This design comes from an exercise in tuning for small area on the open sky130 flow, not from production work. In this exercise RTL edits were held to simulation tests only and were not proved equivalent to the original. Not every run is shown, and edits may drop behaviour that the tests do not exercise.

**flow/design.v**
```verilog
module twiddle_rom #(
    parameter DATA_WIDTH = 12,
    parameter ADDR_WIDTH = 8
)(
    input  wire                      clk,
    input  wire [ADDR_WIDTH-1:0]     addr_forward,
    input  wire [ADDR_WIDTH-1:0]     addr_backward,
    input  wire [6:0]                addr_pwm,
    output wire [DATA_WIDTH-1:0]     data_forward,
    output wire [DATA_WIDTH-1:0]     data_backward,
    output wire [DATA_WIDTH-1:0]     data_pwm
);
    reg [7:0] ra_f, ra_b;
    reg [6:0] ra_p;
    always @(posedge clk) begin
        ra_f <= addr_forward;
        ra_b <= addr_backward;
        ra_p <= addr_pwm;
    end
    wire [11:0] xf, xb, xp;
    wire tf_new_n100, tf_new_n101, tf_new_n102, tf_new_n103, tf_new_n104, tf_new_n105, tf_new_n106, tf_new_n107;
    wire tf_new_n108, tf_new_n109, tf_new_n110, tf_new_n111, tf_new_n112, tf_new_n113, tf_new_n114, tf_new_n115;
    wire tf_new_n116, tf_new_n117, tf_new_n118, tf_new_n119, tf_new_n120, tf_new_n121, tf_new_n122, tf_new_n123;
    wire tf_new_n124, tf_new_n125, tf_new_n126, tf_new_n127, tf_new_n128, tf_new_n129, tf_new_n130, tf_new_n131;
    wire tf_new_n132, tf_new_n133, tf_new_n134, tf_new_n135, tf_new_n136, tf_new_n137, tf_new_n138, tf_new_n139;
    wire tf_new_n140, tf_new_n142, tf_new_n143, tf_new_n144, tf_new_n145, tf_new_n146, tf_new_n147, tf_new_n148;
    wire tf_new_n149, tf_new_n150, tf_new_n151, tf_new_n152, tf_new_n153, tf_new_n154, tf_new_n155, tf_new_n156;
    wire tf_new_n157, tf_new_n158, tf_new_n159, tf_new_n160, tf_new_n161, tf_new_n162, tf_new_n163, tf_new_n164;
    wire tf_new_n165, tf_new_n166, tf_new_n167, tf_new_n168, tf_new_n169, tf_new_n170, tf_new_n171, tf_new_n172;
    wire tf_new_n173, tf_new_n175, tf_new_n176, tf_new_n177, tf_new_n178, tf_new_n179, tf_new_n180, tf_new_n181;
    wire tf_new_n182, tf_new_n183, tf_new_n184, tf_new_n185, tf_new_n186, tf_new_n187, tf_new_n188, tf_new_n189;
    wire tf_new_n190, tf_new_n191, tf_new_n192, tf_new_n193, tf_new_n194, tf_new_n195, tf_new_n196, tf_new_n197;
    wire tf_new_n199, tf_new_n20, tf_new_n200, tf_new_n201, tf_new_n202, tf_new_n203, tf_new_n204, tf_new_n205;
    wire tf_new_n206, tf_new_n207, tf_new_n208, tf_new_n209, tf_new_n21, tf_new_n210, tf_new_n211, tf_new_n212;
    wire tf_new_n213, tf_new_n215, tf_new_n216, tf_new_n217, tf_new_n218, tf_new_n219, tf_new_n22, tf_new_n220;
    wire tf_new_n221, tf_new_n222, tf_new_n223, tf_new_n224, tf_new_n225, tf_new_n226, tf_new_n227, tf_new_n228;
    wire tf_new_n229, tf_new_n23, tf_new_n231, tf_new_n232, tf_new_n233, tf_new_n234, tf_new_n235, tf_new_n236;
    wire tf_new_n237, tf_new_n238, tf_new_n239, tf_new_n24, tf_new_n240, tf_new_n241, tf_new_n242, tf_new_n243;
    wire tf_new_n244, tf_new_n245, tf_new_n246, tf_new_n247, tf_new_n248, tf_new_n249, tf_new_n25, tf_new_n250;
    wire tf_new_n251, tf_new_n252, tf_new_n254, tf_new_n255, tf_new_n256, tf_new_n257, tf_new_n258, tf_new_n259;
    wire tf_new_n26, tf_new_n260, tf_new_n261, tf_new_n262, tf_new_n263, tf_new_n264, tf_new_n265, tf_new_n266;
    wire tf_new_n268, tf_new_n269, tf_new_n27, tf_new_n270, tf_new_n271, tf_new_n272, tf_new_n273, tf_new_n274;
    wire tf_new_n275, tf_new_n276, tf_new_n277, tf_new_n278, tf_new_n279, tf_new_n28, tf_new_n281, tf_new_n282;
    wire tf_new_n283, tf_new_n284, tf_new_n285, tf_new_n286, tf_new_n287, tf_new_n288, tf_new_n289, tf_new_n29;
    wire tf_new_n290, tf_new_n291, tf_new_n293, tf_new_n294, tf_new_n295, tf_new_n296, tf_new_n297, tf_new_n298;
    wire tf_new_n299, tf_new_n30, tf_new_n300, tf_new_n301, tf_new_n302, tf_new_n303, tf_new_n305, tf_new_n306;
    wire tf_new_n307, tf_new_n308, tf_new_n309, tf_new_n31, tf_new_n310, tf_new_n311, tf_new_n312, tf_new_n313;
    wire tf_new_n314, tf_new_n315, tf_new_n316, tf_new_n317, tf_new_n32, tf_new_n33, tf_new_n34, tf_new_n35;
    wire tf_new_n36, tf_new_n37, tf_new_n38, tf_new_n39, tf_new_n40, tf_new_n41, tf_new_n42, tf_new_n43;
    wire tf_new_n44, tf_new_n45, tf_new_n46, tf_new_n47, tf_new_n48, tf_new_n49, tf_new_n50, tf_new_n51;
    wire tf_new_n52, tf_new_n53, tf_new_n54, tf_new_n55, tf_new_n56, tf_new_n57, tf_new_n58, tf_new_n59;
    wire tf_new_n60, tf_new_n61, tf_new_n62, tf_new_n63, tf_new_n64, tf_new_n65, tf_new_n66, tf_new_n67;
    wire tf_new_n68, tf_new_n69, tf_new_n70, tf_new_n71, tf_new_n72, tf_new_n73, tf_new_n74, tf_new_n75;
    wire tf_new_n76, tf_new_n77, tf_new_n78, tf_new_n79, tf_new_n80, tf_new_n81, tf_new_n82, tf_new_n83;
    wire tf_new_n84, tf_new_n85, tf_new_n86, tf_new_n87, tf_new_n88, tf_new_n89, tf_new_n90, tf_new_n91;
    wire tf_new_n92, tf_new_n93, tf_new_n94, tf_new_n95, tf_new_n96, tf_new_n97, tf_new_n99, tb_new_n100;
    wire tb_new_n101, tb_new_n102, tb_new_n103, tb_new_n104, tb_new_n105, tb_new_n106, tb_new_n107, tb_new_n108;
    wire tb_new_n109, tb_new_n110, tb_new_n111, tb_new_n112, tb_new_n113, tb_new_n114, tb_new_n115, tb_new_n116;
    wire tb_new_n117, tb_new_n118, tb_new_n119, tb_new_n120, tb_new_n121, tb_new_n122, tb_new_n123, tb_new_n124;
    wire tb_new_n125, tb_new_n126, tb_new_n127, tb_new_n128, tb_new_n129, tb_new_n130, tb_new_n131, tb_new_n132;
    wire tb_new_n133, tb_new_n134, tb_new_n135, tb_new_n136, tb_new_n137, tb_new_n138, tb_new_n139, tb_new_n140;
    wire tb_new_n141, tb_new_n142, tb_new_n143, tb_new_n144, tb_new_n145, tb_new_n146, tb_new_n147, tb_new_n148;
    wire tb_new_n149, tb_new_n151, tb_new_n152, tb_new_n153, tb_new_n154, tb_new_n155, tb_new_n156, tb_new_n157;
    wire tb_new_n158, tb_new_n159, tb_new_n160, tb_new_n161, tb_new_n162, tb_new_n163, tb_new_n164, tb_new_n165;
    wire tb_new_n166, tb_new_n167, tb_new_n168, tb_new_n169, tb_new_n170, tb_new_n171, tb_new_n172, tb_new_n173;
    wire tb_new_n174, tb_new_n175, tb_new_n177, tb_new_n178, tb_new_n179, tb_new_n180, tb_new_n181, tb_new_n182;
    wire tb_new_n183, tb_new_n184, tb_new_n185, tb_new_n186, tb_new_n187, tb_new_n188, tb_new_n189, tb_new_n190;
    wire tb_new_n191, tb_new_n192, tb_new_n193, tb_new_n194, tb_new_n195, tb_new_n197, tb_new_n198, tb_new_n199;
    wire tb_new_n20, tb_new_n200, tb_new_n201, tb_new_n202, tb_new_n203, tb_new_n204, tb_new_n205, tb_new_n206;
    wire tb_new_n207, tb_new_n208, tb_new_n209, tb_new_n21, tb_new_n210, tb_new_n211, tb_new_n212, tb_new_n213;
    wire tb_new_n214, tb_new_n215, tb_new_n216, tb_new_n217, tb_new_n218, tb_new_n219, tb_new_n22, tb_new_n220;
    wire tb_new_n222, tb_new_n223, tb_new_n224, tb_new_n225, tb_new_n226, tb_new_n227, tb_new_n228, tb_new_n229;
    wire tb_new_n23, tb_new_n230, tb_new_n231, tb_new_n232, tb_new_n233, tb_new_n234, tb_new_n235, tb_new_n236;
    wire tb_new_n237, tb_new_n239, tb_new_n24, tb_new_n240, tb_new_n241, tb_new_n242, tb_new_n243, tb_new_n244;
    wire tb_new_n245, tb_new_n246, tb_new_n247, tb_new_n248, tb_new_n249, tb_new_n25, tb_new_n250, tb_new_n251;
    wire tb_new_n252, tb_new_n253, tb_new_n254, tb_new_n255, tb_new_n256, tb_new_n257, tb_new_n258, tb_new_n26;
    wire tb_new_n260, tb_new_n261, tb_new_n262, tb_new_n263, tb_new_n264, tb_new_n265, tb_new_n266, tb_new_n267;
    wire tb_new_n268, tb_new_n269, tb_new_n27, tb_new_n270, tb_new_n271, tb_new_n272, tb_new_n273, tb_new_n274;
    wire tb_new_n275, tb_new_n277, tb_new_n278, tb_new_n279, tb_new_n28, tb_new_n280, tb_new_n281, tb_new_n282;
    wire tb_new_n283, tb_new_n284, tb_new_n285, tb_new_n286, tb_new_n287, tb_new_n288, tb_new_n289, tb_new_n29;
    wire tb_new_n291, tb_new_n292, tb_new_n293, tb_new_n294, tb_new_n295, tb_new_n296, tb_new_n297, tb_new_n298;
    wire tb_new_n299, tb_new_n30, tb_new_n300, tb_new_n301, tb_new_n302, tb_new_n304, tb_new_n305, tb_new_n306;
    wire tb_new_n307, tb_new_n308, tb_new_n309, tb_new_n31, tb_new_n310, tb_new_n311, tb_new_n312, tb_new_n313;
    wire tb_new_n314, tb_new_n316, tb_new_n317, tb_new_n318, tb_new_n319, tb_new_n32, tb_new_n320, tb_new_n321;
    wire tb_new_n322, tb_new_n323, tb_new_n324, tb_new_n325, tb_new_n326, tb_new_n33, tb_new_n34, tb_new_n35;
    wire tb_new_n36, tb_new_n37, tb_new_n38, tb_new_n39, tb_new_n40, tb_new_n41, tb_new_n42, tb_new_n43;
    wire tb_new_n44, tb_new_n45, tb_new_n46, tb_new_n47, tb_new_n48, tb_new_n49, tb_new_n50, tb_new_n51;
    wire tb_new_n52, tb_new_n53, tb_new_n54, tb_new_n55, tb_new_n56, tb_new_n57, tb_new_n58, tb_new_n59;
    wire tb_new_n60, tb_new_n61, tb_new_n62, tb_new_n63, tb_new_n64, tb_new_n65, tb_new_n66, tb_new_n67;
    wire tb_new_n68, tb_new_n69, tb_new_n70, tb_new_n71, tb_new_n72, tb_new_n73, tb_new_n74, tb_new_n75;
    wire tb_new_n76, tb_new_n77, tb_new_n78, tb_new_n79, tb_new_n80, tb_new_n81, tb_new_n82, tb_new_n83;
    wire tb_new_n84, tb_new_n85, tb_new_n86, tb_new_n87, tb_new_n88, tb_new_n89, tb_new_n90, tb_new_n91;
    wire tb_new_n92, tb_new_n93, tb_new_n94, tb_new_n95, tb_new_n96, tb_new_n97, tb_new_n99, tp_new_n100;
    wire tp_new_n101, tp_new_n102, tp_new_n103, tp_new_n104, tp_new_n105, tp_new_n106, tp_new_n107, tp_new_n108;
    wire tp_new_n110, tp_new_n111, tp_new_n112, tp_new_n113, tp_new_n114, tp_new_n115, tp_new_n116, tp_new_n117;
    wire tp_new_n118, tp_new_n119, tp_new_n120, tp_new_n121, tp_new_n122, tp_new_n123, tp_new_n125, tp_new_n126;
    wire tp_new_n127, tp_new_n128, tp_new_n129, tp_new_n130, tp_new_n131, tp_new_n133, tp_new_n134, tp_new_n135;
    wire tp_new_n136, tp_new_n137, tp_new_n138, tp_new_n139, tp_new_n140, tp_new_n142, tp_new_n143, tp_new_n144;
    wire tp_new_n145, tp_new_n146, tp_new_n147, tp_new_n149, tp_new_n150, tp_new_n151, tp_new_n152, tp_new_n154;
    wire tp_new_n155, tp_new_n157, tp_new_n158, tp_new_n159, tp_new_n160, tp_new_n161, tp_new_n162, tp_new_n163;
    wire tp_new_n165, tp_new_n166, tp_new_n167, tp_new_n168, tp_new_n169, tp_new_n171, tp_new_n172, tp_new_n173;
    wire tp_new_n174, tp_new_n175, tp_new_n176, tp_new_n177, tp_new_n19, tp_new_n20, tp_new_n21, tp_new_n22;
    wire tp_new_n23, tp_new_n24, tp_new_n25, tp_new_n26, tp_new_n27, tp_new_n28, tp_new_n29, tp_new_n30;
    wire tp_new_n31, tp_new_n32, tp_new_n33, tp_new_n34, tp_new_n35, tp_new_n36, tp_new_n37, tp_new_n38;
    wire tp_new_n39, tp_new_n40, tp_new_n41, tp_new_n42, tp_new_n43, tp_new_n44, tp_new_n45, tp_new_n46;
    wire tp_new_n47, tp_new_n48, tp_new_n49, tp_new_n50, tp_new_n51, tp_new_n52, tp_new_n53, tp_new_n54;
    wire tp_new_n55, tp_new_n56, tp_new_n57, tp_new_n58, tp_new_n59, tp_new_n60, tp_new_n61, tp_new_n62;
    wire tp_new_n63, tp_new_n64, tp_new_n65, tp_new_n66, tp_new_n67, tp_new_n68, tp_new_n69, tp_new_n70;
    wire tp_new_n71, tp_new_n73, tp_new_n74, tp_new_n75, tp_new_n76, tp_new_n77, tp_new_n78, tp_new_n79;
    wire tp_new_n80, tp_new_n81, tp_new_n82, tp_new_n83, tp_new_n84, tp_new_n85, tp_new_n86, tp_new_n87;
    wire tp_new_n88, tp_new_n89, tp_new_n90, tp_new_n91, tp_new_n92, tp_new_n93, tp_new_n95, tp_new_n96;
    wire tp_new_n97, tp_new_n98, tp_new_n99;
    assign tf_new_n20 = (~(ra_f[4]));
    assign tf_new_n21 = (~(ra_f[7]));
    assign tf_new_n22 = (~(ra_f[5])&~(ra_f[6]));
    assign tf_new_n23 = (~(ra_f[5]));
    assign tf_new_n24 = (~(ra_f[6]));
    assign tf_new_n25 = (~(tf_new_n23)&~(tf_new_n24));
    assign tf_new_n26 = (~(tf_new_n22)&~(tf_new_n25));
    assign tf_new_n27 = (~(tf_new_n26));
    assign tf_new_n28 = (~(ra_f[2]));
    assign tf_new_n29 = (~(ra_f[1])&~(tf_new_n28));
    assign tf_new_n30 = (~(ra_f[3]));
    assign tf_new_n31 = (~(tf_new_n27)&~(tf_new_n30)) | (~(tf_new_n29)&~(tf_new_n30));
    assign tf_new_n32 = (~(tf_new_n27)&~(tf_new_n29)) | (~(tf_new_n31));
    assign tf_new_n33 = (~(ra_f[3])&~(tf_new_n29));
    assign tf_new_n34 = (~(tf_new_n28)&~(tf_new_n24));
    assign tf_new_n35 = (~(ra_f[1]));
    assign tf_new_n36 = (~(ra_f[5])&~(tf_new_n35));
    assign tf_new_n37 = (~(tf_new_n36)&~(tf_new_n25));
    assign tf_new_n38 = (~(tf_new_n34)&~(tf_new_n37)) | (~(tf_new_n33));
    assign tf_new_n39 = (~(tf_new_n35)&~(tf_new_n24));
    assign tf_new_n40 = (~(ra_f[2])&~(tf_new_n39));
    assign tf_new_n41 = (~(tf_new_n27)&~(tf_new_n30)) | (~(tf_new_n40)&~(tf_new_n30));
    assign tf_new_n42 = (~(ra_f[1])&~(ra_f[6]));
    assign tf_new_n43 = (~(tf_new_n42)&~(tf_new_n39));
    assign tf_new_n44 = (~(tf_new_n28)&~(tf_new_n23));
    assign tf_new_n45 = (~(tf_new_n44));
    assign tf_new_n46 = (~(tf_new_n45)&~(tf_new_n43));
    assign tf_new_n47 = (~(tf_new_n46));
    assign tf_new_n48 = (~(tf_new_n42));
    assign tf_new_n49 = (~(ra_f[5])&~(tf_new_n28));
    assign tf_new_n50 = (~(tf_new_n48)) | (~(tf_new_n49));
    assign tf_new_n51 = (~(tf_new_n42)&~(tf_new_n45));
    assign tf_new_n52 = (~(tf_new_n51));
    assign tf_new_n53 = (~(ra_f[2])&~(ra_f[6])) | (~(tf_new_n52));
    assign tf_new_n54 = (~(ra_f[2])&~(tf_new_n24));
    assign tf_new_n55 = (~(tf_new_n54));
    assign tf_new_n56 = (~(tf_new_n23)&~(tf_new_n55)) | (~(tf_new_n30));
    assign tf_new_n57 = (~(tf_new_n53)&~(tf_new_n56)) | (~(tf_new_n43)&~(tf_new_n56));
    assign tf_new_n58 = (~(tf_new_n41)&~(tf_new_n57)) | (~(tf_new_n47)&~(tf_new_n57)) | (~(tf_new_n50)&~(tf_new_n57));
    assign tf_new_n59 = (~(tf_new_n21)&~(tf_new_n58));
    assign tf_new_n60 = (~(tf_new_n21)&~(tf_new_n59)) | (~(tf_new_n32)&~(tf_new_n59)) | (~(tf_new_n38)&~(tf_new_n59));
    assign tf_new_n61 = (~(ra_f[1])&~(tf_new_n24));
    assign tf_new_n62 = (~(ra_f[1])&~(tf_new_n23));
    assign tf_new_n63 = (~(tf_new_n61)&~(tf_new_n62));
    assign tf_new_n64 = (~(tf_new_n63));
    assign tf_new_n65 = (~(tf_new_n36)&~(tf_new_n64));
    assign tf_new_n66 = (~(tf_new_n65));
    assign tf_new_n67 = (~(tf_new_n28)&~(tf_new_n66));
    assign tf_new_n68 = (~(ra_f[2])&~(tf_new_n23)&~(tf_new_n48));
    assign tf_new_n69 = (~(tf_new_n35)&~(tf_new_n28));
    assign tf_new_n70 = (~(tf_new_n69));
    assign tf_new_n71 = (~(tf_new_n22)&~(tf_new_n70));
    assign tf_new_n72 = (~(ra_f[3])&~(tf_new_n68)&~(tf_new_n71)&~(tf_new_n67));
    assign tf_new_n73 = (~(ra_f[6])&~(tf_new_n45));
    assign tf_new_n74 = (~(tf_new_n24)&~(tf_new_n45));
    assign tf_new_n75 = (~(tf_new_n49));
    assign tf_new_n76 = (~(tf_new_n35)&~(ra_f[6])&~(tf_new_n75));
    assign tf_new_n77 = (~(tf_new_n74)&~(tf_new_n76));
    assign tf_new_n78 = (~(tf_new_n77));
    assign tf_new_n79 = (~(tf_new_n35)&~(tf_new_n78)) | (~(tf_new_n73)&~(tf_new_n78));
    assign tf_new_n80 = (~(ra_f[1])&~(ra_f[5]));
    assign tf_new_n81 = (~(ra_f[6])&~(tf_new_n35));
    assign tf_new_n82 = (~(ra_f[2])&~(tf_new_n81));
    assign tf_new_n83 = (~(tf_new_n82));
    assign tf_new_n84 = (~(tf_new_n80)&~(tf_new_n83));
    assign tf_new_n85 = (~(tf_new_n84));
    assign tf_new_n86 = (~(tf_new_n61));
    assign tf_new_n87 = (~(tf_new_n86)&~(tf_new_n30)) | (~(tf_new_n28)&~(tf_new_n30));
    assign tf_new_n88 = (~(tf_new_n79)&~(ra_f[7])&~(tf_new_n72)) | (~(tf_new_n85)&~(ra_f[7])&~(tf_new_n72)) | (~(tf_new_n87)&~(ra_f[7])&~(tf_new_n72));
    assign tf_new_n89 = (~(tf_new_n23)&~(tf_new_n39));
    assign tf_new_n90 = (~(tf_new_n36));
    assign tf_new_n91 = (~(tf_new_n24)&~(tf_new_n90));
    assign tf_new_n92 = (~(tf_new_n89)&~(tf_new_n91)) | (~(ra_f[2]));
    assign tf_new_n93 = (~(tf_new_n35)&~(tf_new_n23));
    assign tf_new_n94 = (~(ra_f[2])&~(tf_new_n93));
    assign tf_new_n95 = (~(tf_new_n30)&~(tf_new_n94));
    assign tf_new_n96 = (~(ra_f[6])&~(tf_new_n92)) | (~(ra_f[6])&~(tf_new_n95)) | (~(tf_new_n33)&~(tf_new_n92)) | (~(tf_new_n33)&~(tf_new_n95));
    assign tf_new_n97 = (~(tf_new_n21)&~(tf_new_n96)) | (~(tf_new_n20));
    assign xf[0] = (~(tf_new_n20)&~(tf_new_n60)) | (~(tf_new_n97)&~(tf_new_n88));
    assign tf_new_n99 = (~(tf_new_n29)&~(tf_new_n34));
    assign tf_new_n100 = (~(tf_new_n99)&~(tf_new_n26));
    assign tf_new_n101 = (~(ra_f[2])&~(tf_new_n27));
    assign tf_new_n102 = (~(tf_new_n101)&~(tf_new_n100)) | (~(tf_new_n86)&~(tf_new_n100));
    assign tf_new_n103 = (~(tf_new_n35)&~(tf_new_n26));
    assign tf_new_n104 = (~(tf_new_n63)) | (~(tf_new_n28));
    assign tf_new_n105 = (~(tf_new_n42)&~(tf_new_n36));
    assign tf_new_n106 = (~(tf_new_n105));
    assign tf_new_n107 = (~(tf_new_n106)&~(tf_new_n30)) | (~(ra_f[2])&~(tf_new_n30));
    assign tf_new_n108 = (~(tf_new_n103)&~(tf_new_n104)) | (~(tf_new_n107));
    assign tf_new_n109 = (~(ra_f[3])&~(tf_new_n102)) | (~(tf_new_n20)) | (~(tf_new_n108));
    assign tf_new_n110 = (~(tf_new_n61)) | (~(ra_f[5]));
    assign tf_new_n111 = (~(tf_new_n110)) | (~(ra_f[2]));
    assign tf_new_n112 = (~(tf_new_n66)) | (~(tf_new_n30)) | (~(tf_new_n111));
    assign tf_new_n113 = (~(ra_f[3])&~(tf_new_n20));
    assign tf_new_n114 = (~(tf_new_n90)&~(tf_new_n20)) | (~(tf_new_n54)&~(tf_new_n20));
    assign tf_new_n115 = ((tf_new_n28)&(tf_new_n114)) | ((tf_new_n89)&(tf_new_n114));
    assign tf_new_n116 = (~(tf_new_n113)&~(tf_new_n115)) | (~(tf_new_n112));
    assign tf_new_n117 = (~(tf_new_n109)) | (~(ra_f[7])) | (~(tf_new_n116));
    assign tf_new_n118 = (~(tf_new_n36)) | (~(ra_f[2]));
    assign tf_new_n119 = (~(tf_new_n47)) | (~(tf_new_n118));
    assign tf_new_n120 = (~(tf_new_n43));
    assign tf_new_n121 = (~(tf_new_n34)&~(tf_new_n40));
    assign tf_new_n122 = (~(tf_new_n30)&~(tf_new_n121));
    assign tf_new_n123 = (~(tf_new_n27)&~(tf_new_n120)) | (~(tf_new_n122));
    assign tf_new_n124 = (~(tf_new_n25));
    assign tf_new_n125 = (~(tf_new_n40)) | (~(tf_new_n124));
    assign tf_new_n126 = (~(ra_f[1])&~(tf_new_n125));
    assign tf_new_n127 = (~(ra_f[3])&~(ra_f[5]));
    assign tf_new_n128 = (~(tf_new_n127));
    assign tf_new_n129 = (~(tf_new_n54)&~(tf_new_n128));
    assign tf_new_n130 = (~(ra_f[3])&~(tf_new_n69));
    assign tf_new_n131 = (~(tf_new_n130));
    assign tf_new_n132 = (~(tf_new_n129)&~(tf_new_n131)&~(tf_new_n126)) | (~(tf_new_n20)) | (~(tf_new_n123));
    assign tf_new_n133 = (~(tf_new_n110)) | (~(ra_f[3]));
    assign tf_new_n134 = (~(tf_new_n133));
    assign tf_new_n135 = (~(tf_new_n65)) | (~(tf_new_n28));
    assign tf_new_n136 = (~(tf_new_n135)) | (~(tf_new_n134));
    assign tf_new_n137 = (~(tf_new_n40));
    assign tf_new_n138 = (~(tf_new_n73));
    assign tf_new_n139 = (~(tf_new_n138)) | (~(tf_new_n137)) | (~(tf_new_n113));
    assign tf_new_n140 = (~(tf_new_n20)&~(tf_new_n119)&~(tf_new_n136)) | (~(tf_new_n139)) | (~(tf_new_n132));
    assign xf[1] = (~(ra_f[7])&~(tf_new_n140)) | (~(tf_new_n117));
    assign tf_new_n142 = (~(tf_new_n34));
    assign tf_new_n143 = (~(tf_new_n93)&~(tf_new_n142)) | (~(tf_new_n30));
    assign tf_new_n144 = (~(tf_new_n83)&~(tf_new_n27));
    assign tf_new_n145 = (~(ra_f[2])&~(tf_new_n42));
    assign tf_new_n146 = (~(tf_new_n81)) | (~(tf_new_n28));
    assign tf_new_n147 = (~(tf_new_n89)) | (~(tf_new_n146));
    assign tf_new_n148 = (~(tf_new_n147)) | (~(tf_new_n145));
    assign tf_new_n149 = (~(tf_new_n148)&~(tf_new_n144));
    assign tf_new_n150 = (~(tf_new_n44)&~(tf_new_n149)) | (~(tf_new_n134));
    assign tf_new_n151 = (~(tf_new_n35)&~(tf_new_n83));
    assign tf_new_n152 = (~(tf_new_n143)&~(tf_new_n144)&~(tf_new_n151)&~(tf_new_n67)) | (~(tf_new_n150));
    assign tf_new_n153 = (~(tf_new_n152)) | (~(ra_f[4]));
    assign tf_new_n154 = (~(tf_new_n23)&~(tf_new_n120));
    assign tf_new_n155 = (~(tf_new_n42)&~(tf_new_n103));
    assign tf_new_n156 = (~(tf_new_n28)&~(tf_new_n155)) | (~(tf_new_n103)&~(tf_new_n104));
    assign tf_new_n157 = (~(tf_new_n156)&~(ra_f[4])) | (~(ra_f[3])&~(ra_f[4]));
    assign tf_new_n158 = (~(tf_new_n143)&~(tf_new_n154)&~(tf_new_n67)) | (~(tf_new_n157));
    assign tf_new_n159 = (~(tf_new_n22)&~(tf_new_n111)) | (~(tf_new_n30)) | (~(tf_new_n148));
    assign tf_new_n160 = (~(tf_new_n30)&~(tf_new_n68));
    assign tf_new_n161 = (~(tf_new_n24)&~(tf_new_n75));
    assign tf_new_n162 = (~(tf_new_n69)&~(tf_new_n161));
    assign tf_new_n163 = (~(tf_new_n162));
    assign tf_new_n164 = (~(tf_new_n101)&~(tf_new_n163)) | (~(tf_new_n160));
    assign tf_new_n165 = (~(ra_f[2])&~(ra_f[5]));
    assign tf_new_n166 = (~(ra_f[3])&~(ra_f[4]));
    assign tf_new_n167 = (~(tf_new_n166));
    assign tf_new_n168 = (~(tf_new_n165)&~(tf_new_n167)&~(tf_new_n78));
    assign tf_new_n169 = (~(ra_f[1])&~(tf_new_n75));
    assign tf_new_n170 = (~(tf_new_n30)&~(ra_f[4])&~(tf_new_n169));
    assign tf_new_n171 = (~(tf_new_n170)&~(tf_new_n168)) | (~(tf_new_n146));
    assign tf_new_n172 = (~(tf_new_n171)) | (~(ra_f[7]));
    assign tf_new_n173 = (~(ra_f[4])&~(tf_new_n172)) | (~(tf_new_n159)&~(tf_new_n172)) | (~(tf_new_n164)&~(tf_new_n172));
    assign xf[2] = (~(tf_new_n21)&~(tf_new_n173)) | (~(tf_new_n153)&~(tf_new_n173)) | (~(tf_new_n158)&~(tf_new_n173));
    assign tf_new_n175 = (~(tf_new_n165));
    assign tf_new_n176 = (~(ra_f[1])&~(tf_new_n175));
    assign tf_new_n177 = (~(tf_new_n176));
    assign tf_new_n178 = (~(tf_new_n65)) | (~(tf_new_n55));
    assign tf_new_n179 = (~(tf_new_n178)) | (~(tf_new_n177));
    assign tf_new_n180 = (~(tf_new_n137)&~(tf_new_n179));
    assign tf_new_n181 = (~(ra_f[3])&~(tf_new_n76));
    assign tf_new_n182 = (~(tf_new_n85)&~(tf_new_n20)) | (~(tf_new_n181)&~(tf_new_n20));
    assign tf_new_n183 = (~(tf_new_n30)&~(tf_new_n46)&~(tf_new_n76)&~(tf_new_n180)) | (~(tf_new_n182));
    assign tf_new_n184 = (~(tf_new_n165)) | (~(ra_f[1]));
    assign tf_new_n185 = (~(tf_new_n24)&~(ra_f[3])) | (~(ra_f[1])&~(ra_f[3])) | (~(ra_f[2])&~(ra_f[3]));
    assign tf_new_n186 = (~(tf_new_n124)) | (~(tf_new_n48)) | (~(tf_new_n175));
    assign tf_new_n187 = (~(tf_new_n184)&~(tf_new_n186)&~(ra_f[4])) | (~(tf_new_n184)&~(ra_f[3])&~(ra_f[4])) | (~(tf_new_n185)&~(tf_new_n186)&~(ra_f[4])) | (~(tf_new_n185)&~(ra_f[3])&~(ra_f[4]));
    assign tf_new_n188 = (~(tf_new_n21)&~(tf_new_n187));
    assign tf_new_n189 = (~(tf_new_n137)&~(tf_new_n106)) | (~(tf_new_n31));
    assign tf_new_n190 = (~(ra_f[4])&~(tf_new_n30));
    assign tf_new_n191 = (~(ra_f[4])&~(tf_new_n169)&~(tf_new_n51));
    assign tf_new_n192 = (~(tf_new_n190)&~(tf_new_n191)) | (~(tf_new_n137)&~(tf_new_n128)) | (~(tf_new_n189));
    assign tf_new_n193 = (~(tf_new_n74));
    assign tf_new_n194 = (~(tf_new_n193)) | (~(tf_new_n148)) | (~(tf_new_n30)) | (~(tf_new_n118));
    assign tf_new_n195 = (~(tf_new_n30)&~(tf_new_n169));
    assign tf_new_n196 = (~(tf_new_n80)&~(tf_new_n121)) | (~(tf_new_n195));
    assign tf_new_n197 = (~(tf_new_n194)) | (~(ra_f[4])) | (~(tf_new_n196));
    assign xf[3] = (~(tf_new_n197)&~(tf_new_n183)) | (~(tf_new_n197)&~(tf_new_n188)) | (~(tf_new_n21)&~(tf_new_n183)) | (~(tf_new_n192)&~(tf_new_n183)) | (~(tf_new_n21)&~(tf_new_n188)) | (~(tf_new_n192)&~(tf_new_n188));
    assign tf_new_n199 = (~(tf_new_n178)) | (~(tf_new_n193)) | (~(tf_new_n177));
    assign tf_new_n200 = (~(tf_new_n63)) | (~(tf_new_n82));
    assign tf_new_n201 = (~(tf_new_n200)) | (~(tf_new_n124)) | (~(tf_new_n142));
    assign tf_new_n202 = (~(tf_new_n107)&~(tf_new_n199)&~(tf_new_n20)) | (~(tf_new_n107)&~(tf_new_n181)&~(tf_new_n20)) | (~(tf_new_n201)&~(tf_new_n199)&~(tf_new_n20)) | (~(tf_new_n201)&~(tf_new_n181)&~(tf_new_n20));
    assign tf_new_n203 = (~(tf_new_n28)&~(tf_new_n43));
    assign tf_new_n204 = (~(tf_new_n190));
    assign tf_new_n205 = (~(tf_new_n203)&~(tf_new_n169)&~(tf_new_n204)&~(tf_new_n144));
    assign tf_new_n206 = (~(tf_new_n94)&~(tf_new_n167)&~(tf_new_n53));
    assign tf_new_n207 = (~(tf_new_n205)&~(tf_new_n206)&~(tf_new_n202));
    assign tf_new_n208 = (~(tf_new_n83)&~(tf_new_n113)) | (~(ra_f[4])&~(tf_new_n113)) | (~(tf_new_n110)&~(tf_new_n113));
    assign tf_new_n209 = (~(tf_new_n181)&~(tf_new_n208)) | (~(tf_new_n47)&~(tf_new_n208)) | (~(tf_new_n125)&~(tf_new_n208));
    assign tf_new_n210 = (~(tf_new_n177)) | (~(tf_new_n118)) | (~(tf_new_n166));
    assign tf_new_n211 = (~(tf_new_n83)&~(tf_new_n66)) | (~(tf_new_n50));
    assign tf_new_n212 = (~(tf_new_n211)) | (~(tf_new_n190));
    assign tf_new_n213 = (~(tf_new_n155)&~(tf_new_n210)) | (~(ra_f[7])) | (~(tf_new_n212));
    assign xf[4] = (~(ra_f[7])&~(tf_new_n207)) | (~(tf_new_n209)&~(tf_new_n213));
    assign tf_new_n215 = (~(tf_new_n135)&~(tf_new_n95)) | (~(tf_new_n134)&~(tf_new_n95));
    assign tf_new_n216 = (~(tf_new_n48)&~(tf_new_n45)) | (~(tf_new_n118));
    assign tf_new_n217 = (~(tf_new_n56));
    assign tf_new_n218 = (~(tf_new_n217)) | (~(tf_new_n64));
    assign tf_new_n219 = (~(tf_new_n91)&~(tf_new_n216)&~(tf_new_n215)) | (~(tf_new_n21)) | (~(tf_new_n218));
    assign tf_new_n220 = (~(tf_new_n120)) | (~(ra_f[3]));
    assign tf_new_n221 = (~(tf_new_n45)&~(tf_new_n21)) | (~(tf_new_n61)&~(tf_new_n21));
    assign tf_new_n222 = (~(tf_new_n220)) | (~(tf_new_n221));
    assign tf_new_n223 = (~(tf_new_n73)&~(tf_new_n101)&~(tf_new_n222)) | (~(tf_new_n20)) | (~(tf_new_n219));
    assign tf_new_n224 = (~(tf_new_n36)&~(tf_new_n111));
    assign tf_new_n225 = (~(tf_new_n224)) | (~(tf_new_n121));
    assign tf_new_n226 = (~(tf_new_n160)&~(tf_new_n178)&~(tf_new_n21)) | (~(tf_new_n160)&~(tf_new_n33)&~(tf_new_n21)) | (~(tf_new_n225)&~(tf_new_n178)&~(tf_new_n21)) | (~(tf_new_n225)&~(tf_new_n33)&~(tf_new_n21));
    assign tf_new_n227 = (~(tf_new_n91));
    assign tf_new_n228 = (~(tf_new_n227)) | (~(tf_new_n21)) | (~(tf_new_n104));
    assign tf_new_n229 = (~(tf_new_n77)&~(tf_new_n228)) | (~(tf_new_n160)&~(tf_new_n228));
    assign xf[5] = (~(tf_new_n20)&~(tf_new_n226)&~(tf_new_n229)) | (~(tf_new_n223));
    assign tf_new_n231 = (~(ra_f[2])&~(tf_new_n43));
    assign tf_new_n232 = (~(tf_new_n126));
    assign tf_new_n233 = (~(tf_new_n232)) | (~(tf_new_n135)) | (~(tf_new_n47)) | (~(tf_new_n181));
    assign tf_new_n234 = (~(tf_new_n231)&~(tf_new_n233));
    assign tf_new_n235 = (~(tf_new_n30)&~(tf_new_n145)&~(tf_new_n224));
    assign tf_new_n236 = (~(tf_new_n30)&~(tf_new_n44)&~(tf_new_n155));
    assign tf_new_n237 = (~(tf_new_n27)&~(tf_new_n30)) | (~(ra_f[2])&~(tf_new_n30));
    assign tf_new_n238 = (~(tf_new_n237));
    assign tf_new_n239 = (~(tf_new_n46)&~(tf_new_n82)&~(tf_new_n101));
    assign tf_new_n240 = (~(tf_new_n238)&~(tf_new_n236)) | (~(ra_f[3])&~(tf_new_n239));
    assign tf_new_n241 = (~(tf_new_n240)) | (~(ra_f[7]));
    assign tf_new_n242 = (~(ra_f[7])&~(tf_new_n235)&~(tf_new_n234)) | (~(ra_f[4])) | (~(tf_new_n241));
    assign tf_new_n243 = (~(tf_new_n70)) | (~(tf_new_n55));
    assign tf_new_n244 = (~(tf_new_n93)&~(tf_new_n243)) | (~(tf_new_n237));
    assign tf_new_n245 = (~(tf_new_n36)&~(tf_new_n131));
    assign tf_new_n246 = (~(ra_f[7])&~(tf_new_n245));
    assign tf_new_n247 = (~(tf_new_n80)&~(tf_new_n142));
    assign tf_new_n248 = (~(ra_f[3])&~(tf_new_n247));
    assign tf_new_n249 = (~(tf_new_n232)) | (~(tf_new_n248));
    assign tf_new_n250 = (~(tf_new_n243)&~(tf_new_n27)) | (~(ra_f[3]));
    assign tf_new_n251 = (~(tf_new_n249)&~(tf_new_n21)) | (~(tf_new_n250)&~(tf_new_n21));
    assign tf_new_n252 = (~(tf_new_n244)&~(tf_new_n251)) | (~(tf_new_n246)&~(tf_new_n251));
    assign xf[6] = (~(ra_f[4])&~(tf_new_n252)) | (~(tf_new_n242));
    assign tf_new_n254 = (~(tf_new_n169)&~(tf_new_n144));
    assign tf_new_n255 = (~(ra_f[3])&~(tf_new_n100));
    assign tf_new_n256 = (~(tf_new_n254)&~(tf_new_n79)) | (~(tf_new_n254)&~(tf_new_n41)) | (~(tf_new_n255)&~(tf_new_n79)) | (~(tf_new_n255)&~(tf_new_n41));
    assign tf_new_n257 = (~(tf_new_n20)&~(tf_new_n256));
    assign tf_new_n258 = (~(tf_new_n52)) | (~(tf_new_n148));
    assign tf_new_n259 = (~(ra_f[2])&~(tf_new_n42)) | (~(tf_new_n99));
    assign tf_new_n260 = (~(tf_new_n195)&~(tf_new_n258)&~(tf_new_n20)) | (~(tf_new_n195)&~(tf_new_n217)&~(tf_new_n20)) | (~(tf_new_n259)&~(tf_new_n258)&~(tf_new_n20)) | (~(tf_new_n259)&~(tf_new_n217)&~(tf_new_n20));
    assign tf_new_n261 = (~(tf_new_n90)&~(tf_new_n204)&~(tf_new_n163)) | (~(tf_new_n82)&~(tf_new_n204)&~(tf_new_n163));
    assign tf_new_n262 = (~(tf_new_n36)&~(tf_new_n161)) | (~(tf_new_n28)&~(tf_new_n161));
    assign tf_new_n263 = (~(tf_new_n262)&~(tf_new_n167)) | (~(tf_new_n147)&~(tf_new_n167));
    assign tf_new_n264 = (~(tf_new_n261)&~(tf_new_n263)&~(tf_new_n260));
    assign tf_new_n265 = (~(tf_new_n162)) | (~(tf_new_n166));
    assign tf_new_n266 = (~(tf_new_n265)&~(tf_new_n149)) | (~(tf_new_n64)&~(tf_new_n204)) | (~(tf_new_n21));
    assign xf[7] = (~(tf_new_n266)&~(tf_new_n257)) | (~(tf_new_n21)&~(tf_new_n264));
    assign tf_new_n268 = (~(tf_new_n179)&~(tf_new_n203)&~(tf_new_n56)) | (~(tf_new_n28)&~(tf_new_n203)&~(tf_new_n56));
    assign tf_new_n269 = (~(tf_new_n22)&~(tf_new_n151));
    assign tf_new_n270 = (~(tf_new_n31)&~(tf_new_n20)&~(tf_new_n268)) | (~(tf_new_n269)&~(tf_new_n20)&~(tf_new_n268));
    assign tf_new_n271 = (~(tf_new_n51)&~(tf_new_n84)&~(tf_new_n238));
    assign tf_new_n272 = (~(tf_new_n129)&~(tf_new_n271)) | (~(tf_new_n20));
    assign tf_new_n273 = (~(tf_new_n272)) | (~(tf_new_n21));
    assign tf_new_n274 = (~(tf_new_n89)&~(tf_new_n231)) | (~(tf_new_n217));
    assign tf_new_n275 = (~(tf_new_n30)&~(tf_new_n94)&~(tf_new_n71)) | (~(ra_f[4])) | (~(tf_new_n274));
    assign tf_new_n276 = (~(tf_new_n46)&~(tf_new_n101));
    assign tf_new_n277 = (~(ra_f[3])&~(tf_new_n276));
    assign tf_new_n278 = (~(tf_new_n218)&~(tf_new_n277)) | (~(tf_new_n276)&~(tf_new_n277));
    assign tf_new_n279 = (~(ra_f[4])&~(tf_new_n278)) | (~(tf_new_n275));
    assign xf[8] = (~(tf_new_n273)&~(tf_new_n270)) | (~(tf_new_n21)&~(tf_new_n279));
    assign tf_new_n281 = (~(tf_new_n71)&~(tf_new_n53)) | (~(ra_f[3]));
    assign tf_new_n282 = (~(tf_new_n248)&~(tf_new_n21)) | (~(tf_new_n200)&~(tf_new_n21));
    assign tf_new_n283 = (~(tf_new_n80)) | (~(ra_f[6]));
    assign tf_new_n284 = (~(tf_new_n239)&~(tf_new_n236)) | (~(tf_new_n185)&~(tf_new_n236)) | (~(tf_new_n283)&~(tf_new_n236));
    assign tf_new_n285 = (~(tf_new_n281)&~(tf_new_n284)) | (~(tf_new_n281)&~(tf_new_n21)) | (~(tf_new_n282)&~(tf_new_n284)) | (~(tf_new_n282)&~(tf_new_n21));
    assign tf_new_n286 = (~(ra_f[4])&~(tf_new_n285));
    assign tf_new_n287 = (~(tf_new_n47)) | (~(tf_new_n146)) | (~(tf_new_n221));
    assign tf_new_n288 = (~(ra_f[3])&~(tf_new_n21)) | (~(tf_new_n287));
    assign tf_new_n289 = (~(tf_new_n143)&~(tf_new_n180)) | (~(tf_new_n288));
    assign tf_new_n290 = (~(tf_new_n245)) | (~(tf_new_n138)) | (~(tf_new_n55));
    assign tf_new_n291 = (~(tf_new_n30)&~(tf_new_n216)&~(tf_new_n179)) | (~(tf_new_n21)) | (~(tf_new_n290));
    assign xf[9] = (~(ra_f[4])&~(tf_new_n286)) | (~(tf_new_n289)&~(tf_new_n286)) | (~(tf_new_n291)&~(tf_new_n286));
    assign tf_new_n293 = ((tf_new_n47)&(tf_new_n50)&(tf_new_n87));
    assign tf_new_n294 = (~(ra_f[2])&~(tf_new_n103));
    assign tf_new_n295 = (~(ra_f[3])&~(tf_new_n100)&~(tf_new_n294));
    assign tf_new_n296 = (~(ra_f[2])&~(tf_new_n106)) | (~(tf_new_n30)) | (~(tf_new_n111));
    assign tf_new_n297 = (~(tf_new_n30)&~(tf_new_n294)&~(tf_new_n67)) | (~(ra_f[4])) | (~(tf_new_n296));
    assign tf_new_n298 = (~(ra_f[4])&~(tf_new_n293)&~(tf_new_n295)) | (~(tf_new_n21)) | (~(tf_new_n297));
    assign tf_new_n299 = (~(tf_new_n191)&~(tf_new_n30)) | (~(tf_new_n148)&~(tf_new_n30));
    assign tf_new_n300 = (~(tf_new_n68)&~(tf_new_n167)&~(tf_new_n71));
    assign tf_new_n301 = (~(tf_new_n62)&~(tf_new_n106)) | (~(tf_new_n300));
    assign tf_new_n302 = (~(tf_new_n114)) | (~(tf_new_n177));
    assign tf_new_n303 = (~(tf_new_n100)&~(tf_new_n302)) | (~(ra_f[7])) | (~(tf_new_n301));
    assign xf[10] = (~(tf_new_n299)&~(tf_new_n303)) | (~(tf_new_n298));
    assign tf_new_n305 = (~(tf_new_n232)) | (~(tf_new_n135)) | (~(tf_new_n191));
    assign tf_new_n306 = (~(tf_new_n193)) | (~(tf_new_n118)) | (~(ra_f[4])) | (~(tf_new_n83));
    assign tf_new_n307 = (~(tf_new_n305)) | (~(tf_new_n30)) | (~(tf_new_n306));
    assign tf_new_n308 = (~(tf_new_n40)&~(tf_new_n119)) | (~(tf_new_n190));
    assign tf_new_n309 = (~(tf_new_n115)) | (~(ra_f[3]));
    assign tf_new_n310 = (~(tf_new_n149)&~(tf_new_n309)) | (~(tf_new_n308)) | (~(tf_new_n307));
    assign tf_new_n311 = (~(tf_new_n255)) | (~(tf_new_n105)) | (~(tf_new_n175));
    assign tf_new_n312 = (~(tf_new_n227)) | (~(tf_new_n28)) | (~(ra_f[3]));
    assign tf_new_n313 = (~(tf_new_n311)&~(tf_new_n20)) | (~(tf_new_n312)&~(tf_new_n20));
    assign tf_new_n314 = (~(ra_f[5])&~(tf_new_n201)) | (~(tf_new_n190));
    assign tf_new_n315 = (~(tf_new_n49)&~(tf_new_n154)) | (~(tf_new_n166)) | (~(tf_new_n92));
    assign tf_new_n316 = (~(tf_new_n154)&~(tf_new_n314)) | (~(tf_new_n21)) | (~(tf_new_n315));
    assign tf_new_n317 = (~(tf_new_n313)&~(tf_new_n316));
    assign xf[11] = (~(tf_new_n310)&~(tf_new_n317)) | (~(ra_f[7])&~(tf_new_n317));
    assign tb_new_n20 = (~(ra_b[4]));
    assign tb_new_n21 = (~(ra_b[3]));
    assign tb_new_n22 = (~(ra_b[5]));
    assign tb_new_n23 = (~(ra_b[1]));
    assign tb_new_n24 = (~(ra_b[2]));
    assign tb_new_n25 = (~(tb_new_n23)) | (~(tb_new_n24));
    assign tb_new_n26 = (~(tb_new_n22)&~(tb_new_n25));
    assign tb_new_n27 = (~(tb_new_n26));
    assign tb_new_n28 = (~(ra_b[7]));
    assign tb_new_n29 = (~(tb_new_n24)&~(tb_new_n28));
    assign tb_new_n30 = (~(tb_new_n29));
    assign tb_new_n31 = (~(tb_new_n22)&~(tb_new_n30));
    assign tb_new_n32 = (~(ra_b[6])&~(tb_new_n31));
    assign tb_new_n33 = (~(tb_new_n32)) | (~(tb_new_n27));
    assign tb_new_n34 = (~(ra_b[7])&~(tb_new_n24));
    assign tb_new_n35 = (~(ra_b[5])&~(tb_new_n23));
    assign tb_new_n36 = (~(tb_new_n35));
    assign tb_new_n37 = (~(tb_new_n34)&~(tb_new_n36));
    assign tb_new_n38 = (~(ra_b[2])&~(ra_b[7]));
    assign tb_new_n39 = (~(tb_new_n38)&~(tb_new_n29));
    assign tb_new_n40 = (~(tb_new_n39));
    assign tb_new_n41 = (~(ra_b[2])&~(tb_new_n23));
    assign tb_new_n42 = (~(tb_new_n22)&~(tb_new_n41));
    assign tb_new_n43 = (~(tb_new_n40)) | (~(tb_new_n42));
    assign tb_new_n44 = (~(ra_b[2])&~(tb_new_n28));
    assign tb_new_n45 = (~(tb_new_n23)&~(tb_new_n44));
    assign tb_new_n46 = (~(tb_new_n45));
    assign tb_new_n47 = (~(tb_new_n22)&~(tb_new_n46));
    assign tb_new_n48 = (~(tb_new_n47));
    assign tb_new_n49 = (~(tb_new_n48)) | (~(tb_new_n43));
    assign tb_new_n50 = (~(ra_b[6]));
    assign tb_new_n51 = (~(ra_b[5])&~(tb_new_n28));
    assign tb_new_n52 = (~(tb_new_n50)&~(tb_new_n51));
    assign tb_new_n53 = (~(ra_b[1])&~(tb_new_n24));
    assign tb_new_n54 = (~(ra_b[6])&~(tb_new_n52)) | (~(tb_new_n53)&~(tb_new_n52));
    assign tb_new_n55 = (~(tb_new_n54)&~(tb_new_n49)) | (~(tb_new_n33)&~(tb_new_n37));
    assign tb_new_n56 = (~(ra_b[1])&~(tb_new_n28));
    assign tb_new_n57 = (~(tb_new_n56));
    assign tb_new_n58 = (~(tb_new_n23)&~(tb_new_n24));
    assign tb_new_n59 = (~(tb_new_n58));
    assign tb_new_n60 = (~(tb_new_n27)&~(ra_b[6])) | (~(tb_new_n57)&~(ra_b[6])) | (~(tb_new_n59)&~(ra_b[6]));
    assign tb_new_n61 = (~(ra_b[1])&~(tb_new_n39));
    assign tb_new_n62 = (~(tb_new_n61));
    assign tb_new_n63 = (~(tb_new_n50)&~(tb_new_n53));
    assign tb_new_n64 = (~(tb_new_n63));
    assign tb_new_n65 = (~(tb_new_n64)&~(tb_new_n62));
    assign tb_new_n66 = (~(tb_new_n60)&~(tb_new_n65)) | (~(ra_b[3]));
    assign tb_new_n67 = (~(tb_new_n66)) | (~(ra_b[4]));
    assign tb_new_n68 = (~(tb_new_n21)&~(tb_new_n67)) | (~(tb_new_n55)&~(tb_new_n67));
    assign tb_new_n69 = (~(tb_new_n23)&~(tb_new_n39));
    assign tb_new_n70 = (~(tb_new_n56)&~(tb_new_n69)) | (~(ra_b[5]));
    assign tb_new_n71 = (~(tb_new_n69));
    assign tb_new_n72 = (~(tb_new_n71)) | (~(tb_new_n22)) | (~(tb_new_n57));
    assign tb_new_n73 = (~(tb_new_n72)) | (~(tb_new_n21)) | (~(tb_new_n70));
    assign tb_new_n74 = (~(tb_new_n23)&~(tb_new_n28));
    assign tb_new_n75 = (~(tb_new_n41)&~(tb_new_n74));
    assign tb_new_n76 = (~(ra_b[1])&~(ra_b[5]));
    assign tb_new_n77 = (~(tb_new_n76));
    assign tb_new_n78 = (~(ra_b[5])&~(tb_new_n34));
    assign tb_new_n79 = (~(tb_new_n75)&~(tb_new_n78)) | (~(tb_new_n77)&~(tb_new_n78));
    assign tb_new_n80 = (~(tb_new_n76)&~(tb_new_n49)) | (~(ra_b[6]));
    assign tb_new_n81 = (~(tb_new_n79)&~(tb_new_n80)) | (~(ra_b[3])&~(tb_new_n50));
    assign tb_new_n82 = (~(tb_new_n81)) | (~(tb_new_n73));
    assign tb_new_n83 = (~(tb_new_n53));
    assign tb_new_n84 = (~(tb_new_n83)) | (~(tb_new_n22));
    assign tb_new_n85 = (~(tb_new_n41)&~(tb_new_n84));
    assign tb_new_n86 = (~(ra_b[2])&~(tb_new_n22));
    assign tb_new_n87 = (~(ra_b[1])&~(ra_b[7]));
    assign tb_new_n88 = (~(tb_new_n87));
    assign tb_new_n89 = (~(tb_new_n88)) | (~(tb_new_n86));
    assign tb_new_n90 = (~(tb_new_n89)) | (~(tb_new_n21));
    assign tb_new_n91 = (~(tb_new_n22)&~(tb_new_n28));
    assign tb_new_n92 = (~(tb_new_n86)&~(tb_new_n91));
    assign tb_new_n93 = (~(ra_b[2])&~(ra_b[5])&~(tb_new_n74));
    assign tb_new_n94 = (~(tb_new_n93));
    assign tb_new_n95 = (~(tb_new_n94)) | (~(tb_new_n92));
    assign tb_new_n96 = (~(tb_new_n95)&~(ra_b[6])) | (~(ra_b[3])&~(ra_b[6])) | (~(tb_new_n88)&~(ra_b[6]));
    assign tb_new_n97 = (~(tb_new_n85)&~(tb_new_n90)) | (~(tb_new_n96));
    assign xb[0] = (~(tb_new_n82)&~(tb_new_n68)) | (~(tb_new_n20)&~(tb_new_n68)) | (~(tb_new_n97)&~(tb_new_n68));
    assign tb_new_n99 = (~(tb_new_n38));
    assign tb_new_n100 = (~(tb_new_n23)&~(tb_new_n22));
    assign tb_new_n101 = (~(tb_new_n100)) | (~(tb_new_n99));
    assign tb_new_n102 = (~(tb_new_n85));
    assign tb_new_n103 = (~(ra_b[6])&~(tb_new_n51));
    assign tb_new_n104 = (~(tb_new_n102)) | (~(tb_new_n103));
    assign tb_new_n105 = (~(tb_new_n104));
    assign tb_new_n106 = (~(tb_new_n105)) | (~(tb_new_n101));
    assign tb_new_n107 = (~(tb_new_n44)&~(tb_new_n36));
    assign tb_new_n108 = (~(tb_new_n50)&~(tb_new_n107));
    assign tb_new_n109 = (~(tb_new_n62)) | (~(ra_b[5]));
    assign tb_new_n110 = (~(tb_new_n109)) | (~(tb_new_n95));
    assign tb_new_n111 = (~(tb_new_n110)&~(tb_new_n20)) | (~(tb_new_n108)&~(tb_new_n20));
    assign tb_new_n112 = (~(tb_new_n51));
    assign tb_new_n113 = (~(tb_new_n41)&~(tb_new_n112));
    assign tb_new_n114 = (~(ra_b[6])&~(tb_new_n113));
    assign tb_new_n115 = (~(ra_b[7])&~(tb_new_n59)) | (~(ra_b[5]));
    assign tb_new_n116 = (~(tb_new_n61)&~(tb_new_n115)) | (~(tb_new_n114));
    assign tb_new_n117 = (~(tb_new_n22)&~(tb_new_n44));
    assign tb_new_n118 = (~(tb_new_n117));
    assign tb_new_n119 = (~(tb_new_n118)) | (~(tb_new_n112));
    assign tb_new_n120 = (~(tb_new_n50)&~(tb_new_n26));
    assign tb_new_n121 = (~(tb_new_n119)&~(ra_b[4])) | (~(tb_new_n120)&~(ra_b[4]));
    assign tb_new_n122 = (~(tb_new_n116)&~(tb_new_n106)) | (~(tb_new_n116)&~(tb_new_n111)) | (~(tb_new_n121)&~(tb_new_n106)) | (~(tb_new_n121)&~(tb_new_n111));
    assign tb_new_n123 = (~(tb_new_n59)&~(ra_b[6])) | (~(tb_new_n78)&~(ra_b[6]));
    assign tb_new_n124 = (~(tb_new_n50)&~(tb_new_n76));
    assign tb_new_n125 = (~(tb_new_n34));
    assign tb_new_n126 = (~(tb_new_n125)) | (~(tb_new_n23));
    assign tb_new_n127 = (~(tb_new_n126));
    assign tb_new_n128 = (~(tb_new_n23)&~(tb_new_n29));
    assign tb_new_n129 = (~(tb_new_n128));
    assign tb_new_n130 = (~(tb_new_n129)) | (~(ra_b[5]));
    assign tb_new_n131 = (~(tb_new_n127)&~(tb_new_n130));
    assign tb_new_n132 = (~(tb_new_n131));
    assign tb_new_n133 = (~(tb_new_n132)&~(tb_new_n123)) | (~(tb_new_n124)&~(tb_new_n123));
    assign tb_new_n134 = (~(ra_b[6])&~(tb_new_n56));
    assign tb_new_n135 = (~(tb_new_n119)) | (~(tb_new_n134));
    assign tb_new_n136 = (~(tb_new_n24)&~(tb_new_n133)) | (~(tb_new_n20)) | (~(tb_new_n135));
    assign tb_new_n137 = (~(tb_new_n99)) | (~(tb_new_n23));
    assign tb_new_n138 = (~(tb_new_n129)) | (~(tb_new_n137));
    assign tb_new_n139 = (~(tb_new_n138)) | (~(ra_b[5]));
    assign tb_new_n140 = (~(tb_new_n139)) | (~(tb_new_n40));
    assign tb_new_n141 = (~(tb_new_n86)&~(tb_new_n100));
    assign tb_new_n142 = (~(tb_new_n141)&~(tb_new_n69));
    assign tb_new_n143 = (~(tb_new_n142));
    assign tb_new_n144 = (~(tb_new_n140)) | (~(tb_new_n50)) | (~(tb_new_n143));
    assign tb_new_n145 = (~(tb_new_n45)&~(tb_new_n84));
    assign tb_new_n146 = (~(tb_new_n56)&~(tb_new_n45)) | (~(ra_b[5]));
    assign tb_new_n147 = (~(tb_new_n146)) | (~(tb_new_n120));
    assign tb_new_n148 = (~(tb_new_n145)&~(tb_new_n147)) | (~(ra_b[4])) | (~(tb_new_n144));
    assign tb_new_n149 = (~(tb_new_n136)) | (~(ra_b[3])) | (~(tb_new_n148));
    assign xb[1] = (~(ra_b[3])&~(tb_new_n122)) | (~(tb_new_n149));
    assign tb_new_n151 = (~(tb_new_n87)&~(tb_new_n74));
    assign tb_new_n152 = (~(ra_b[5])&~(tb_new_n29));
    assign tb_new_n153 = (~(tb_new_n152));
    assign tb_new_n154 = (~(tb_new_n151)&~(tb_new_n153)) | (~(ra_b[6])) | (~(tb_new_n146));
    assign tb_new_n155 = (~(tb_new_n78)&~(tb_new_n126)) | (~(tb_new_n78)&~(tb_new_n117)) | (~(tb_new_n88)&~(tb_new_n126)) | (~(tb_new_n88)&~(tb_new_n117));
    assign tb_new_n156 = (~(ra_b[6])&~(tb_new_n155)) | (~(tb_new_n154));
    assign tb_new_n157 = (~(tb_new_n156)) | (~(tb_new_n21));
    assign tb_new_n158 = (~(tb_new_n86)&~(tb_new_n51));
    assign tb_new_n159 = (~(tb_new_n126)&~(ra_b[6])) | (~(tb_new_n158)&~(ra_b[6]));
    assign tb_new_n160 = (~(tb_new_n22)&~(tb_new_n28)) | (~(tb_new_n101)) | (~(tb_new_n108));
    assign tb_new_n161 = (~(tb_new_n160)) | (~(ra_b[3]));
    assign tb_new_n162 = (~(tb_new_n159)&~(tb_new_n161)) | (~(tb_new_n157));
    assign tb_new_n163 = (~(tb_new_n100)) | (~(tb_new_n34));
    assign tb_new_n164 = (~(ra_b[5])&~(tb_new_n138)) | (~(tb_new_n163));
    assign tb_new_n165 = (~(tb_new_n23)&~(tb_new_n99));
    assign tb_new_n166 = (~(tb_new_n53)&~(tb_new_n165)&~(tb_new_n164)) | (~(tb_new_n50));
    assign tb_new_n167 = (~(tb_new_n31));
    assign tb_new_n168 = (~(tb_new_n167)) | (~(tb_new_n36)) | (~(tb_new_n120));
    assign tb_new_n169 = (~(tb_new_n166)) | (~(tb_new_n21)) | (~(tb_new_n168));
    assign tb_new_n170 = (~(tb_new_n52)) | (~(tb_new_n163));
    assign tb_new_n171 = (~(tb_new_n99)) | (~(tb_new_n22));
    assign tb_new_n172 = (~(tb_new_n87)&~(tb_new_n171)) | (~(tb_new_n50));
    assign tb_new_n173 = (~(tb_new_n172));
    assign tb_new_n174 = (~(tb_new_n143)&~(tb_new_n21)) | (~(tb_new_n173)&~(tb_new_n21));
    assign tb_new_n175 = (~(tb_new_n174)&~(ra_b[4])) | (~(tb_new_n170)&~(ra_b[4]));
    assign xb[2] = (~(ra_b[4])&~(tb_new_n169)) | (~(ra_b[4])&~(tb_new_n175)) | (~(tb_new_n162)&~(tb_new_n169)) | (~(tb_new_n162)&~(tb_new_n175));
    assign tb_new_n177 = (~(tb_new_n41));
    assign tb_new_n178 = (~(tb_new_n71)&~(ra_b[3])) | (~(tb_new_n25)&~(ra_b[3]));
    assign tb_new_n179 = (~(ra_b[3])&~(ra_b[5])&~(tb_new_n178)) | (~(tb_new_n177)&~(ra_b[5])&~(tb_new_n178)) | (~(tb_new_n40)&~(ra_b[5])&~(tb_new_n178));
    assign tb_new_n180 = (~(tb_new_n141)) | (~(tb_new_n50));
    assign tb_new_n181 = (~(ra_b[3])&~(tb_new_n50)&~(tb_new_n79));
    assign tb_new_n182 = (~(ra_b[1])&~(tb_new_n181)) | (~(ra_b[3])&~(tb_new_n181)) | (~(ra_b[6])&~(tb_new_n181)) | (~(tb_new_n153)&~(tb_new_n181));
    assign tb_new_n183 = (~(tb_new_n180)&~(tb_new_n179)) | (~(tb_new_n182));
    assign tb_new_n184 = (~(tb_new_n42));
    assign tb_new_n185 = (~(tb_new_n56)&~(tb_new_n184));
    assign tb_new_n186 = (~(tb_new_n75)) | (~(tb_new_n22));
    assign tb_new_n187 = (~(tb_new_n186)&~(tb_new_n61));
    assign tb_new_n188 = (~(tb_new_n185)&~(tb_new_n187)) | (~(ra_b[6]));
    assign tb_new_n189 = (~(tb_new_n174)) | (~(tb_new_n188));
    assign tb_new_n190 = (~(tb_new_n39)&~(tb_new_n50)) | (~(ra_b[5])&~(tb_new_n50));
    assign tb_new_n191 = (~(tb_new_n151)) | (~(tb_new_n22)) | (~(tb_new_n83));
    assign tb_new_n192 = (~(tb_new_n34)&~(ra_b[6])) | (~(tb_new_n76)&~(ra_b[6]));
    assign tb_new_n193 = (~(tb_new_n192));
    assign tb_new_n194 = (~(tb_new_n90)&~(tb_new_n193)) | (~(ra_b[4]));
    assign tb_new_n195 = (~(tb_new_n191)&~(tb_new_n194)) | (~(tb_new_n21)&~(tb_new_n194)) | (~(tb_new_n190)&~(tb_new_n194));
    assign xb[3] = (~(tb_new_n189)&~(tb_new_n183)) | (~(tb_new_n189)&~(tb_new_n20)) | (~(tb_new_n195)&~(tb_new_n183)) | (~(tb_new_n195)&~(tb_new_n20));
    assign tb_new_n197 = (~(tb_new_n124)&~(tb_new_n65)) | (~(tb_new_n74)&~(tb_new_n141));
    assign tb_new_n198 = (~(tb_new_n74)&~(tb_new_n171));
    assign tb_new_n199 = (~(tb_new_n198)&~(tb_new_n185)) | (~(tb_new_n192));
    assign tb_new_n200 = (~(ra_b[5])&~(tb_new_n61));
    assign tb_new_n201 = (~(tb_new_n200));
    assign tb_new_n202 = (~(tb_new_n32));
    assign tb_new_n203 = (~(tb_new_n58)&~(tb_new_n118));
    assign tb_new_n204 = (~(tb_new_n203)&~(tb_new_n202));
    assign tb_new_n205 = (~(tb_new_n77)&~(tb_new_n40));
    assign tb_new_n206 = (~(tb_new_n34)&~(tb_new_n84));
    assign tb_new_n207 = (~(tb_new_n206)&~(tb_new_n205));
    assign tb_new_n208 = (~(tb_new_n63)&~(tb_new_n204)&~(ra_b[3])) | (~(tb_new_n63)&~(tb_new_n207)&~(ra_b[3])) | (~(tb_new_n201)&~(tb_new_n204)&~(ra_b[3])) | (~(tb_new_n201)&~(tb_new_n207)&~(ra_b[3]));
    assign tb_new_n209 = (~(ra_b[3])&~(tb_new_n20)&~(tb_new_n208)) | (~(tb_new_n197)&~(tb_new_n20)&~(tb_new_n208)) | (~(tb_new_n199)&~(tb_new_n20)&~(tb_new_n208));
    assign tb_new_n210 = (~(tb_new_n74)&~(tb_new_n87)) | (~(tb_new_n117));
    assign tb_new_n211 = (~(tb_new_n50)&~(tb_new_n113));
    assign tb_new_n212 = (~(ra_b[5])&~(tb_new_n44));
    assign tb_new_n213 = (~(tb_new_n212));
    assign tb_new_n214 = (~(tb_new_n213)) | (~(tb_new_n36));
    assign tb_new_n215 = (~(ra_b[6])&~(tb_new_n214));
    assign tb_new_n216 = (~(tb_new_n210)&~(tb_new_n215)&~(ra_b[3])) | (~(tb_new_n210)&~(tb_new_n135)&~(ra_b[3])) | (~(tb_new_n211)&~(tb_new_n215)&~(ra_b[3])) | (~(tb_new_n211)&~(tb_new_n135)&~(ra_b[3]));
    assign tb_new_n217 = (~(tb_new_n186)&~(tb_new_n61)) | (~(ra_b[6])) | (~(tb_new_n210));
    assign tb_new_n218 = (~(tb_new_n94)) | (~(tb_new_n210));
    assign tb_new_n219 = (~(tb_new_n218)&~(tb_new_n21)) | (~(tb_new_n50)&~(tb_new_n21));
    assign tb_new_n220 = (~(tb_new_n217)&~(ra_b[4])&~(tb_new_n216)) | (~(tb_new_n219)&~(ra_b[4])&~(tb_new_n216));
    assign xb[4] = ((tb_new_n220)) | ((tb_new_n209));
    assign tb_new_n222 = (~(tb_new_n35)) | (~(tb_new_n38));
    assign tb_new_n223 = (~(tb_new_n130)&~(tb_new_n61)) | (~(tb_new_n222)&~(tb_new_n61));
    assign tb_new_n224 = (~(tb_new_n24)&~(tb_new_n151));
    assign tb_new_n225 = (~(tb_new_n224));
    assign tb_new_n226 = (~(tb_new_n225)) | (~(ra_b[6])) | (~(tb_new_n130));
    assign tb_new_n227 = (~(tb_new_n29)&~(tb_new_n193)&~(tb_new_n223)) | (~(ra_b[3])) | (~(tb_new_n226));
    assign tb_new_n228 = (~(tb_new_n115)) | (~(tb_new_n50));
    assign tb_new_n229 = (~(tb_new_n147)&~(tb_new_n187)) | (~(tb_new_n78)&~(tb_new_n228)) | (~(tb_new_n21));
    assign tb_new_n230 = (~(tb_new_n227)) | (~(tb_new_n20)) | (~(tb_new_n229));
    assign tb_new_n231 = (~(tb_new_n168)) | (~(ra_b[6])) | (~(tb_new_n75));
    assign tb_new_n232 = (~(tb_new_n145)&~(ra_b[3])) | (~(tb_new_n134)&~(ra_b[3]));
    assign tb_new_n233 = (~(tb_new_n231)) | (~(tb_new_n232));
    assign tb_new_n234 = (~(tb_new_n52));
    assign tb_new_n235 = (~(tb_new_n213)&~(tb_new_n127));
    assign tb_new_n236 = (~(tb_new_n100)&~(tb_new_n235)&~(tb_new_n202)) | (~(tb_new_n234)&~(tb_new_n165));
    assign tb_new_n237 = (~(tb_new_n236)) | (~(ra_b[4])) | (~(tb_new_n233));
    assign xb[5] = (~(tb_new_n230)) | (~(tb_new_n237));
    assign tb_new_n239 = (~(tb_new_n177)&~(tb_new_n104)) | (~(tb_new_n88)&~(tb_new_n104));
    assign tb_new_n240 = (~(tb_new_n50)&~(tb_new_n31));
    assign tb_new_n241 = (~(tb_new_n61)&~(tb_new_n115)) | (~(tb_new_n240));
    assign tb_new_n242 = (~(tb_new_n93)&~(tb_new_n241));
    assign tb_new_n243 = (~(tb_new_n242)&~(tb_new_n239)) | (~(tb_new_n21));
    assign tb_new_n244 = (~(tb_new_n152)) | (~(tb_new_n83));
    assign tb_new_n245 = (~(tb_new_n39)) | (~(tb_new_n42));
    assign tb_new_n246 = (~(tb_new_n244)&~(ra_b[6])) | (~(tb_new_n245)&~(ra_b[6]));
    assign tb_new_n247 = (~(tb_new_n50)&~(tb_new_n213)&~(tb_new_n127));
    assign tb_new_n248 = (~(tb_new_n47)&~(tb_new_n246)&~(tb_new_n247)) | (~(ra_b[3]));
    assign tb_new_n249 = (~(tb_new_n35)&~(tb_new_n205)) | (~(tb_new_n40)&~(tb_new_n205));
    assign tb_new_n250 = (~(tb_new_n87)&~(tb_new_n249));
    assign tb_new_n251 = (~(tb_new_n26)&~(tb_new_n91)&~(tb_new_n250));
    assign tb_new_n252 = (~(ra_b[6])&~(tb_new_n107));
    assign tb_new_n253 = (~(tb_new_n252)&~(ra_b[3])) | (~(tb_new_n115)&~(ra_b[3]));
    assign tb_new_n254 = (~(tb_new_n50)&~(tb_new_n251)) | (~(tb_new_n253));
    assign tb_new_n255 = (~(tb_new_n117)) | (~(tb_new_n25));
    assign tb_new_n256 = (~(tb_new_n191)&~(tb_new_n50)) | (~(tb_new_n92)&~(tb_new_n50));
    assign tb_new_n257 = (~(tb_new_n114)&~(tb_new_n21)&~(tb_new_n256)) | (~(tb_new_n255)&~(tb_new_n21)&~(tb_new_n256));
    assign tb_new_n258 = (~(ra_b[4])&~(tb_new_n257));
    assign xb[6] = (~(ra_b[4])&~(tb_new_n254)) | (~(ra_b[4])&~(tb_new_n258)) | (~(tb_new_n243)&~(tb_new_n254)) | (~(tb_new_n248)&~(tb_new_n254)) | (~(tb_new_n243)&~(tb_new_n258)) | (~(tb_new_n248)&~(tb_new_n258));
    assign tb_new_n260 = (~(tb_new_n204)) | (~(tb_new_n153));
    assign tb_new_n261 = (~(tb_new_n50)&~(tb_new_n198));
    assign tb_new_n262 = (~(tb_new_n261)&~(tb_new_n21)) | (~(tb_new_n43)&~(tb_new_n21));
    assign tb_new_n263 = (~(tb_new_n91)&~(tb_new_n212)) | (~(tb_new_n63));
    assign tb_new_n264 = (~(tb_new_n173)&~(ra_b[3])) | (~(tb_new_n184)&~(ra_b[3]));
    assign tb_new_n265 = (~(tb_new_n263)&~(tb_new_n260)&~(ra_b[4])) | (~(tb_new_n263)&~(tb_new_n262)&~(ra_b[4])) | (~(tb_new_n264)&~(tb_new_n260)&~(ra_b[4])) | (~(tb_new_n264)&~(tb_new_n262)&~(ra_b[4]));
    assign tb_new_n266 = (~(tb_new_n152)) | (~(ra_b[6]));
    assign tb_new_n267 = (~(tb_new_n266)&~(tb_new_n128)) | (~(tb_new_n64)&~(tb_new_n128));
    assign tb_new_n268 = (~(tb_new_n151)) | (~(tb_new_n117));
    assign tb_new_n269 = ((tb_new_n72)&(tb_new_n50)&(tb_new_n268)) | ((tb_new_n267));
    assign tb_new_n270 = (~(tb_new_n269)) | (~(tb_new_n21));
    assign tb_new_n271 = (~(tb_new_n151)) | (~(tb_new_n212));
    assign tb_new_n272 = (~(tb_new_n190)) | (~(tb_new_n101)) | (~(tb_new_n271));
    assign tb_new_n273 = (~(tb_new_n75)&~(ra_b[6])) | (~(tb_new_n22)&~(ra_b[6]));
    assign tb_new_n274 = (~(tb_new_n48)&~(tb_new_n21)) | (~(tb_new_n273)&~(tb_new_n21));
    assign tb_new_n275 = (~(tb_new_n274)&~(tb_new_n20)) | (~(tb_new_n272)&~(tb_new_n20));
    assign xb[7] = (~(tb_new_n270)&~(tb_new_n265)) | (~(tb_new_n275)&~(tb_new_n265));
    assign tb_new_n277 = (~(tb_new_n92)) | (~(tb_new_n52));
    assign tb_new_n278 = (~(tb_new_n167)) | (~(tb_new_n252)) | (~(tb_new_n57));
    assign tb_new_n279 = (~(tb_new_n278)&~(tb_new_n21)) | (~(tb_new_n277)&~(tb_new_n21));
    assign tb_new_n280 = (~(tb_new_n214)) | (~(ra_b[6]));
    assign tb_new_n281 = (~(tb_new_n58)&~(tb_new_n109)) | (~(tb_new_n215));
    assign tb_new_n282 = (~(tb_new_n281)&~(ra_b[3])) | (~(tb_new_n280)&~(ra_b[3]));
    assign tb_new_n283 = (~(tb_new_n20)&~(tb_new_n279)&~(tb_new_n282));
    assign tb_new_n284 = (~(tb_new_n198)&~(tb_new_n116)) | (~(tb_new_n50));
    assign tb_new_n285 = (~(tb_new_n234)&~(tb_new_n165)&~(tb_new_n131)) | (~(ra_b[3])) | (~(tb_new_n284));
    assign tb_new_n286 = (~(tb_new_n249)) | (~(tb_new_n225)) | (~(tb_new_n240));
    assign tb_new_n287 = (~(tb_new_n100)&~(tb_new_n119)) | (~(tb_new_n32)) | (~(tb_new_n102));
    assign tb_new_n288 = (~(tb_new_n286)) | (~(tb_new_n287));
    assign tb_new_n289 = (~(tb_new_n288)&~(ra_b[4])) | (~(tb_new_n21)&~(ra_b[4]));
    assign xb[8] = (~(tb_new_n285)&~(tb_new_n283)) | (~(tb_new_n289)&~(tb_new_n283));
    assign tb_new_n291 = (~(tb_new_n137)&~(tb_new_n33)) | (~(tb_new_n152)&~(tb_new_n33));
    assign tb_new_n292 = (~(tb_new_n83)&~(tb_new_n50)&~(tb_new_n31)) | (~(tb_new_n152)&~(tb_new_n50)&~(tb_new_n31));
    assign tb_new_n293 = (~(tb_new_n292)&~(tb_new_n291)) | (~(tb_new_n21));
    assign tb_new_n294 = (~(tb_new_n40)) | (~(tb_new_n100));
    assign tb_new_n295 = (~(tb_new_n294)) | (~(ra_b[6])) | (~(tb_new_n222));
    assign tb_new_n296 = (~(tb_new_n295)) | (~(ra_b[3])) | (~(tb_new_n135));
    assign tb_new_n297 = (~(tb_new_n123)) | (~(tb_new_n210));
    assign tb_new_n298 = (~(tb_new_n80)) | (~(ra_b[3])) | (~(tb_new_n266)) | (~(tb_new_n297));
    assign tb_new_n299 = (~(tb_new_n294)) | (~(tb_new_n88)) | (~(tb_new_n103));
    assign tb_new_n300 = (~(tb_new_n87)&~(tb_new_n171)) | (~(tb_new_n294));
    assign tb_new_n301 = (~(tb_new_n300)&~(ra_b[3])) | (~(ra_b[6])&~(ra_b[3]));
    assign tb_new_n302 = (~(tb_new_n301)&~(ra_b[4])) | (~(tb_new_n299)&~(ra_b[4]));
    assign xb[9] = ((tb_new_n293)&(ra_b[4])&(tb_new_n296)) | ((tb_new_n298)&(tb_new_n302));
    assign tb_new_n304 = (~(tb_new_n153)&~(tb_new_n205)) | (~(ra_b[6])) | (~(tb_new_n139));
    assign tb_new_n305 = (~(tb_new_n105)&~(tb_new_n21)) | (~(tb_new_n245)&~(tb_new_n21));
    assign tb_new_n306 = (~(tb_new_n201)) | (~(tb_new_n32)) | (~(tb_new_n163));
    assign tb_new_n307 = (~(tb_new_n163)) | (~(tb_new_n57)) | (~(tb_new_n124));
    assign tb_new_n308 = ((tb_new_n21)&(tb_new_n306)&(tb_new_n307)) | ((tb_new_n305)&(tb_new_n304));
    assign tb_new_n309 = (~(tb_new_n92)&~(tb_new_n223)&~(tb_new_n21)) | (~(tb_new_n92)&~(ra_b[6])&~(tb_new_n21)) | (~(tb_new_n273)&~(tb_new_n223)&~(tb_new_n21)) | (~(tb_new_n273)&~(ra_b[6])&~(tb_new_n21));
    assign tb_new_n310 = (~(ra_b[6])&~(tb_new_n250));
    assign tb_new_n311 = (~(tb_new_n310)) | (~(tb_new_n294));
    assign tb_new_n312 = (~(tb_new_n50)&~(tb_new_n203)) | (~(tb_new_n311));
    assign tb_new_n313 = (~(tb_new_n312)&~(tb_new_n309)) | (~(tb_new_n21)&~(tb_new_n309));
    assign tb_new_n314 = (~(ra_b[4])&~(tb_new_n313));
    assign xb[10] = (~(ra_b[4])&~(tb_new_n314)) | (~(tb_new_n308)&~(tb_new_n314));
    assign tb_new_n316 = (~(tb_new_n310)) | (~(tb_new_n132));
    assign tb_new_n317 = (~(tb_new_n316)&~(ra_b[3])) | (~(tb_new_n266)&~(ra_b[3])) | (~(tb_new_n307)&~(ra_b[3]));
    assign tb_new_n318 = (~(tb_new_n277)&~(tb_new_n50)&~(tb_new_n198)) | (~(tb_new_n101)&~(tb_new_n50)&~(tb_new_n198));
    assign tb_new_n319 = (~(tb_new_n224)&~(tb_new_n228)) | (~(ra_b[3]));
    assign tb_new_n320 = (~(tb_new_n318)&~(tb_new_n319)) | (~(ra_b[4]));
    assign tb_new_n321 = (~(tb_new_n50)&~(tb_new_n26)&~(tb_new_n164));
    assign tb_new_n322 = (~(tb_new_n77)&~(tb_new_n321)) | (~(tb_new_n134)&~(tb_new_n321)) | (~(tb_new_n294)&~(tb_new_n321));
    assign tb_new_n323 = (~(tb_new_n206)&~(tb_new_n131)) | (~(ra_b[6]));
    assign tb_new_n324 = (~(tb_new_n109)) | (~(tb_new_n77)) | (~(tb_new_n252));
    assign tb_new_n325 = (~(tb_new_n323)) | (~(tb_new_n21)) | (~(tb_new_n324));
    assign tb_new_n326 = (~(tb_new_n21)&~(tb_new_n322)) | (~(tb_new_n325));
    assign xb[11] = (~(tb_new_n320)&~(tb_new_n317)) | (~(ra_b[4])&~(tb_new_n326));
    assign tp_new_n19 = (~(ra_p[3]));
    assign tp_new_n20 = (~(ra_p[1])&~(ra_p[6]));
    assign tp_new_n21 = (~(ra_p[2]));
    assign tp_new_n22 = (~(ra_p[5])&~(ra_p[6]));
    assign tp_new_n23 = (~(tp_new_n22));
    assign tp_new_n24 = (~(tp_new_n21)&~(tp_new_n23));
    assign tp_new_n25 = (~(tp_new_n20)&~(tp_new_n24));
    assign tp_new_n26 = (~(ra_p[4]));
    assign tp_new_n27 = (~(ra_p[1]));
    assign tp_new_n28 = (~(tp_new_n27)&~(tp_new_n21));
    assign tp_new_n29 = (~(tp_new_n28));
    assign tp_new_n30 = (~(ra_p[5]));
    assign tp_new_n31 = (~(ra_p[6]));
    assign tp_new_n32 = (~(tp_new_n30)&~(tp_new_n31));
    assign tp_new_n33 = (~(tp_new_n29)&~(tp_new_n26)) | (~(tp_new_n32)&~(tp_new_n26));
    assign tp_new_n34 = (~(tp_new_n33)) | (~(tp_new_n25));
    assign tp_new_n35 = (~(ra_p[1])&~(tp_new_n21));
    assign tp_new_n36 = (~(tp_new_n35));
    assign tp_new_n37 = (~(tp_new_n31)&~(tp_new_n36));
    assign tp_new_n38 = (~(tp_new_n37)&~(ra_p[3])) | (~(tp_new_n26)&~(ra_p[3]));
    assign tp_new_n39 = (~(tp_new_n38)) | (~(tp_new_n34));
    assign tp_new_n40 = (~(ra_p[1])&~(ra_p[5]));
    assign tp_new_n41 = (~(tp_new_n40));
    assign tp_new_n42 = (~(tp_new_n41)) | (~(tp_new_n21));
    assign tp_new_n43 = (~(tp_new_n42)) | (~(ra_p[6]));
    assign tp_new_n44 = (~(tp_new_n43)) | (~(ra_p[4]));
    assign tp_new_n45 = (~(tp_new_n44));
    assign tp_new_n46 = (~(ra_p[6])&~(tp_new_n28));
    assign tp_new_n47 = (~(tp_new_n27)&~(tp_new_n30));
    assign tp_new_n48 = (~(tp_new_n47));
    assign tp_new_n49 = (~(tp_new_n46)) | (~(tp_new_n48));
    assign tp_new_n50 = (~(tp_new_n45)) | (~(tp_new_n49));
    assign tp_new_n51 = (~(tp_new_n21)&~(tp_new_n30));
    assign tp_new_n52 = (~(tp_new_n46));
    assign tp_new_n53 = (~(tp_new_n27)&~(tp_new_n52));
    assign tp_new_n54 = (~(tp_new_n20)&~(tp_new_n26)&~(tp_new_n53)) | (~(tp_new_n51)&~(tp_new_n26)&~(tp_new_n53));
    assign tp_new_n55 = (~(tp_new_n54));
    assign tp_new_n56 = (~(tp_new_n55)) | (~(tp_new_n50));
    assign tp_new_n57 = (~(tp_new_n21)&~(tp_new_n31));
    assign tp_new_n58 = (~(tp_new_n57));
    assign tp_new_n59 = (~(ra_p[2])&~(ra_p[5]));
    assign tp_new_n60 = (~(tp_new_n59)&~(tp_new_n51));
    assign tp_new_n61 = (~(tp_new_n60));
    assign tp_new_n62 = (~(ra_p[1])&~(ra_p[2]));
    assign tp_new_n63 = (~(tp_new_n28)&~(tp_new_n62)) | (~(tp_new_n21)&~(tp_new_n23));
    assign tp_new_n64 = (~(tp_new_n52)&~(tp_new_n27)) | (~(tp_new_n52)&~(tp_new_n61)) | (~(tp_new_n58)&~(tp_new_n27)) | (~(tp_new_n63)&~(tp_new_n27)) | (~(tp_new_n58)&~(tp_new_n61)) | (~(tp_new_n63)&~(tp_new_n61));
    assign tp_new_n65 = (~(tp_new_n20)) | (~(ra_p[5]));
    assign tp_new_n66 = (~(tp_new_n61)) | (~(tp_new_n31));
    assign tp_new_n67 = (~(tp_new_n31)&~(tp_new_n48)) | (~(tp_new_n65)) | (~(tp_new_n66));
    assign tp_new_n68 = (~(tp_new_n41)&~(tp_new_n58));
    assign tp_new_n69 = (~(tp_new_n68)&~(tp_new_n67));
    assign tp_new_n70 = (~(ra_p[4])&~(tp_new_n69));
    assign tp_new_n71 = (~(tp_new_n56)&~(tp_new_n70)) | (~(tp_new_n64)&~(tp_new_n70));
    assign xp[0] = (~(tp_new_n19)&~(tp_new_n71)) | (~(tp_new_n39));
    assign tp_new_n73 = (~(tp_new_n25));
    assign tp_new_n74 = (~(tp_new_n73)&~(tp_new_n37)) | (~(tp_new_n36)&~(tp_new_n37));
    assign tp_new_n75 = (~(tp_new_n22)&~(tp_new_n74));
    assign tp_new_n76 = (~(tp_new_n27)&~(tp_new_n66));
    assign tp_new_n77 = (~(tp_new_n62));
    assign tp_new_n78 = (~(tp_new_n31)&~(tp_new_n77));
    assign tp_new_n79 = (~(ra_p[4])&~(tp_new_n78));
    assign tp_new_n80 = (~(tp_new_n79));
    assign tp_new_n81 = (~(tp_new_n32)&~(tp_new_n76)&~(tp_new_n80)&~(tp_new_n75));
    assign tp_new_n82 = (~(ra_p[5])&~(tp_new_n21));
    assign tp_new_n83 = (~(tp_new_n62)&~(tp_new_n28));
    assign tp_new_n84 = (~(tp_new_n40)&~(tp_new_n47));
    assign tp_new_n85 = (~(tp_new_n83)&~(tp_new_n31)) | (~(tp_new_n84)&~(tp_new_n31));
    assign tp_new_n86 = (~(tp_new_n26)&~(tp_new_n82)&~(tp_new_n85)) | (~(ra_p[3]));
    assign tp_new_n87 = (~(tp_new_n47)&~(tp_new_n42));
    assign tp_new_n88 = (~(ra_p[6])&~(tp_new_n62));
    assign tp_new_n89 = (~(tp_new_n88)&~(tp_new_n78));
    assign tp_new_n90 = (~(tp_new_n33)) | (~(tp_new_n89));
    assign tp_new_n91 = (~(tp_new_n90)&~(tp_new_n87)) | (~(tp_new_n44)&~(tp_new_n87));
    assign tp_new_n92 = (~(tp_new_n31)&~(tp_new_n60));
    assign tp_new_n93 = (~(tp_new_n46)&~(tp_new_n92)&~(ra_p[4])) | (~(tp_new_n46)&~(tp_new_n77)&~(ra_p[4])) | (~(tp_new_n60)&~(tp_new_n92)&~(ra_p[4])) | (~(tp_new_n60)&~(tp_new_n77)&~(ra_p[4]));
    assign xp[1] = (~(ra_p[3])&~(tp_new_n91)&~(tp_new_n93)) | (~(tp_new_n86)&~(tp_new_n81));
    assign tp_new_n95 = (~(tp_new_n77)&~(tp_new_n31)) | (~(tp_new_n30)&~(tp_new_n31));
    assign tp_new_n96 = (~(tp_new_n64)) | (~(tp_new_n88));
    assign tp_new_n97 = (~(tp_new_n51)&~(tp_new_n96));
    assign tp_new_n98 = (~(tp_new_n95)&~(tp_new_n97)) | (~(tp_new_n26));
    assign tp_new_n99 = (~(tp_new_n98)) | (~(tp_new_n50));
    assign tp_new_n100 = (~(ra_p[4])&~(tp_new_n88));
    assign tp_new_n101 = (~(tp_new_n43)&~(tp_new_n68)) | (~(tp_new_n100));
    assign tp_new_n102 = (~(tp_new_n101)) | (~(tp_new_n80));
    assign tp_new_n103 = (~(tp_new_n22)&~(tp_new_n53)) | (~(tp_new_n36));
    assign tp_new_n104 = (~(tp_new_n26)&~(tp_new_n87));
    assign tp_new_n105 = (~(tp_new_n104));
    assign tp_new_n106 = (~(tp_new_n30)&~(tp_new_n105));
    assign tp_new_n107 = (~(tp_new_n26)&~(tp_new_n92)&~(tp_new_n73)) | (~(tp_new_n19));
    assign tp_new_n108 = (~(tp_new_n102)&~(tp_new_n106)&~(tp_new_n107)) | (~(tp_new_n103)&~(tp_new_n106)&~(tp_new_n107));
    assign xp[2] = (~(tp_new_n99)&~(tp_new_n108)) | (~(ra_p[3])&~(tp_new_n108));
    assign tp_new_n110 = (~(tp_new_n35)&~(tp_new_n59)&~(tp_new_n25)) | (~(tp_new_n45));
    assign tp_new_n111 = (~(tp_new_n22)&~(tp_new_n32));
    assign tp_new_n112 = (~(tp_new_n111));
    assign tp_new_n113 = (~(ra_p[2])&~(tp_new_n112));
    assign tp_new_n114 = (~(tp_new_n20)&~(tp_new_n113)) | (~(tp_new_n26));
    assign tp_new_n115 = (~(tp_new_n114)&~(ra_p[3])) | (~(tp_new_n110)&~(ra_p[3]));
    assign tp_new_n116 = (~(tp_new_n31)&~(tp_new_n28));
    assign tp_new_n117 = (~(tp_new_n35)&~(tp_new_n51));
    assign tp_new_n118 = (~(ra_p[2])&~(tp_new_n84)) | (~(tp_new_n31));
    assign tp_new_n119 = (~(tp_new_n118)) | (~(tp_new_n117));
    assign tp_new_n120 = ((ra_p[6])&(ra_p[4])&(tp_new_n119)) | ((tp_new_n117)&(ra_p[4])&(tp_new_n119));
    assign tp_new_n121 = (~(tp_new_n104)&~(tp_new_n120)) | (~(tp_new_n84)&~(tp_new_n116));
    assign tp_new_n122 = (~(tp_new_n82)&~(ra_p[4])) | (~(ra_p[6])&~(ra_p[4]));
    assign tp_new_n123 = (~(tp_new_n49)&~(tp_new_n19)) | (~(tp_new_n122)&~(tp_new_n19));
    assign xp[3] = (~(tp_new_n121)&~(tp_new_n115)) | (~(tp_new_n123)&~(tp_new_n115));
    assign tp_new_n125 = (~(tp_new_n28)&~(tp_new_n78)) | (~(tp_new_n32)&~(tp_new_n78));
    assign tp_new_n126 = (~(tp_new_n21)&~(tp_new_n96)) | (~(tp_new_n125));
    assign tp_new_n127 = (~(tp_new_n126)) | (~(tp_new_n33));
    assign tp_new_n128 = (~(tp_new_n35)&~(tp_new_n87));
    assign tp_new_n129 = (~(tp_new_n128)&~(ra_p[3])) | (~(tp_new_n122)&~(ra_p[3]));
    assign tp_new_n130 = (~(tp_new_n92)&~(tp_new_n80));
    assign tp_new_n131 = (~(tp_new_n23)&~(tp_new_n83)) | (~(tp_new_n130));
    assign xp[4] = (~(ra_p[3])&~(tp_new_n127)) | (~(ra_p[3])&~(tp_new_n129)) | (~(tp_new_n90)&~(tp_new_n127)) | (~(tp_new_n131)&~(tp_new_n127)) | (~(tp_new_n90)&~(tp_new_n129)) | (~(tp_new_n131)&~(tp_new_n129));
    assign tp_new_n133 = (~(tp_new_n120));
    assign tp_new_n134 = (~(tp_new_n85));
    assign tp_new_n135 = (~(tp_new_n134)&~(ra_p[4])) | (~(ra_p[5])&~(ra_p[4]));
    assign tp_new_n136 = (~(ra_p[1])&~(ra_p[6])) | (~(tp_new_n135));
    assign tp_new_n137 = (~(tp_new_n103)) | (~(ra_p[4]));
    assign tp_new_n138 = (~(tp_new_n136)&~(tp_new_n19)) | (~(tp_new_n137)&~(tp_new_n19));
    assign tp_new_n139 = (~(tp_new_n31)&~(tp_new_n29));
    assign tp_new_n140 = (~(ra_p[5])&~(tp_new_n139)) | (~(tp_new_n79));
    assign xp[5] = (~(tp_new_n19)&~(tp_new_n138)) | (~(tp_new_n133)&~(tp_new_n138)) | (~(tp_new_n140)&~(tp_new_n138));
    assign tp_new_n142 = (~(tp_new_n27)&~(tp_new_n111));
    assign tp_new_n143 = (~(tp_new_n26)&~(tp_new_n24)&~(tp_new_n142));
    assign tp_new_n144 = (~(tp_new_n57)&~(tp_new_n46)) | (~(tp_new_n143));
    assign tp_new_n145 = (~(ra_p[2])&~(tp_new_n112)) | (~(tp_new_n58)&~(tp_new_n48)) | (~(tp_new_n65));
    assign tp_new_n146 = (~(tp_new_n145)&~(tp_new_n19)) | (~(tp_new_n26)&~(tp_new_n19));
    assign tp_new_n147 = (~(tp_new_n41)&~(tp_new_n106)) | (~(tp_new_n100)&~(tp_new_n106));
    assign xp[6] = ((tp_new_n19)&(tp_new_n101)&(tp_new_n144)) | ((tp_new_n147)&(tp_new_n146));
    assign tp_new_n149 = (~(tp_new_n80)&~(tp_new_n67)) | (~(tp_new_n80)&~(tp_new_n41)) | (~(tp_new_n101)&~(tp_new_n67)) | (~(tp_new_n101)&~(tp_new_n41));
    assign tp_new_n150 = (~(tp_new_n31)&~(tp_new_n85)) | (~(tp_new_n83)&~(tp_new_n85));
    assign tp_new_n151 = (~(tp_new_n68)&~(tp_new_n55)) | (~(ra_p[4])&~(tp_new_n150));
    assign tp_new_n152 = (~(tp_new_n151)) | (~(ra_p[3]));
    assign xp[7] = (~(tp_new_n107)&~(tp_new_n149)) | (~(tp_new_n152));
    assign tp_new_n154 = (~(tp_new_n104)) | (~(tp_new_n63));
    assign tp_new_n155 = (~(tp_new_n134)) | (~(tp_new_n143));
    assign xp[8] = (~(tp_new_n38)&~(tp_new_n146)) | (~(tp_new_n38)&~(tp_new_n154)) | (~(tp_new_n155)&~(tp_new_n146)) | (~(tp_new_n155)&~(tp_new_n154));
    assign tp_new_n157 = (~(tp_new_n95)&~(tp_new_n55));
    assign tp_new_n158 = (~(tp_new_n21)&~(tp_new_n25)) | (~(tp_new_n26));
    assign tp_new_n159 = (~(tp_new_n32)&~(tp_new_n68)&~(tp_new_n158)) | (~(tp_new_n36)&~(tp_new_n68)&~(tp_new_n158));
    assign tp_new_n160 = (~(tp_new_n159)&~(tp_new_n157)) | (~(ra_p[3]));
    assign tp_new_n161 = (~(tp_new_n135)) | (~(tp_new_n89));
    assign tp_new_n162 = (~(ra_p[5])&~(tp_new_n58)) | (~(tp_new_n104));
    assign tp_new_n163 = (~(tp_new_n161)) | (~(tp_new_n19)) | (~(tp_new_n162));
    assign xp[9] = (~(tp_new_n160)) | (~(tp_new_n163));
    assign tp_new_n165 = (~(tp_new_n96)) | (~(tp_new_n130));
    assign tp_new_n166 = (~(tp_new_n26)&~(tp_new_n125));
    assign tp_new_n167 = (~(tp_new_n19)&~(tp_new_n166));
    assign tp_new_n168 = (~(tp_new_n112)&~(tp_new_n139)&~(tp_new_n158));
    assign tp_new_n169 = (~(tp_new_n27)&~(ra_p[3])&~(tp_new_n168)) | (~(ra_p[4])&~(ra_p[3])&~(tp_new_n168)) | (~(tp_new_n112)&~(ra_p[3])&~(tp_new_n168));
    assign xp[10] = (~(tp_new_n165)&~(tp_new_n169)) | (~(tp_new_n167)&~(tp_new_n169));
    assign tp_new_n171 = (~(tp_new_n126)) | (~(tp_new_n26));
    assign tp_new_n172 = (~(tp_new_n27)&~(tp_new_n52)) | (~(tp_new_n67));
    assign tp_new_n173 = (~(tp_new_n172)) | (~(ra_p[4])) | (~(tp_new_n134));
    assign tp_new_n174 = (~(tp_new_n33)&~(tp_new_n104)) | (~(tp_new_n74));
    assign tp_new_n175 = (~(ra_p[5])&~(tp_new_n142)) | (~(tp_new_n35)&~(tp_new_n142));
    assign tp_new_n176 = (~(ra_p[4])&~(tp_new_n175));
    assign tp_new_n177 = (~(ra_p[3])&~(tp_new_n176));
    assign xp[11] = (~(tp_new_n171)&~(tp_new_n174)) | (~(tp_new_n171)&~(tp_new_n177)) | (~(ra_p[3])&~(tp_new_n174)) | (~(tp_new_n173)&~(tp_new_n174)) | (~(ra_p[3])&~(tp_new_n177)) | (~(tp_new_n173)&~(tp_new_n177));
    function [11:0] cneg(input [11:0] x, input j);
        reg [11:0] c;
        integer i;
        begin
            c = 12'd0;
            c[2] = ~x[1];
            for (i = 3; i < 9; i = i + 1) c[i] = c[i-1] & ~x[i-1];
            c[9]  = ~x[8] | c[8];
            c[10] = ~x[9] & c[9];
            c[11] = ~x[10] | c[10];
            cneg[0] = x[0] ^ j;
            cneg[1] = x[1];
            for (i = 2; i < 8; i = i + 1) cneg[i] = x[i] ^ (j & ~c[i]);
            cneg[8]  = x[8] ^ (j & c[8]);
            cneg[9]  = x[9] ^ (j & ~c[9]);
            cneg[10] = x[10] ^ (j & c[10]);
            cneg[11] = x[11] ^ (j & c[11]);
        end
    endfunction
    assign data_forward  = cneg(xf, ra_f[0]);
    assign data_backward = cneg(xb, ra_b[0]);
    assign data_pwm      = cneg(xp, ra_p[0] ^ ra_p[6]);
endmodule
```
**flow/flow/run.sh**
```bash
#!/bin/bash
# Own flow: the standard layout (standard.sh) with these changes:
#  1. Yosys's ABC call maps the logic with flow/abc_map.script (strash; dch; map -D 1500)
#     instead of ORFS's script, which also buffers and resizes; OpenROAD repairs timing later.
#  2. ADDER_MAP_FILE is empty, so synthesis does not extract half/full adders ahead of ABC.
#  3. Port buffers are sky130_fd_sc_hd__buf_1 (every port still gets one).
# Everything else, including the synthesis script itself, is the standard flow's.
set -euo pipefail
W=$(pwd)
{
  echo "proc abc {args} {"
  echo "  set i [lsearch -exact \$args -script]"
  echo "  if {\$i >= 0} { lset args [expr {\$i + 1}] $W/flow/abc_map.script }"
  echo "  yosys abc {*}\$args"
  echo "}"
  cat "$W/synth_recipe.tcl"
} > "$W/flow_synth.tcl"
bash "$W/standard.sh" "SYNTH_SCRIPT=$W/flow_synth.tcl" "ADDER_MAP_FILE=" \
  "BUFFER_PORTS_ARGS=-buffer_cell sky130_fd_sc_hd__buf_1" finish > "$W/orfs_make.log" 2>&1
```
**flow/flow/abc_map.script**
```
strash
dch
map -D 1500
topo
```
**flow/standard.sh**
```bash
#!/bin/bash
# synth_recipe.tcl (not shown) runs the flow's synth.tcl, then flattens the netlist and writes it again
# the make line also repeats each setting of config.mk as NAME=value (left out here)
make -C /OpenROAD-flow-scripts/flow DESIGN_CONFIG=/design/flow/config.mk WORK_HOME=/design/flow/orfs CLKGATE_MAP_FILE= SYNTH_SCRIPT=/design/flow/synth_recipe.tcl "${@:-finish}"
```
**flow/config.mk**
```make
export PLATFORM = sky130hd
export DESIGN_NAME = twiddle_rom
export DESIGN_NICKNAME = twiddle_rom
export VERILOG_FILES = /design/flow/design.v
export SDC_FILE = /design/flow/constraint.sdc
export NUM_CORES = 4
export LEC_CHECK = 0
export ABC_AREA = 1
export CAP_MARGIN = 20
export CORE_MARGIN = 2
export CORE_UTILIZATION = 55
export GPL_TIMING_DRIVEN = 0
export SETUP_SLACK_MARGIN = 0.05
export SLEW_MARGIN = 20
```
**flow/constraint.sdc**
```tcl
create_clock -name core_clock -period 5.0 [get_ports {clk}]
set_input_delay 1.0000 -clock core_clock [delete_from_list [all_inputs] [get_ports {clk}]]
set_output_delay 1.0000 -clock core_clock [all_outputs]
set_load 0.01 [all_outputs]
```
==> impl_metrics.env, run 1 <==
export IMPL_synth_simple_gate_area_share_pct=37.2
export IMPL_overflow=0
export IMPL_crit_path_start_kind="flop"
export IMPL_fin_crit_sh_pct=97.1
export IMPL_rsz0062_at_grt="no"
export IMPL_post_cts_repair_setup_buffers=0
export IMPL_bufAreaShareNonClock_pct=4.67
export IMPL_status="finished clean"
export IMPL_final_cells=1066
export IMPL_slowest_stage="nor2_1"
export IMPL_seq_share_pct=9.14
export IMPL_grt_pass1_wl_um=36000
export IMPL_slew_viol_final=0
export IMPL_cpMostUsedCell="nand2_1"
export IMPL_final_setup_worst_slack_ns=0.144
export IMPL_antenna_left=0
export IMPL_largest_cell_class="multi-input combinational cells"
export IMPL_top_layer="met5"
export IMPL_regArea_um2=478
export IMPL_multi_input_area_share_pct=74.2
export IMPL_min_to="ra_b[5]$_DFF_P_"
export IMPL_path_cells="nand2_1 -> clkinv_1 -> nor2_1 -> clkinv_1 -> a211oi_1 -> o21ai_0 -> nand3_1 -> o21ai_2 -> nand4_1 -> nor2_1 -> nand4_1 -> nand2_1 -> a311o_2 -> nand2_1 -> buf_1"
export IMPL_dr_pass1_iters=22
export IMPL_path_buf_inv=3
export IMPL_drt_iter0_drc=1806
export IMPL_tns_ns=0
export IMPL_synth_cells=895
export IMPL_globalRouteMet3Util_pct=34.7
export IMPL_hold_buffers=0
export IMPL_drc=0
export IMPL_hold_viol_final=0
export IMPL_async_flop_share_pct=0
export IMPL_drive_above_1_share_pct=5.20
export IMPL_path_class="flop to output pin"
export IMPL_num_multi_input_gates=758
export IMPL_dpl_instance_area_um2=5040
export IMPL_post_place_cells=1059
export IMPL_worstPathRequired_ns=4.00
export IMPL_cts_sinks=23
export IMPL_fillers=815
export IMPL_drt_met1_wl_um=7480
export IMPL_reg_top3="ra_b x8, ra_f x8, ra_p x7"
export IMPL_via_count=7742
export IMPL_diodes=0
export IMPL_endpoint="data_forward[11]"
export IMPL_place_congestion=1.20
export IMPL_vdd_drop_max_mv=0.130
export IMPL_ys_flop_type="dfxtp_1"
export IMPL_layout_commonest_cell="nand2_1"
export IMPL_nClkBuffers=3
export IMPL_worst_path_stages=15
export IMPL_syn_avg_cell_area_um2=5.24
export IMPL_cts_inserted_buffers=3
export IMPL_area_growth_pct=11.6
export IMPL_synth_top_family_by_area="compound AO/OA/AOI/OAI gates"
export IMPL_detail_route_wl_per_cell_um=21.9
export IMPL_inv_count=114
export IMPL_max_freq_mhz=206
export IMPL_finalSetupViolCount=0
export IMPL_use_met2_pct=71.1
export IMPL_hold_class="input port to flop"
export IMPL_core_area_um2=8260
export IMPL_synth_xor_area_share_pct=5.42
export IMPL_netlist_top_cells_area="nand2_1 15%, nor2_1 13%, dfxtp_1 9.8%"
export IMPL_whs_path_depth=1
export IMPL_synth_most_common_cell="nand2_1"
export IMPL_rows=33
export IMPL_yosys_area_top_type="nand2_1"
export IMPL_slowest_delay_ns=0.50
export IMPL_switchingPower_mw=0.573
export IMPL_p_leak_nw=1.95
export IMPL_final_cell_mix="185 x nand2_1, 160 x nor2_1, 107 x clkinv_1"
export IMPL_p_total_mw=1.01
export IMPL_power_group_top="combinational logic"
export IMPL_cts_root_buf="clkbuf_8"
export IMPL_multi_input_area_um2=3880
export IMPL_synth_edf_count=0
export IMPL_synth_fp_nets=919
export IMPL_die_area_um2=9270
export IMPL_synth_compound_area_share_pct=38.5
export IMPL_busiest_layer="met2"
export IMPL_seq_cells=23
export IMPL_slew_headroom_pct=47.6
export IMPL_worst_slew_pin_slew_ns=0.786
export IMPL_p_int_mw=0.442
export IMPL_h_tree_depth=1
export IMPL_pin_count=60
export IMPL_holdWs_ns=0.784
export IMPL_p_seq_share_pct=23.6
export IMPL_grt_pass1_vias=6623
export IMPL_seq_power_mw=0.240
export IMPL_wl_met3_um=4500
export IMPL_met2WireLength_um=8960
export IMPL_hp_start="addr_backward[5]"
export IMPL_cpLargestDelayFamily="simple AND/OR/NAND/NOR gates"
export IMPL_crit_arrival_ns=3.86
export IMPL_routed_wl_um=23400
export IMPL_synth_cell_types=35
export IMPL_cts_tree="yes"
export IMPL_clkCellAreaFrac_pct=0.933
export IMPL_switching_share_pct=56.4
export IMPL_via_per_inst=7.26
export IMPL_synth_seq_cells=23
export IMPL_combinationalPower_mw=0.632
export IMPL_powerClk_mw=0.143
export IMPL_clockBufferDepth=2
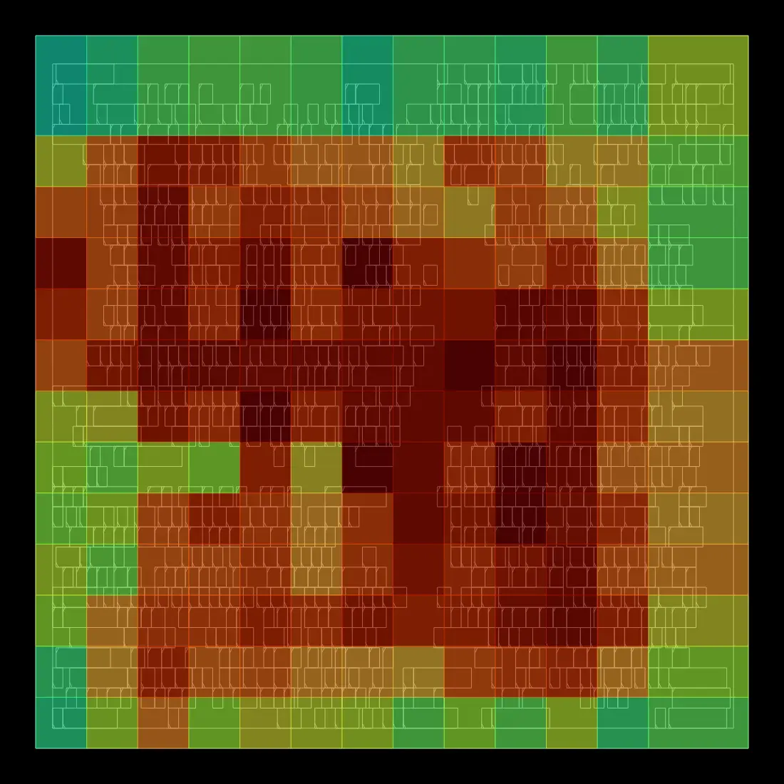
Fig. 1. Routing congestion (run 1).
post-route core utilization: 63.3%
met1 Use GR: 57.1%
GRT Overall Usage: 51.3%

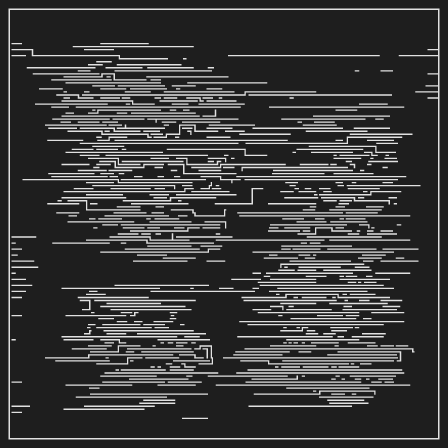
Fig. 2. Met3 routing (run 1).
The longest straight run is 43.5 µm. The layer holds 19% of the routed length. 287 nets have wire on it.

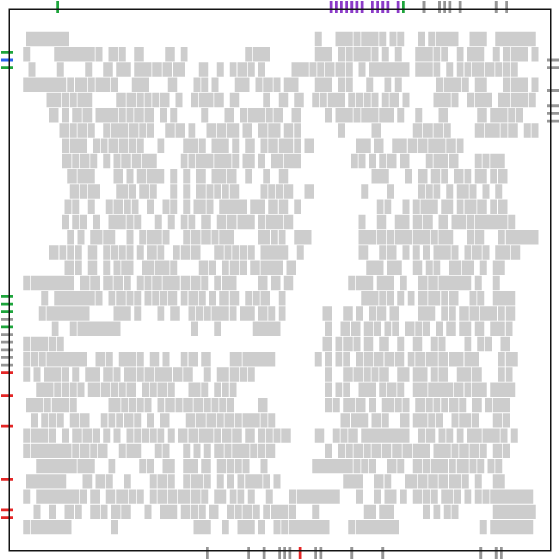
Fig. 3. I/O pins on the die edge (run 1).
Pins as bars across the die edge, other pins in grey.
Purple shows `data_backward`, pins 12, direction output, edge top. Green shows `addr_backward`, pins 8, direction input, edge 6 left, 2 top. Blue shows `clk`, pins 1, direction input, edge left. Red shows `addr_pwm`, pins 7, direction input, edge 6 left, 1 bottom.
Chip Width: 96.3 µm
port buffer count: 59
Die Span Y: 96.3 µm

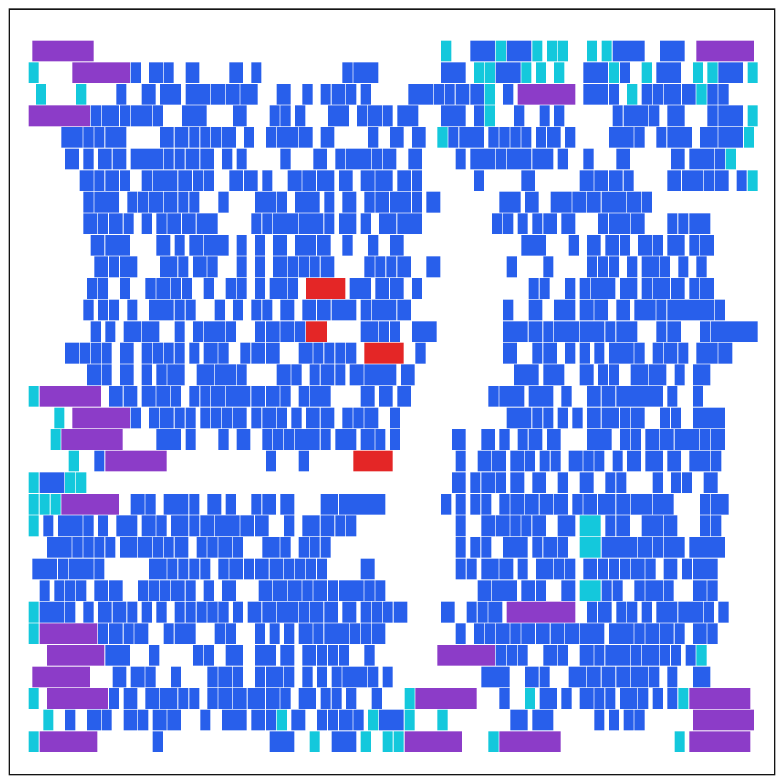
Fig. 4. Cells coloured by class (run 1).
Red shows clock drivers and dummy loads, cells 4, share of their area 0.96%. Cyan shows other buffers and delay cells, cells 62, share of their area 4.8%. Purple shows flops, cells 23, share of their area 9.4%. Blue shows combinational and other logic, cells 872, share of their area 85%.

Fig. 5: run 1, routed metal, one colour a layer
Bar = 20 µm. Only two layers are drawn.
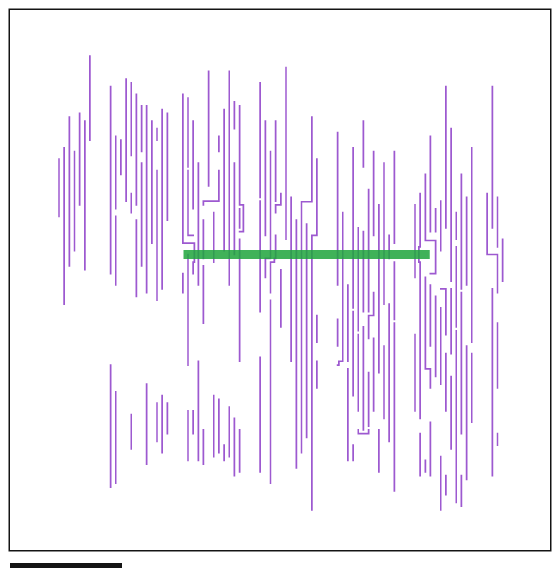

==> run 2: changes to the inputs <==
--- a/flow/design.v
+++ b/flow/design.v
@@ -877,13 +877,14 @@
     assign tp_new_n176 = (~(ra_p[4])&~(tp_new_n175));
     assign tp_new_n177 = (~(ra_p[3])&~(tp_new_n176));
     assign xp[11] = (~(tp_new_n171)&~(tp_new_n174)) | (~(tp_new_n171)&~(tp_new_n177)) | (~(ra_p[3])&~(tp_new_n174)) | (~(tp_new_n173)&~(tp_new_n174)) | (~(ra_p[3])&~(tp_new_n177)) | (~(tp_new_n173)&~(tp_new_n177));
-    function [11:0] cneg(input [11:0] x, input j);
+    function [11:0] cneg(input [11:0] x, input j, input c8);
         reg [11:0] c;
         integer i;
         begin
             c = 12'd0;
             c[2] = ~x[1];
-            for (i = 3; i < 9; i = i + 1) c[i] = c[i-1] & ~x[i-1];
+            for (i = 3; i < 8; i = i + 1) c[i] = c[i-1] & ~x[i-1];
+            c[8]  = c8;
             c[9]  = ~x[8] | c[8];
             c[10] = ~x[9] & c[9];
             c[11] = ~x[10] | c[10];
@@ -896,7 +897,7 @@
             cneg[11] = x[11] ^ (j & c[11]);
         end
     endfunction
-    assign data_forward  = cneg(xf, ra_f[0]);
-    assign data_backward = cneg(xb, ra_b[0]);
-    assign data_pwm      = cneg(xp, ra_p[0] ^ ra_p[6]);
+    assign data_forward  = cneg(xf, ra_f[0], ra_f[7:1] == 7'd0 || ra_f[7:1] == 7'd37);
+    assign data_backward = cneg(xb, ra_b[0], ra_b[7:1] == 7'd0 || ra_b[7:1] == 7'd58);
+    assign data_pwm      = cneg(xp, ra_p[0] ^ ra_p[6], 1'b0);
 endmodule
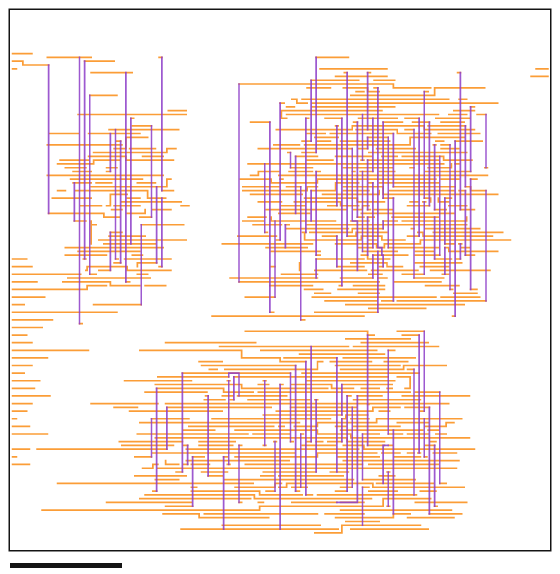
Fig. 6. Routed metal, one colour a layer (run 2).
Bar = 20 µm. Only two layers are drawn.
Purple shows metal 4, wire length 1,730 µm. Orange shows metal 3, wire length 4,100 µm.

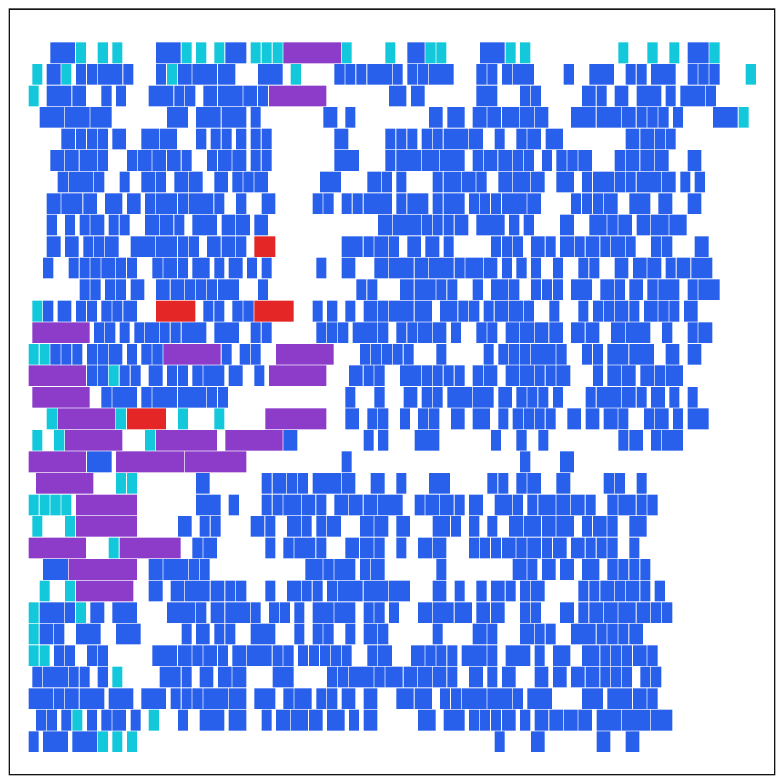
Fig. 7. Cells coloured by class (run 2).
Blue shows combinational and other logic, cells 868, share of their area 85%. Red shows clock drivers and dummy loads, cells 4, share of their area 0.97%. Purple shows flops, cells 23, share of their area 9.5%. Cyan shows other buffers and delay cells, cells 59, share of their area 4.4%.
post-route core utilization: 62.3%
Core Rows: 33
Seq/total area: 9.24%

==> impl_metrics.env, run 2 <==
export IMPL_endpoint="data_forward[7]"
export IMPL_async_flop_share_pct=0
export IMPL_min_to="ra_p[6]$_DFF_P_"
export IMPL_slowest_delay_ns=0.52
export IMPL_hp_start="addr_pwm[6]"
export IMPL_syn_avg_cell_area_um2=5.29
export IMPL_use_met1_pct=58.5
export IMPL_finalSetupViolCount=0
export IMPL_pre_cts_ws_ns=-0.265
export IMPL_layout_commonest_cell="nand2_1"
export IMPL_overflow=0
export IMPL_drc=0
export IMPL_start_util_pct=57.0
export IMPL_grt_pass1_vias=6638
export IMPL_path_buf_inv=3
export IMPL_combinationalPower_mw=0.606
export IMPL_busiest_layer="met2"
export IMPL_multi_input_area_share_pct=73.7
export IMPL_switchingPower_mw=0.521
export IMPL_met2WireLength_um=7740
export IMPL_slowest_stage="dfxtp_4"
export IMPL_syn_area_um2=4710
export IMPL_crit_arrival_ns=3.81
export IMPL_largest_cell_class="multi-input combinational cells"
export IMPL_tapCellCount=105
export IMPL_powerClk_mw=0.115
export IMPL_p_leak_nw=1.92
export IMPL_bufAreaShareNonClock_pct=4.31
export IMPL_hold_viol_final=0
export IMPL_drt_met1_wl_um=7460
export IMPL_path_cells="clkinv_2 -> nor2_2 -> clkinv_1 -> o21ai_1 -> o32ai_1 -> nand2_1 -> o311ai_0 -> o31ai_1 -> nand2_1 -> nor2_1 -> nor2_1 -> a21oi_1 -> o2111ai_1 -> nand2_1 -> buf_1"
export IMPL_seq_power_mw=0.240
export IMPL_regArea_um2=475
export IMPL_clkCellAreaFrac_pct=0.949
export IMPL_synth_commonest_cells="192 x nand2_1, 149 x nor2_1, 124 x clkinv_1"
export IMPL_post_cts_repair_setup_buffers=0
export IMPL_port_buffer_count=59
export IMPL_area_growth_pct=9.22
export IMPL_holdWs_ns=0.820
export IMPL_dpl_instance_area_um2=5060
export IMPL_synth_cell_types=39
export IMPL_cpLargestDelayFamily="compound AO/OA/AOI/OAI gates"
export IMPL_yosys_area_top_type="nand2_1"
export IMPL_die_area_um2=9320
export IMPL_seq_cells=23
export IMPL_grt_usage_pct=45.8
export IMPL_worst_slew_pin_slew_ns=0.775
export IMPL_hold_class="input port to flop"
export IMPL_yosys_area_share_adder_pct=0
export IMPL_crit_path_start_kind="flop"
export IMPL_final_cell_mix="192 x nand2_1, 147 x nor2_1, 118 x clkinv_1"
export IMPL_vdd_drop_max_mv=0.247
export IMPL_synthMuxAreaShare_pct=0
export IMPL_clockBufferDepth=2
export IMPL_tns_ns=0
export IMPL_slew_viol_final=0
export IMPL_inv_count=124
export IMPL_synth_edf_count=0
export IMPL_wl_met3_um=4100
export IMPL_cts_root_buf="clkbuf_8"
export IMPL_cpMostUsedCell="nand2_1"
export IMPL_diodes=0
export IMPL_synth_top_family_by_area="compound AO/OA/AOI/OAI gates"
export IMPL_worstPathRequired_ns=4.00
export IMPL_reg_top3="ra_b x8, ra_f x8, ra_p x7"
export IMPL_cts_sinks=23
export IMPL_multi_input_area_um2=3790
export IMPL_detail_route_wl_per_cell_um=19.9
export IMPL_pin_count=60
export IMPL_ys_flop_type="dfxtp_1"
export IMPL_rsz0062_at_grt="no"
export IMPL_drt_iter0_drc=1943
export IMPL_path_class="flop to output pin"
export IMPL_via_count=7577
export IMPL_antenna_found_initial=0
export IMPL_final_setup_worst_slack_ns=0.191
export IMPL_netlist_top_cells_area="nand2_1 15%, nor2_1 12%, clkinv_1 9.9%"
export IMPL_use_met2_pct=62.0
export IMPL_top_layer="met4"
export IMPL_synth_fp_nets=915
export IMPL_dr_pass1_iters=15
export IMPL_post_place_cells=1055
export IMPL_synth_cells=891
export IMPL_netlist_area_leader_share_pct=15.3
export IMPL_critPathMaxFanout=23
export IMPL_final_cells=1059
export IMPL_nClkBuffers=3
export IMPL_p_seq_share_pct=25.0
export IMPL_antenna_left=0
export IMPL_worst_path_stages=15
export IMPL_via_per_inst=7.15
export IMPL_status="finished clean"
export IMPL_p_int_mw=0.440
export IMPL_cts_tree="yes"
export IMPL_slew_headroom_pct=47.9
export IMPL_synth_simple_gate_area_share_pct=36.1
export IMPL_hold_buffers=0
export IMPL_globalRouteMet3Util_pct=24.4
export IMPL_num_multi_input_gates=744
export IMPL_cts_inserted_buffers=3
export IMPL_synth_most_common_cell="nand2_1"
export IMPL_ctsResizeCount=6
export IMPL_routed_wl_um=21000
export IMPL_grt_pass1_wl_um=33300
export IMPL_fillers=841
export IMPL_core_area_um2=8260
export IMPL_h_tree_depth=1
export IMPL_buffers=59
export IMPL_whs_path_depth=1
export IMPL_place_congestion=1.24
export IMPL_max_freq_mhz=208
export IMPL_drive_above_1_share_pct=2.83
export IMPL_power_group_top="combinational logic"
export IMPL_fin_crit_sh_pct=96.2
export IMPL_p_total_mw=0.961
export IMPL_synth_seq_cells=23
export IMPL_endpoint_kind="output pin"
export IMPL_synth_xor_area_share_pct=5.02
export IMPL_switching_share_pct=54.2
export IMPL_synth_compound_area_share_pct=39.2
export IMPL_setup_worst_path_start="ra_f[2]$_DFF_P_"
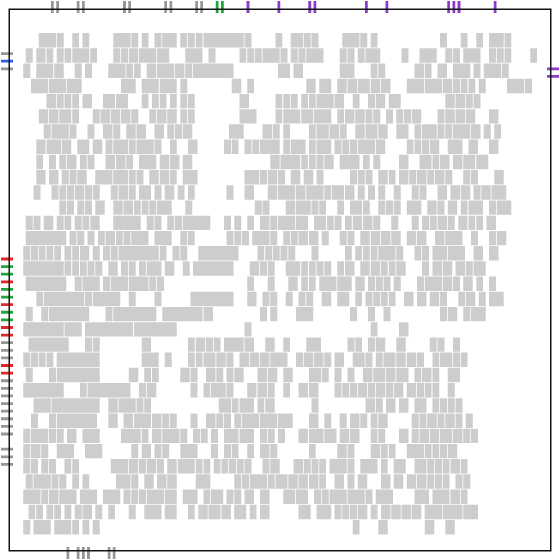
Fig. 8. I/O pins on the die edge (run 2).
Pins as bars across the die edge, other pins in grey.
Purple shows `data_backward`, pins 12, direction output, edge 10 top, 2 right. Green shows `addr_backward`, pins 8, direction input, edge 6 left, 2 top. Red shows `addr_pwm`, pins 7, direction input, edge left. Blue shows `clk`, pins 1, direction input, edge left.
Die Span Y: 96.5 µm
Chip Width: 96.5 µm

Fig. 9: run 2, met3 routing
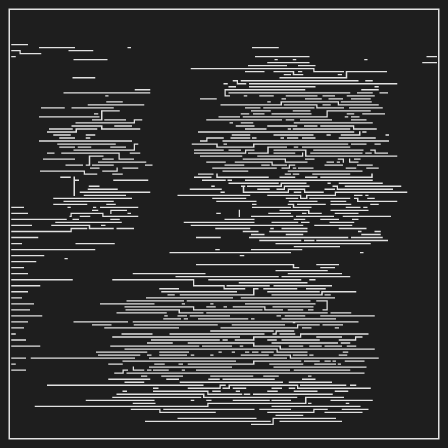

==> run 3: changes to the inputs <==
--- a/flow/config.mk
+++ b/flow/config.mk
@@ -8,7 +8,7 @@
 export ABC_AREA = 1
 export CAP_MARGIN = 20
 export CORE_MARGIN = 2
-export CORE_UTILIZATION = 55
+export CORE_UTILIZATION = 45
 export GPL_TIMING_DRIVEN = 0
 export SETUP_SLACK_MARGIN = 0.05
 export SLEW_MARGIN = 20
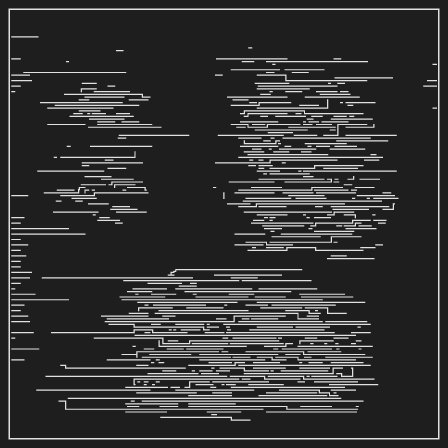
Fig. 10. Met3 routing (run 3).
268 nets have wire on it. The wires run mostly horizontal. The layer carries 4,060 µm of wire. The layer holds 19% of the routed length. The longest straight run is 67.6 µm.
DR vias: 7,412
final wirelength: 21,900 µm
met3 Use GR: 15.9%

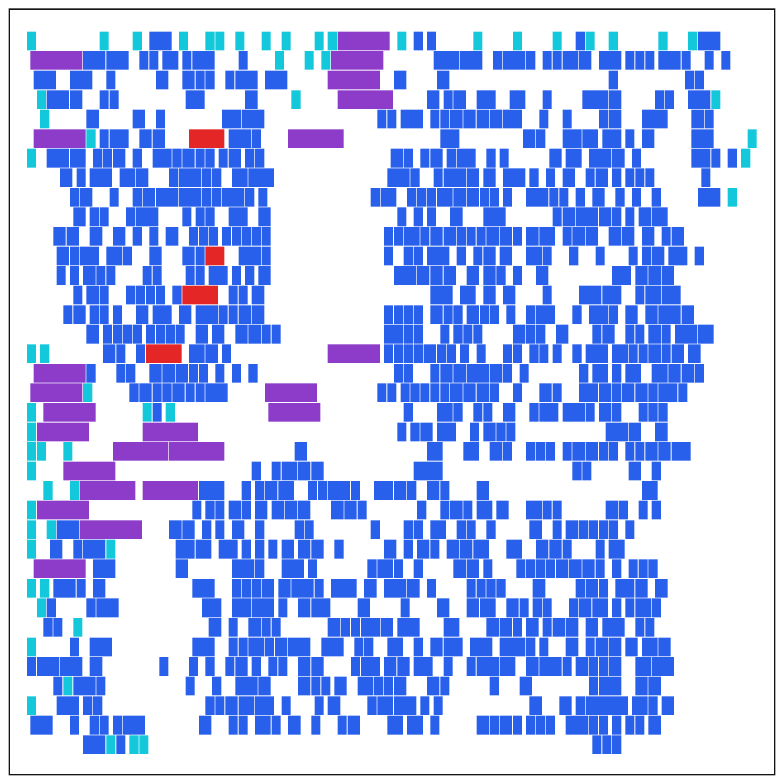
Fig. 11. Cells coloured by class (run 3).
Purple shows flops, cells 23, share of their area 9.4%. Blue shows combinational and other logic, cells 868, share of their area 85%. Cyan shows other buffers and delay cells, cells 59, share of their area 4.4%. Red shows clock drivers and dummy loads, cells 4, share of their area 0.97%.

==> impl_metrics.env, run 3 <==
export IMPL_tns_ns=0
export IMPL_powerClk_mw=0.124
export IMPL_switching_share_pct=54.8
export IMPL_cts_sinks=23
export IMPL_layout_commonest_cell="nand2_1"
export IMPL_drive_above_1_share_pct=3.56
export IMPL_syn_area_um2=4710
export IMPL_path_buf_inv=2
export IMPL_drt_met1_wl_um=8050
export IMPL_p_int_mw=0.442
export IMPL_cts_tree="yes"
export IMPL_fillers=1101
export IMPL_top_layer="met4"
export IMPL_reg_top3="ra_b x8, ra_f x8, ra_p x7"
export IMPL_synth_edf_count=0
export IMPL_hold_viol_final=0
export IMPL_slowest_stage="dfxtp_2"
export IMPL_start_util_pct=46.0
export IMPL_cpLargestDelayFamily="compound AO/OA/AOI/OAI gates"
export IMPL_synth_simple_gate_area_share_pct=36.1
export IMPL_core_area_um2=10200
export IMPL_bufAreaShareNonClock_pct=4.25
export IMPL_use_met1_pct=49.8
export IMPL_yosys_area_top_type="nand2_1"
export IMPL_wl_met3_um=4060
export IMPL_p_seq_share_pct=24.6
export IMPL_synth_top_family_by_area="compound AO/OA/AOI/OAI gates"
export IMPL_hold_buffers=0
export IMPL_endpoint="data_forward[7]"
export IMPL_finalSetupViolCount=0
export IMPL_place_congestion=1.10
export IMPL_synth_compound_area_share_pct=39.2
export IMPL_diodes=0
export IMPL_inv_count=124
export IMPL_combinationalPower_mw=0.614
export IMPL_power_group_top="combinational logic"
export IMPL_synth_cell_types=39
export IMPL_busiest_layer="met2"
export IMPL_final_setup_worst_slack_ns=0.114
export IMPL_cpMostUsedCell="nor2_1"
export IMPL_status="finished clean"
export IMPL_p_leak_nw=1.93
export IMPL_syn_avg_cell_area_um2=5.29
export IMPL_area_growth_pct=10.6
export IMPL_detail_route_wl_per_cell_um=20.1
export IMPL_pre_cts_ws_ns=-0.423
export IMPL_h_tree_depth=1
export IMPL_crit_arrival_ns=3.89
export IMPL_cts_root_buf="clkbuf_8"
export IMPL_ctsResizeCount=9
export IMPL_overflow=0
export IMPL_synth_most_common_cell="nand2_1"
export IMPL_synth_fp_nets=915
export IMPL_synth_cells=891
export IMPL_synth_seq_cells=23
export IMPL_largest_cell_class="multi-input combinational cells"
export IMPL_drt_iter0_drc=1229
export IMPL_max_freq_mhz=205
export IMPL_clockBufferDepth=2
export IMPL_clockPowerShare_pct=12.6
export IMPL_final_cells=1090
export IMPL_use_met2_pct=52.0
export IMPL_cts_inserted_buffers=3
export IMPL_nClkBuffers=3
export IMPL_seq_power_mw=0.240
export IMPL_regArea_um2=473
export IMPL_met2WireLength_um=8300
export IMPL_rows=37
export IMPL_post_place_cells=1086
export IMPL_num_multi_input_gates=744
export IMPL_async_flop_share_pct=0
export IMPL_power_density_nw_per_um2=188
export IMPL_utilization_pct=50.9
export IMPL_synthMuxAreaShare_pct=0
export IMPL_seq_share_pct=9.08
export IMPL_multi_input_area_share_pct=73.3
export IMPL_dr_pass1_iters=11
export IMPL_antenna_found_initial=0
export IMPL_port_buffer_count=59
export IMPL_switchingPower_mw=0.536
export IMPL_dpl_instance_area_um2=5100
export IMPL_final_cell_mix="190 x nand2_1, 143 x nor2_1, 119 x clkinv_1"
export IMPL_grt_pass1_vias=6555
export IMPL_critPathMaxFanout=18
export IMPL_synth_xor_area_share_pct=5.02
export IMPL_whs_path_depth=1
export IMPL_holdWs_ns=0.805
export IMPL_final_cell_area_um2=5210
export IMPL_die_h_um=106
export IMPL_endpoint_kind="output pin"
export IMPL_path_cells="nor2_1 -> o21ai_1 -> nor2_1 -> nor2_1 -> clkinv_1 -> nor2_1 -> o21ai_0 -> a32oi_1 -> nor2_1 -> nor2_1 -> a21oi_2 -> a31o_2 -> nand2_1 -> buf_1"
export IMPL_fp_dieW_um=106
export IMPL_slew_viol_final=0
export IMPL_clkCellAreaFrac_pct=0.937
export IMPL_antenna_left=0
export IMPL_hold_class="input port to flop"
export IMPL_pin_count=60
export IMPL_slowest_delay_ns=0.59
export IMPL_hp_start="addr_backward[4]"
export IMPL_netlist_top_cells_area="nand2_1 15%, nor2_1 12%, clkinv_1 9.9%"
export IMPL_grt_usage_pct=37.5
export IMPL_post_cts_repair_setup_buffers=0
export IMPL_netlist_area_leader_share_pct=15.3
export IMPL_multi_input_area_um2=3820
export IMPL_slew_headroom_pct=39.0
export IMPL_seq_cells=23
export IMPL_fin_crit_sh_pct=97.7
export IMPL_worst_path_stages=14
export IMPL_tapCellCount=136
export IMPL_setup_worst_path_start="ra_f[5]$_DFF_P_"
export IMPL_ys_flop_type="dfxtp_1"
export IMPL_buffers=59
export IMPL_worst_slew_pin_slew_ns=0.914
export IMPL_rsz0062_at_grt="yes"
export IMPL_vdd_drop_max_mv=0.145
export IMPL_path_class="flop to output pin"
export IMPL_min_to="ra_b[4]$_DFF_P_"
export IMPL_yosys_area_share_adder_pct=0
export IMPL_die_area_um2=11300
export IMPL_grt_pass1_wl_um=34100
export IMPL_worstPathRequired_ns=4.00
export IMPL_drc=0
export IMPL_via_per_inst=6.80
export IMPL_synth_commonest_cells="192 x nand2_1, 149 x nor2_1, 124 x clkinv_1"
export IMPL_crit_path_start_kind="flop"
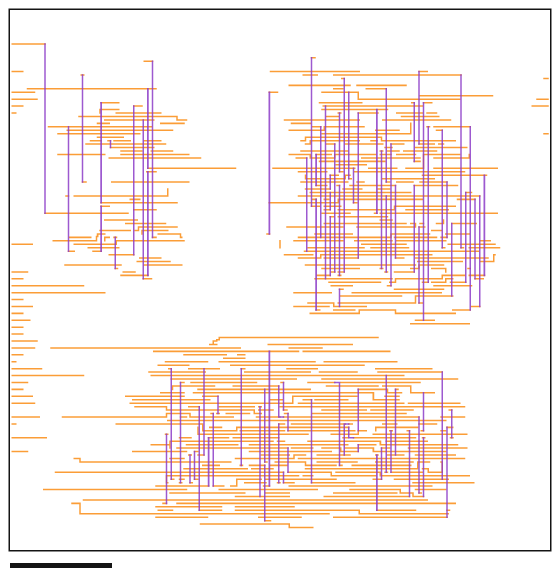
Fig. 12. Routed metal, one colour a layer (run 3).
Bar = 20 µm. Only two layers are drawn.
Purple shows metal 4, wire length 1,470 µm. Orange shows metal 3, wire length 4,060 µm.

Fig. 13: run 3, routing congestion
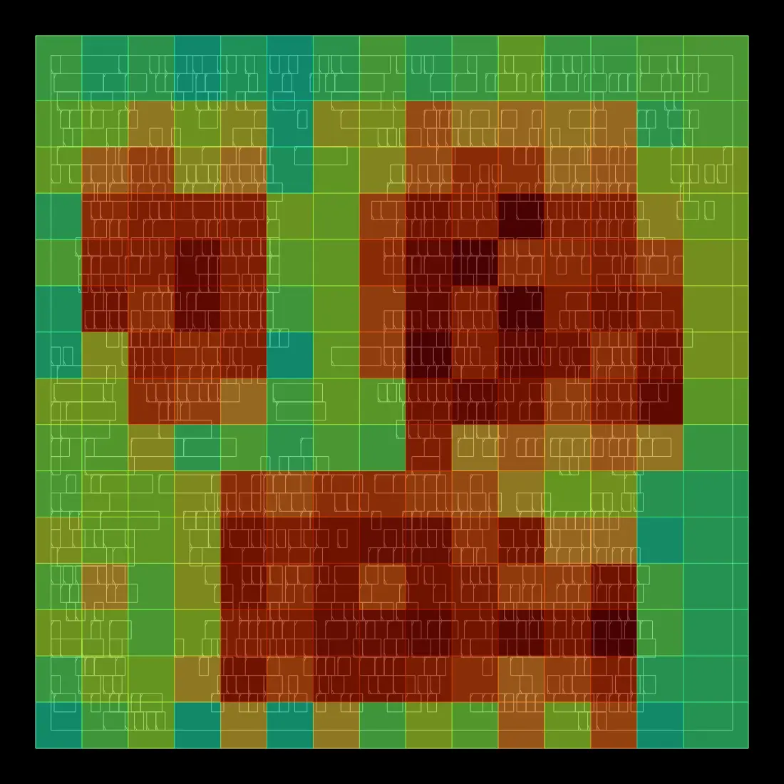

==> run 4: changes to the inputs <==
--- a/flow/config.mk
+++ b/flow/config.mk
@@ -8,7 +8,8 @@
 export ABC_AREA = 1
 export CAP_MARGIN = 20
 export CORE_MARGIN = 2
-export CORE_UTILIZATION = 45
+export CORE_UTILIZATION = 55
+export CTS_BUF_LIST = sky130_fd_sc_hd__clkbuf_4
 export GPL_TIMING_DRIVEN = 0
 export SETUP_SLACK_MARGIN = 0.05
 export SLEW_MARGIN = 20
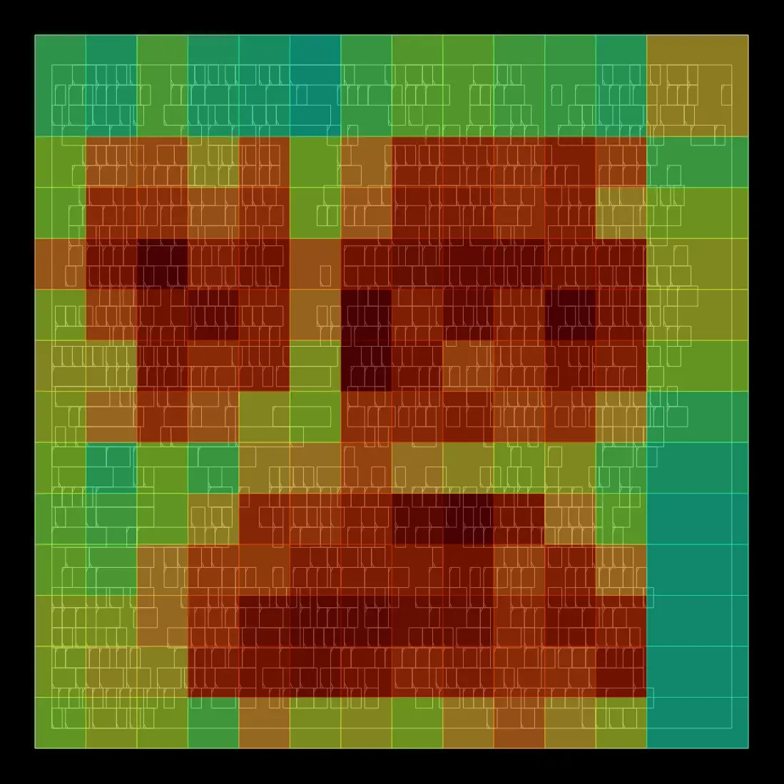
Fig. 14. Routing congestion (run 4).
met1 Use GR: 58.2%
GRT Max-Usage Layer: met2
Wirelength per Cell: 19.8 µm
GRT Overall Usage: 45.7%
post-route core utilization: 62.4%

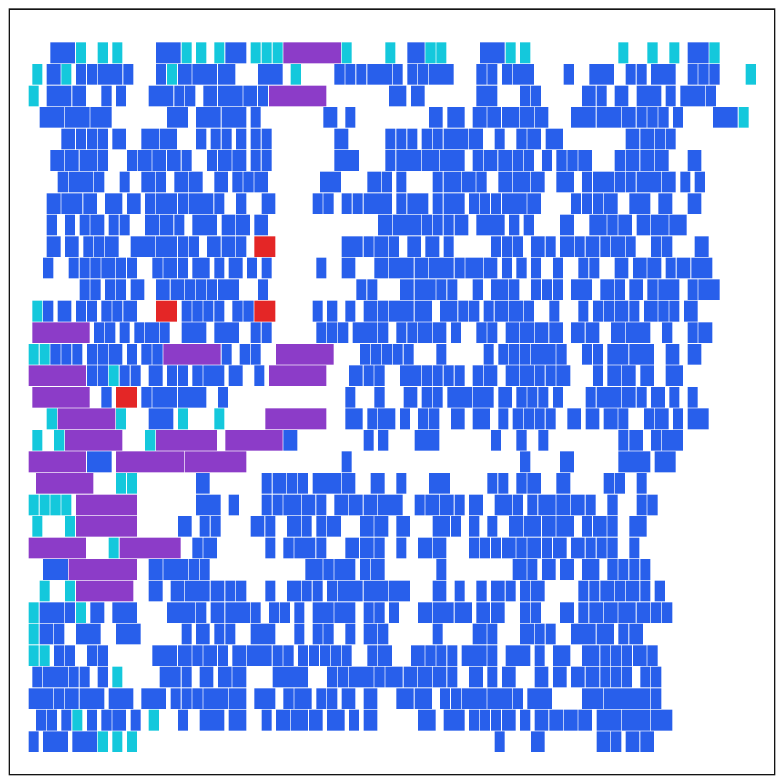
Fig. 15. Cells coloured by class (run 4).
Purple shows flops, cells 23, share of their area 9.5%. Cyan shows other buffers and delay cells, cells 59, share of their area 4.4%. Red shows clock drivers and dummy loads, cells 4, share of their area 0.60%. Blue shows combinational and other logic, cells 868, share of their area 86%.
final instance area: 5150 µm²
Seq/total area: 9.23%
Core ar.: 8260 µm²

==> impl_metrics.env, run 4 <==
export IMPL_status="finished clean"
export IMPL_syn_avg_cell_area_um2=5.29
export IMPL_post_place_cells=1055
export IMPL_p_leak_nw=1.92
export IMPL_largest_cell_class="multi-input combinational cells"
export IMPL_netlist_top_cells_area="nand2_1 15%, nor2_1 12%, clkinv_1 9.9%"
export IMPL_post_cts_repair_setup_buffers=0
export IMPL_inv_count=124
export IMPL_synthMuxAreaShare_pct=0
export IMPL_slew_viol_final=0
export IMPL_pre_cts_ws_ns=-0.265
export IMPL_rsz0062_at_grt="no"
export IMPL_antenna_left=0
export IMPL_powerClk_mw=0.0887
export IMPL_rows=33
export IMPL_drc=0
export IMPL_path_class="flop to output pin"
export IMPL_slowest_stage="dfxtp_1"
export IMPL_cts_inserted_buffers=3
export IMPL_whs_path_depth=1
export IMPL_synth_xor_area_share_pct=5.02
export IMPL_worst_path_stages=16
export IMPL_multi_input_area_um2=3810
export IMPL_dpl_instance_area_um2=5060
export IMPL_worstPathRequired_ns=4.00
export IMPL_die_h_um=96.5
export IMPL_worst_slew_pin_slew_ns=0.789
export IMPL_drt_iter0_drc=1824
export IMPL_endpoint="data_backward[7]"
export IMPL_netlist_area_leader_share_pct=15.3
export IMPL_met2WireLength_um=7920
export IMPL_path_cells="clkinv_1 -> nand2_1 -> clkinv_1 -> a21oi_1 -> a21oi_1 -> o2bb2ai_1 -> a22o_2 -> nand2_1 -> nor2_1 -> nand2_1 -> nand2_1 -> o21ai_0 -> nor2_1 -> nand2_1 -> nand2_1 -> buf_1"
export IMPL_hold_buffers=0
export IMPL_reg_top3="ra_b x8, ra_f x8, ra_p x7"
export IMPL_buffers=59
export IMPL_synth_seq_cells=23
export IMPL_cts_tree="yes"
export IMPL_cpLargestDelayFamily="compound AO/OA/AOI/OAI gates"
export IMPL_globalRouteMet3Util_pct=24.7
export IMPL_path_buf_inv=3
export IMPL_use_met2_pct=61.3
export IMPL_async_flop_share_pct=0
export IMPL_switching_share_pct=55.6
export IMPL_area_growth_pct=9.40
export IMPL_seq_cells=23
export IMPL_synth_commonest_cells="192 x nand2_1, 149 x nor2_1, 124 x clkinv_1"
export IMPL_nClkBuffers=3
export IMPL_ctsResizeCount=7
export IMPL_dr_pass1_iters=17
export IMPL_wl_met3_um=3950
export IMPL_tns_ns=0
export IMPL_crit_arrival_ns=3.78
export IMPL_yosys_area_top_type="nand2_1"
export IMPL_combinationalPower_mw=0.608
export IMPL_synth_top_family_by_area="compound AO/OA/AOI/OAI gates"
export IMPL_crit_path_start_kind="flop"
export IMPL_multi_input_area_share_pct=74.0
export IMPL_yosys_area_share_adder_pct=0
export IMPL_slowest_delay_ns=0.65
export IMPL_num_multi_input_gates=744
export IMPL_tapCellCount=105
export IMPL_slew_headroom_pct=47.3
export IMPL_start_util_pct=57.0
export IMPL_die_area_um2=9320
export IMPL_vdd_drop_max_mv=0.242
export IMPL_hp_start="addr_backward[4]"
export IMPL_synth_compound_area_share_pct=39.2
export IMPL_drive_above_1_share_pct=3.35
export IMPL_setup_worst_path_start="ra_b[1]$_DFF_P_"
export IMPL_finalSetupViolCount=0
export IMPL_min_to="ra_b[4]$_DFF_P_"
export IMPL_cts_root_buf="clkbuf_4"
export IMPL_max_freq_mhz=209
export IMPL_synth_simple_gate_area_share_pct=36.1
export IMPL_bufAreaShareNonClock_pct=4.30
export IMPL_cts_sinks=23
export IMPL_final_cells=1059
export IMPL_pin_count=60
export IMPL_clockPowerShare_pct=9.5
export IMPL_synth_edf_count=0
export IMPL_grt_pass1_wl_um=33200
export IMPL_ys_flop_type="dfxtp_1"
export IMPL_synth_fp_nets=915
export IMPL_fillers=847
export IMPL_synth_most_common_cell="nand2_1"
export IMPL_power_group_top="combinational logic"
export IMPL_hold_viol_final=0
export IMPL_holdWs_ns=0.755
export IMPL_drt_met1_wl_um=7570
export IMPL_critPathMaxFanout=13
export IMPL_synth_cell_types=39
export IMPL_hold_class="input port to flop"
export IMPL_final_setup_worst_slack_ns=0.217
export IMPL_h_tree_depth=1
export IMPL_endpoint_kind="output pin"
export IMPL_via_per_inst=7.15
export IMPL_power_density_nw_per_um2=182
export IMPL_final_cell_mix="192 x nand2_1, 145 x nor2_1, 117 x clkinv_1"
export IMPL_clockBufferDepth=2
export IMPL_seq_power_mw=0.240
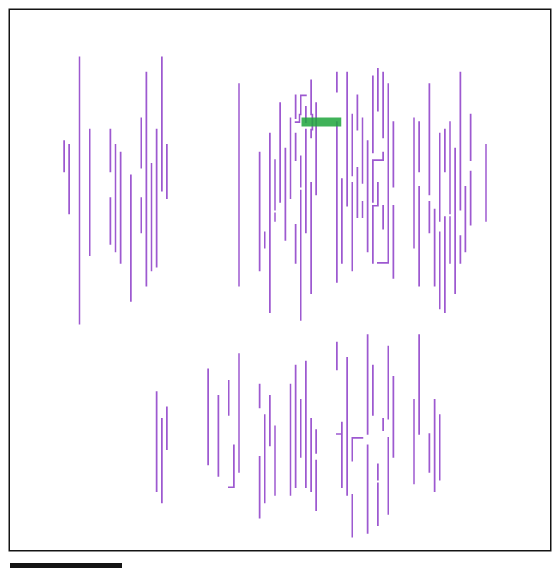
Fig. 16. Routed metal, one colour a layer (run 4).
Bar = 20 µm. Only two layers are drawn.
Green shows metal 5, wire length 5.50 µm. Purple shows metal 4, wire length 1,570 µm.
DR vias: 7,573
final wirelength: 21,000 µm

-- static timing again, ports no longer ideal --
The results above use ideal ports. As a check the final layouts listed here were re-extracted and re-timed, cells and wires unchanged. Step 1: set_driving_cell puts a clkbuf_16 on clk and a buf_2 on each other input, an assumption about the parent block. Step 2 also shifts input and output timing later by t, the mid clock arrival at the registers, as if the neighbouring blocks saw the same clock. Slacks: no drivers / after step 1 / after step 2; pairs: no drivers / after step 1.
| run | t, ns | setup WS [ns] | hold slack, ns | slew at the worst register clock pin (ns) | pins driven straight from the clock port |
|---|---|---|---|---|---|
| run 1 | 0.332 | 0.144 / 0.104 / 0.436 | 0.784 / 0.768 / 1.100 | 0.11 / 0.11 | 1 |
| run 2 | 0.289 | 0.191 / 0.163 / 0.453 | 0.820 / 0.816 / 1.105 | 0.08 / 0.08 | 1 |
| run 3 | 0.301 | 0.114 / 0.085 / 0.386 | 0.805 / 0.798 / 1.099 | 0.09 / 0.09 | 1 |
| run 4 | 0.344 | 0.217 / 0.195 / 0.538 | 0.755 / 0.757 / 1.101 | 0.12 / 0.12 | 1 |
After both steps setup and hold are still met in every run listed.
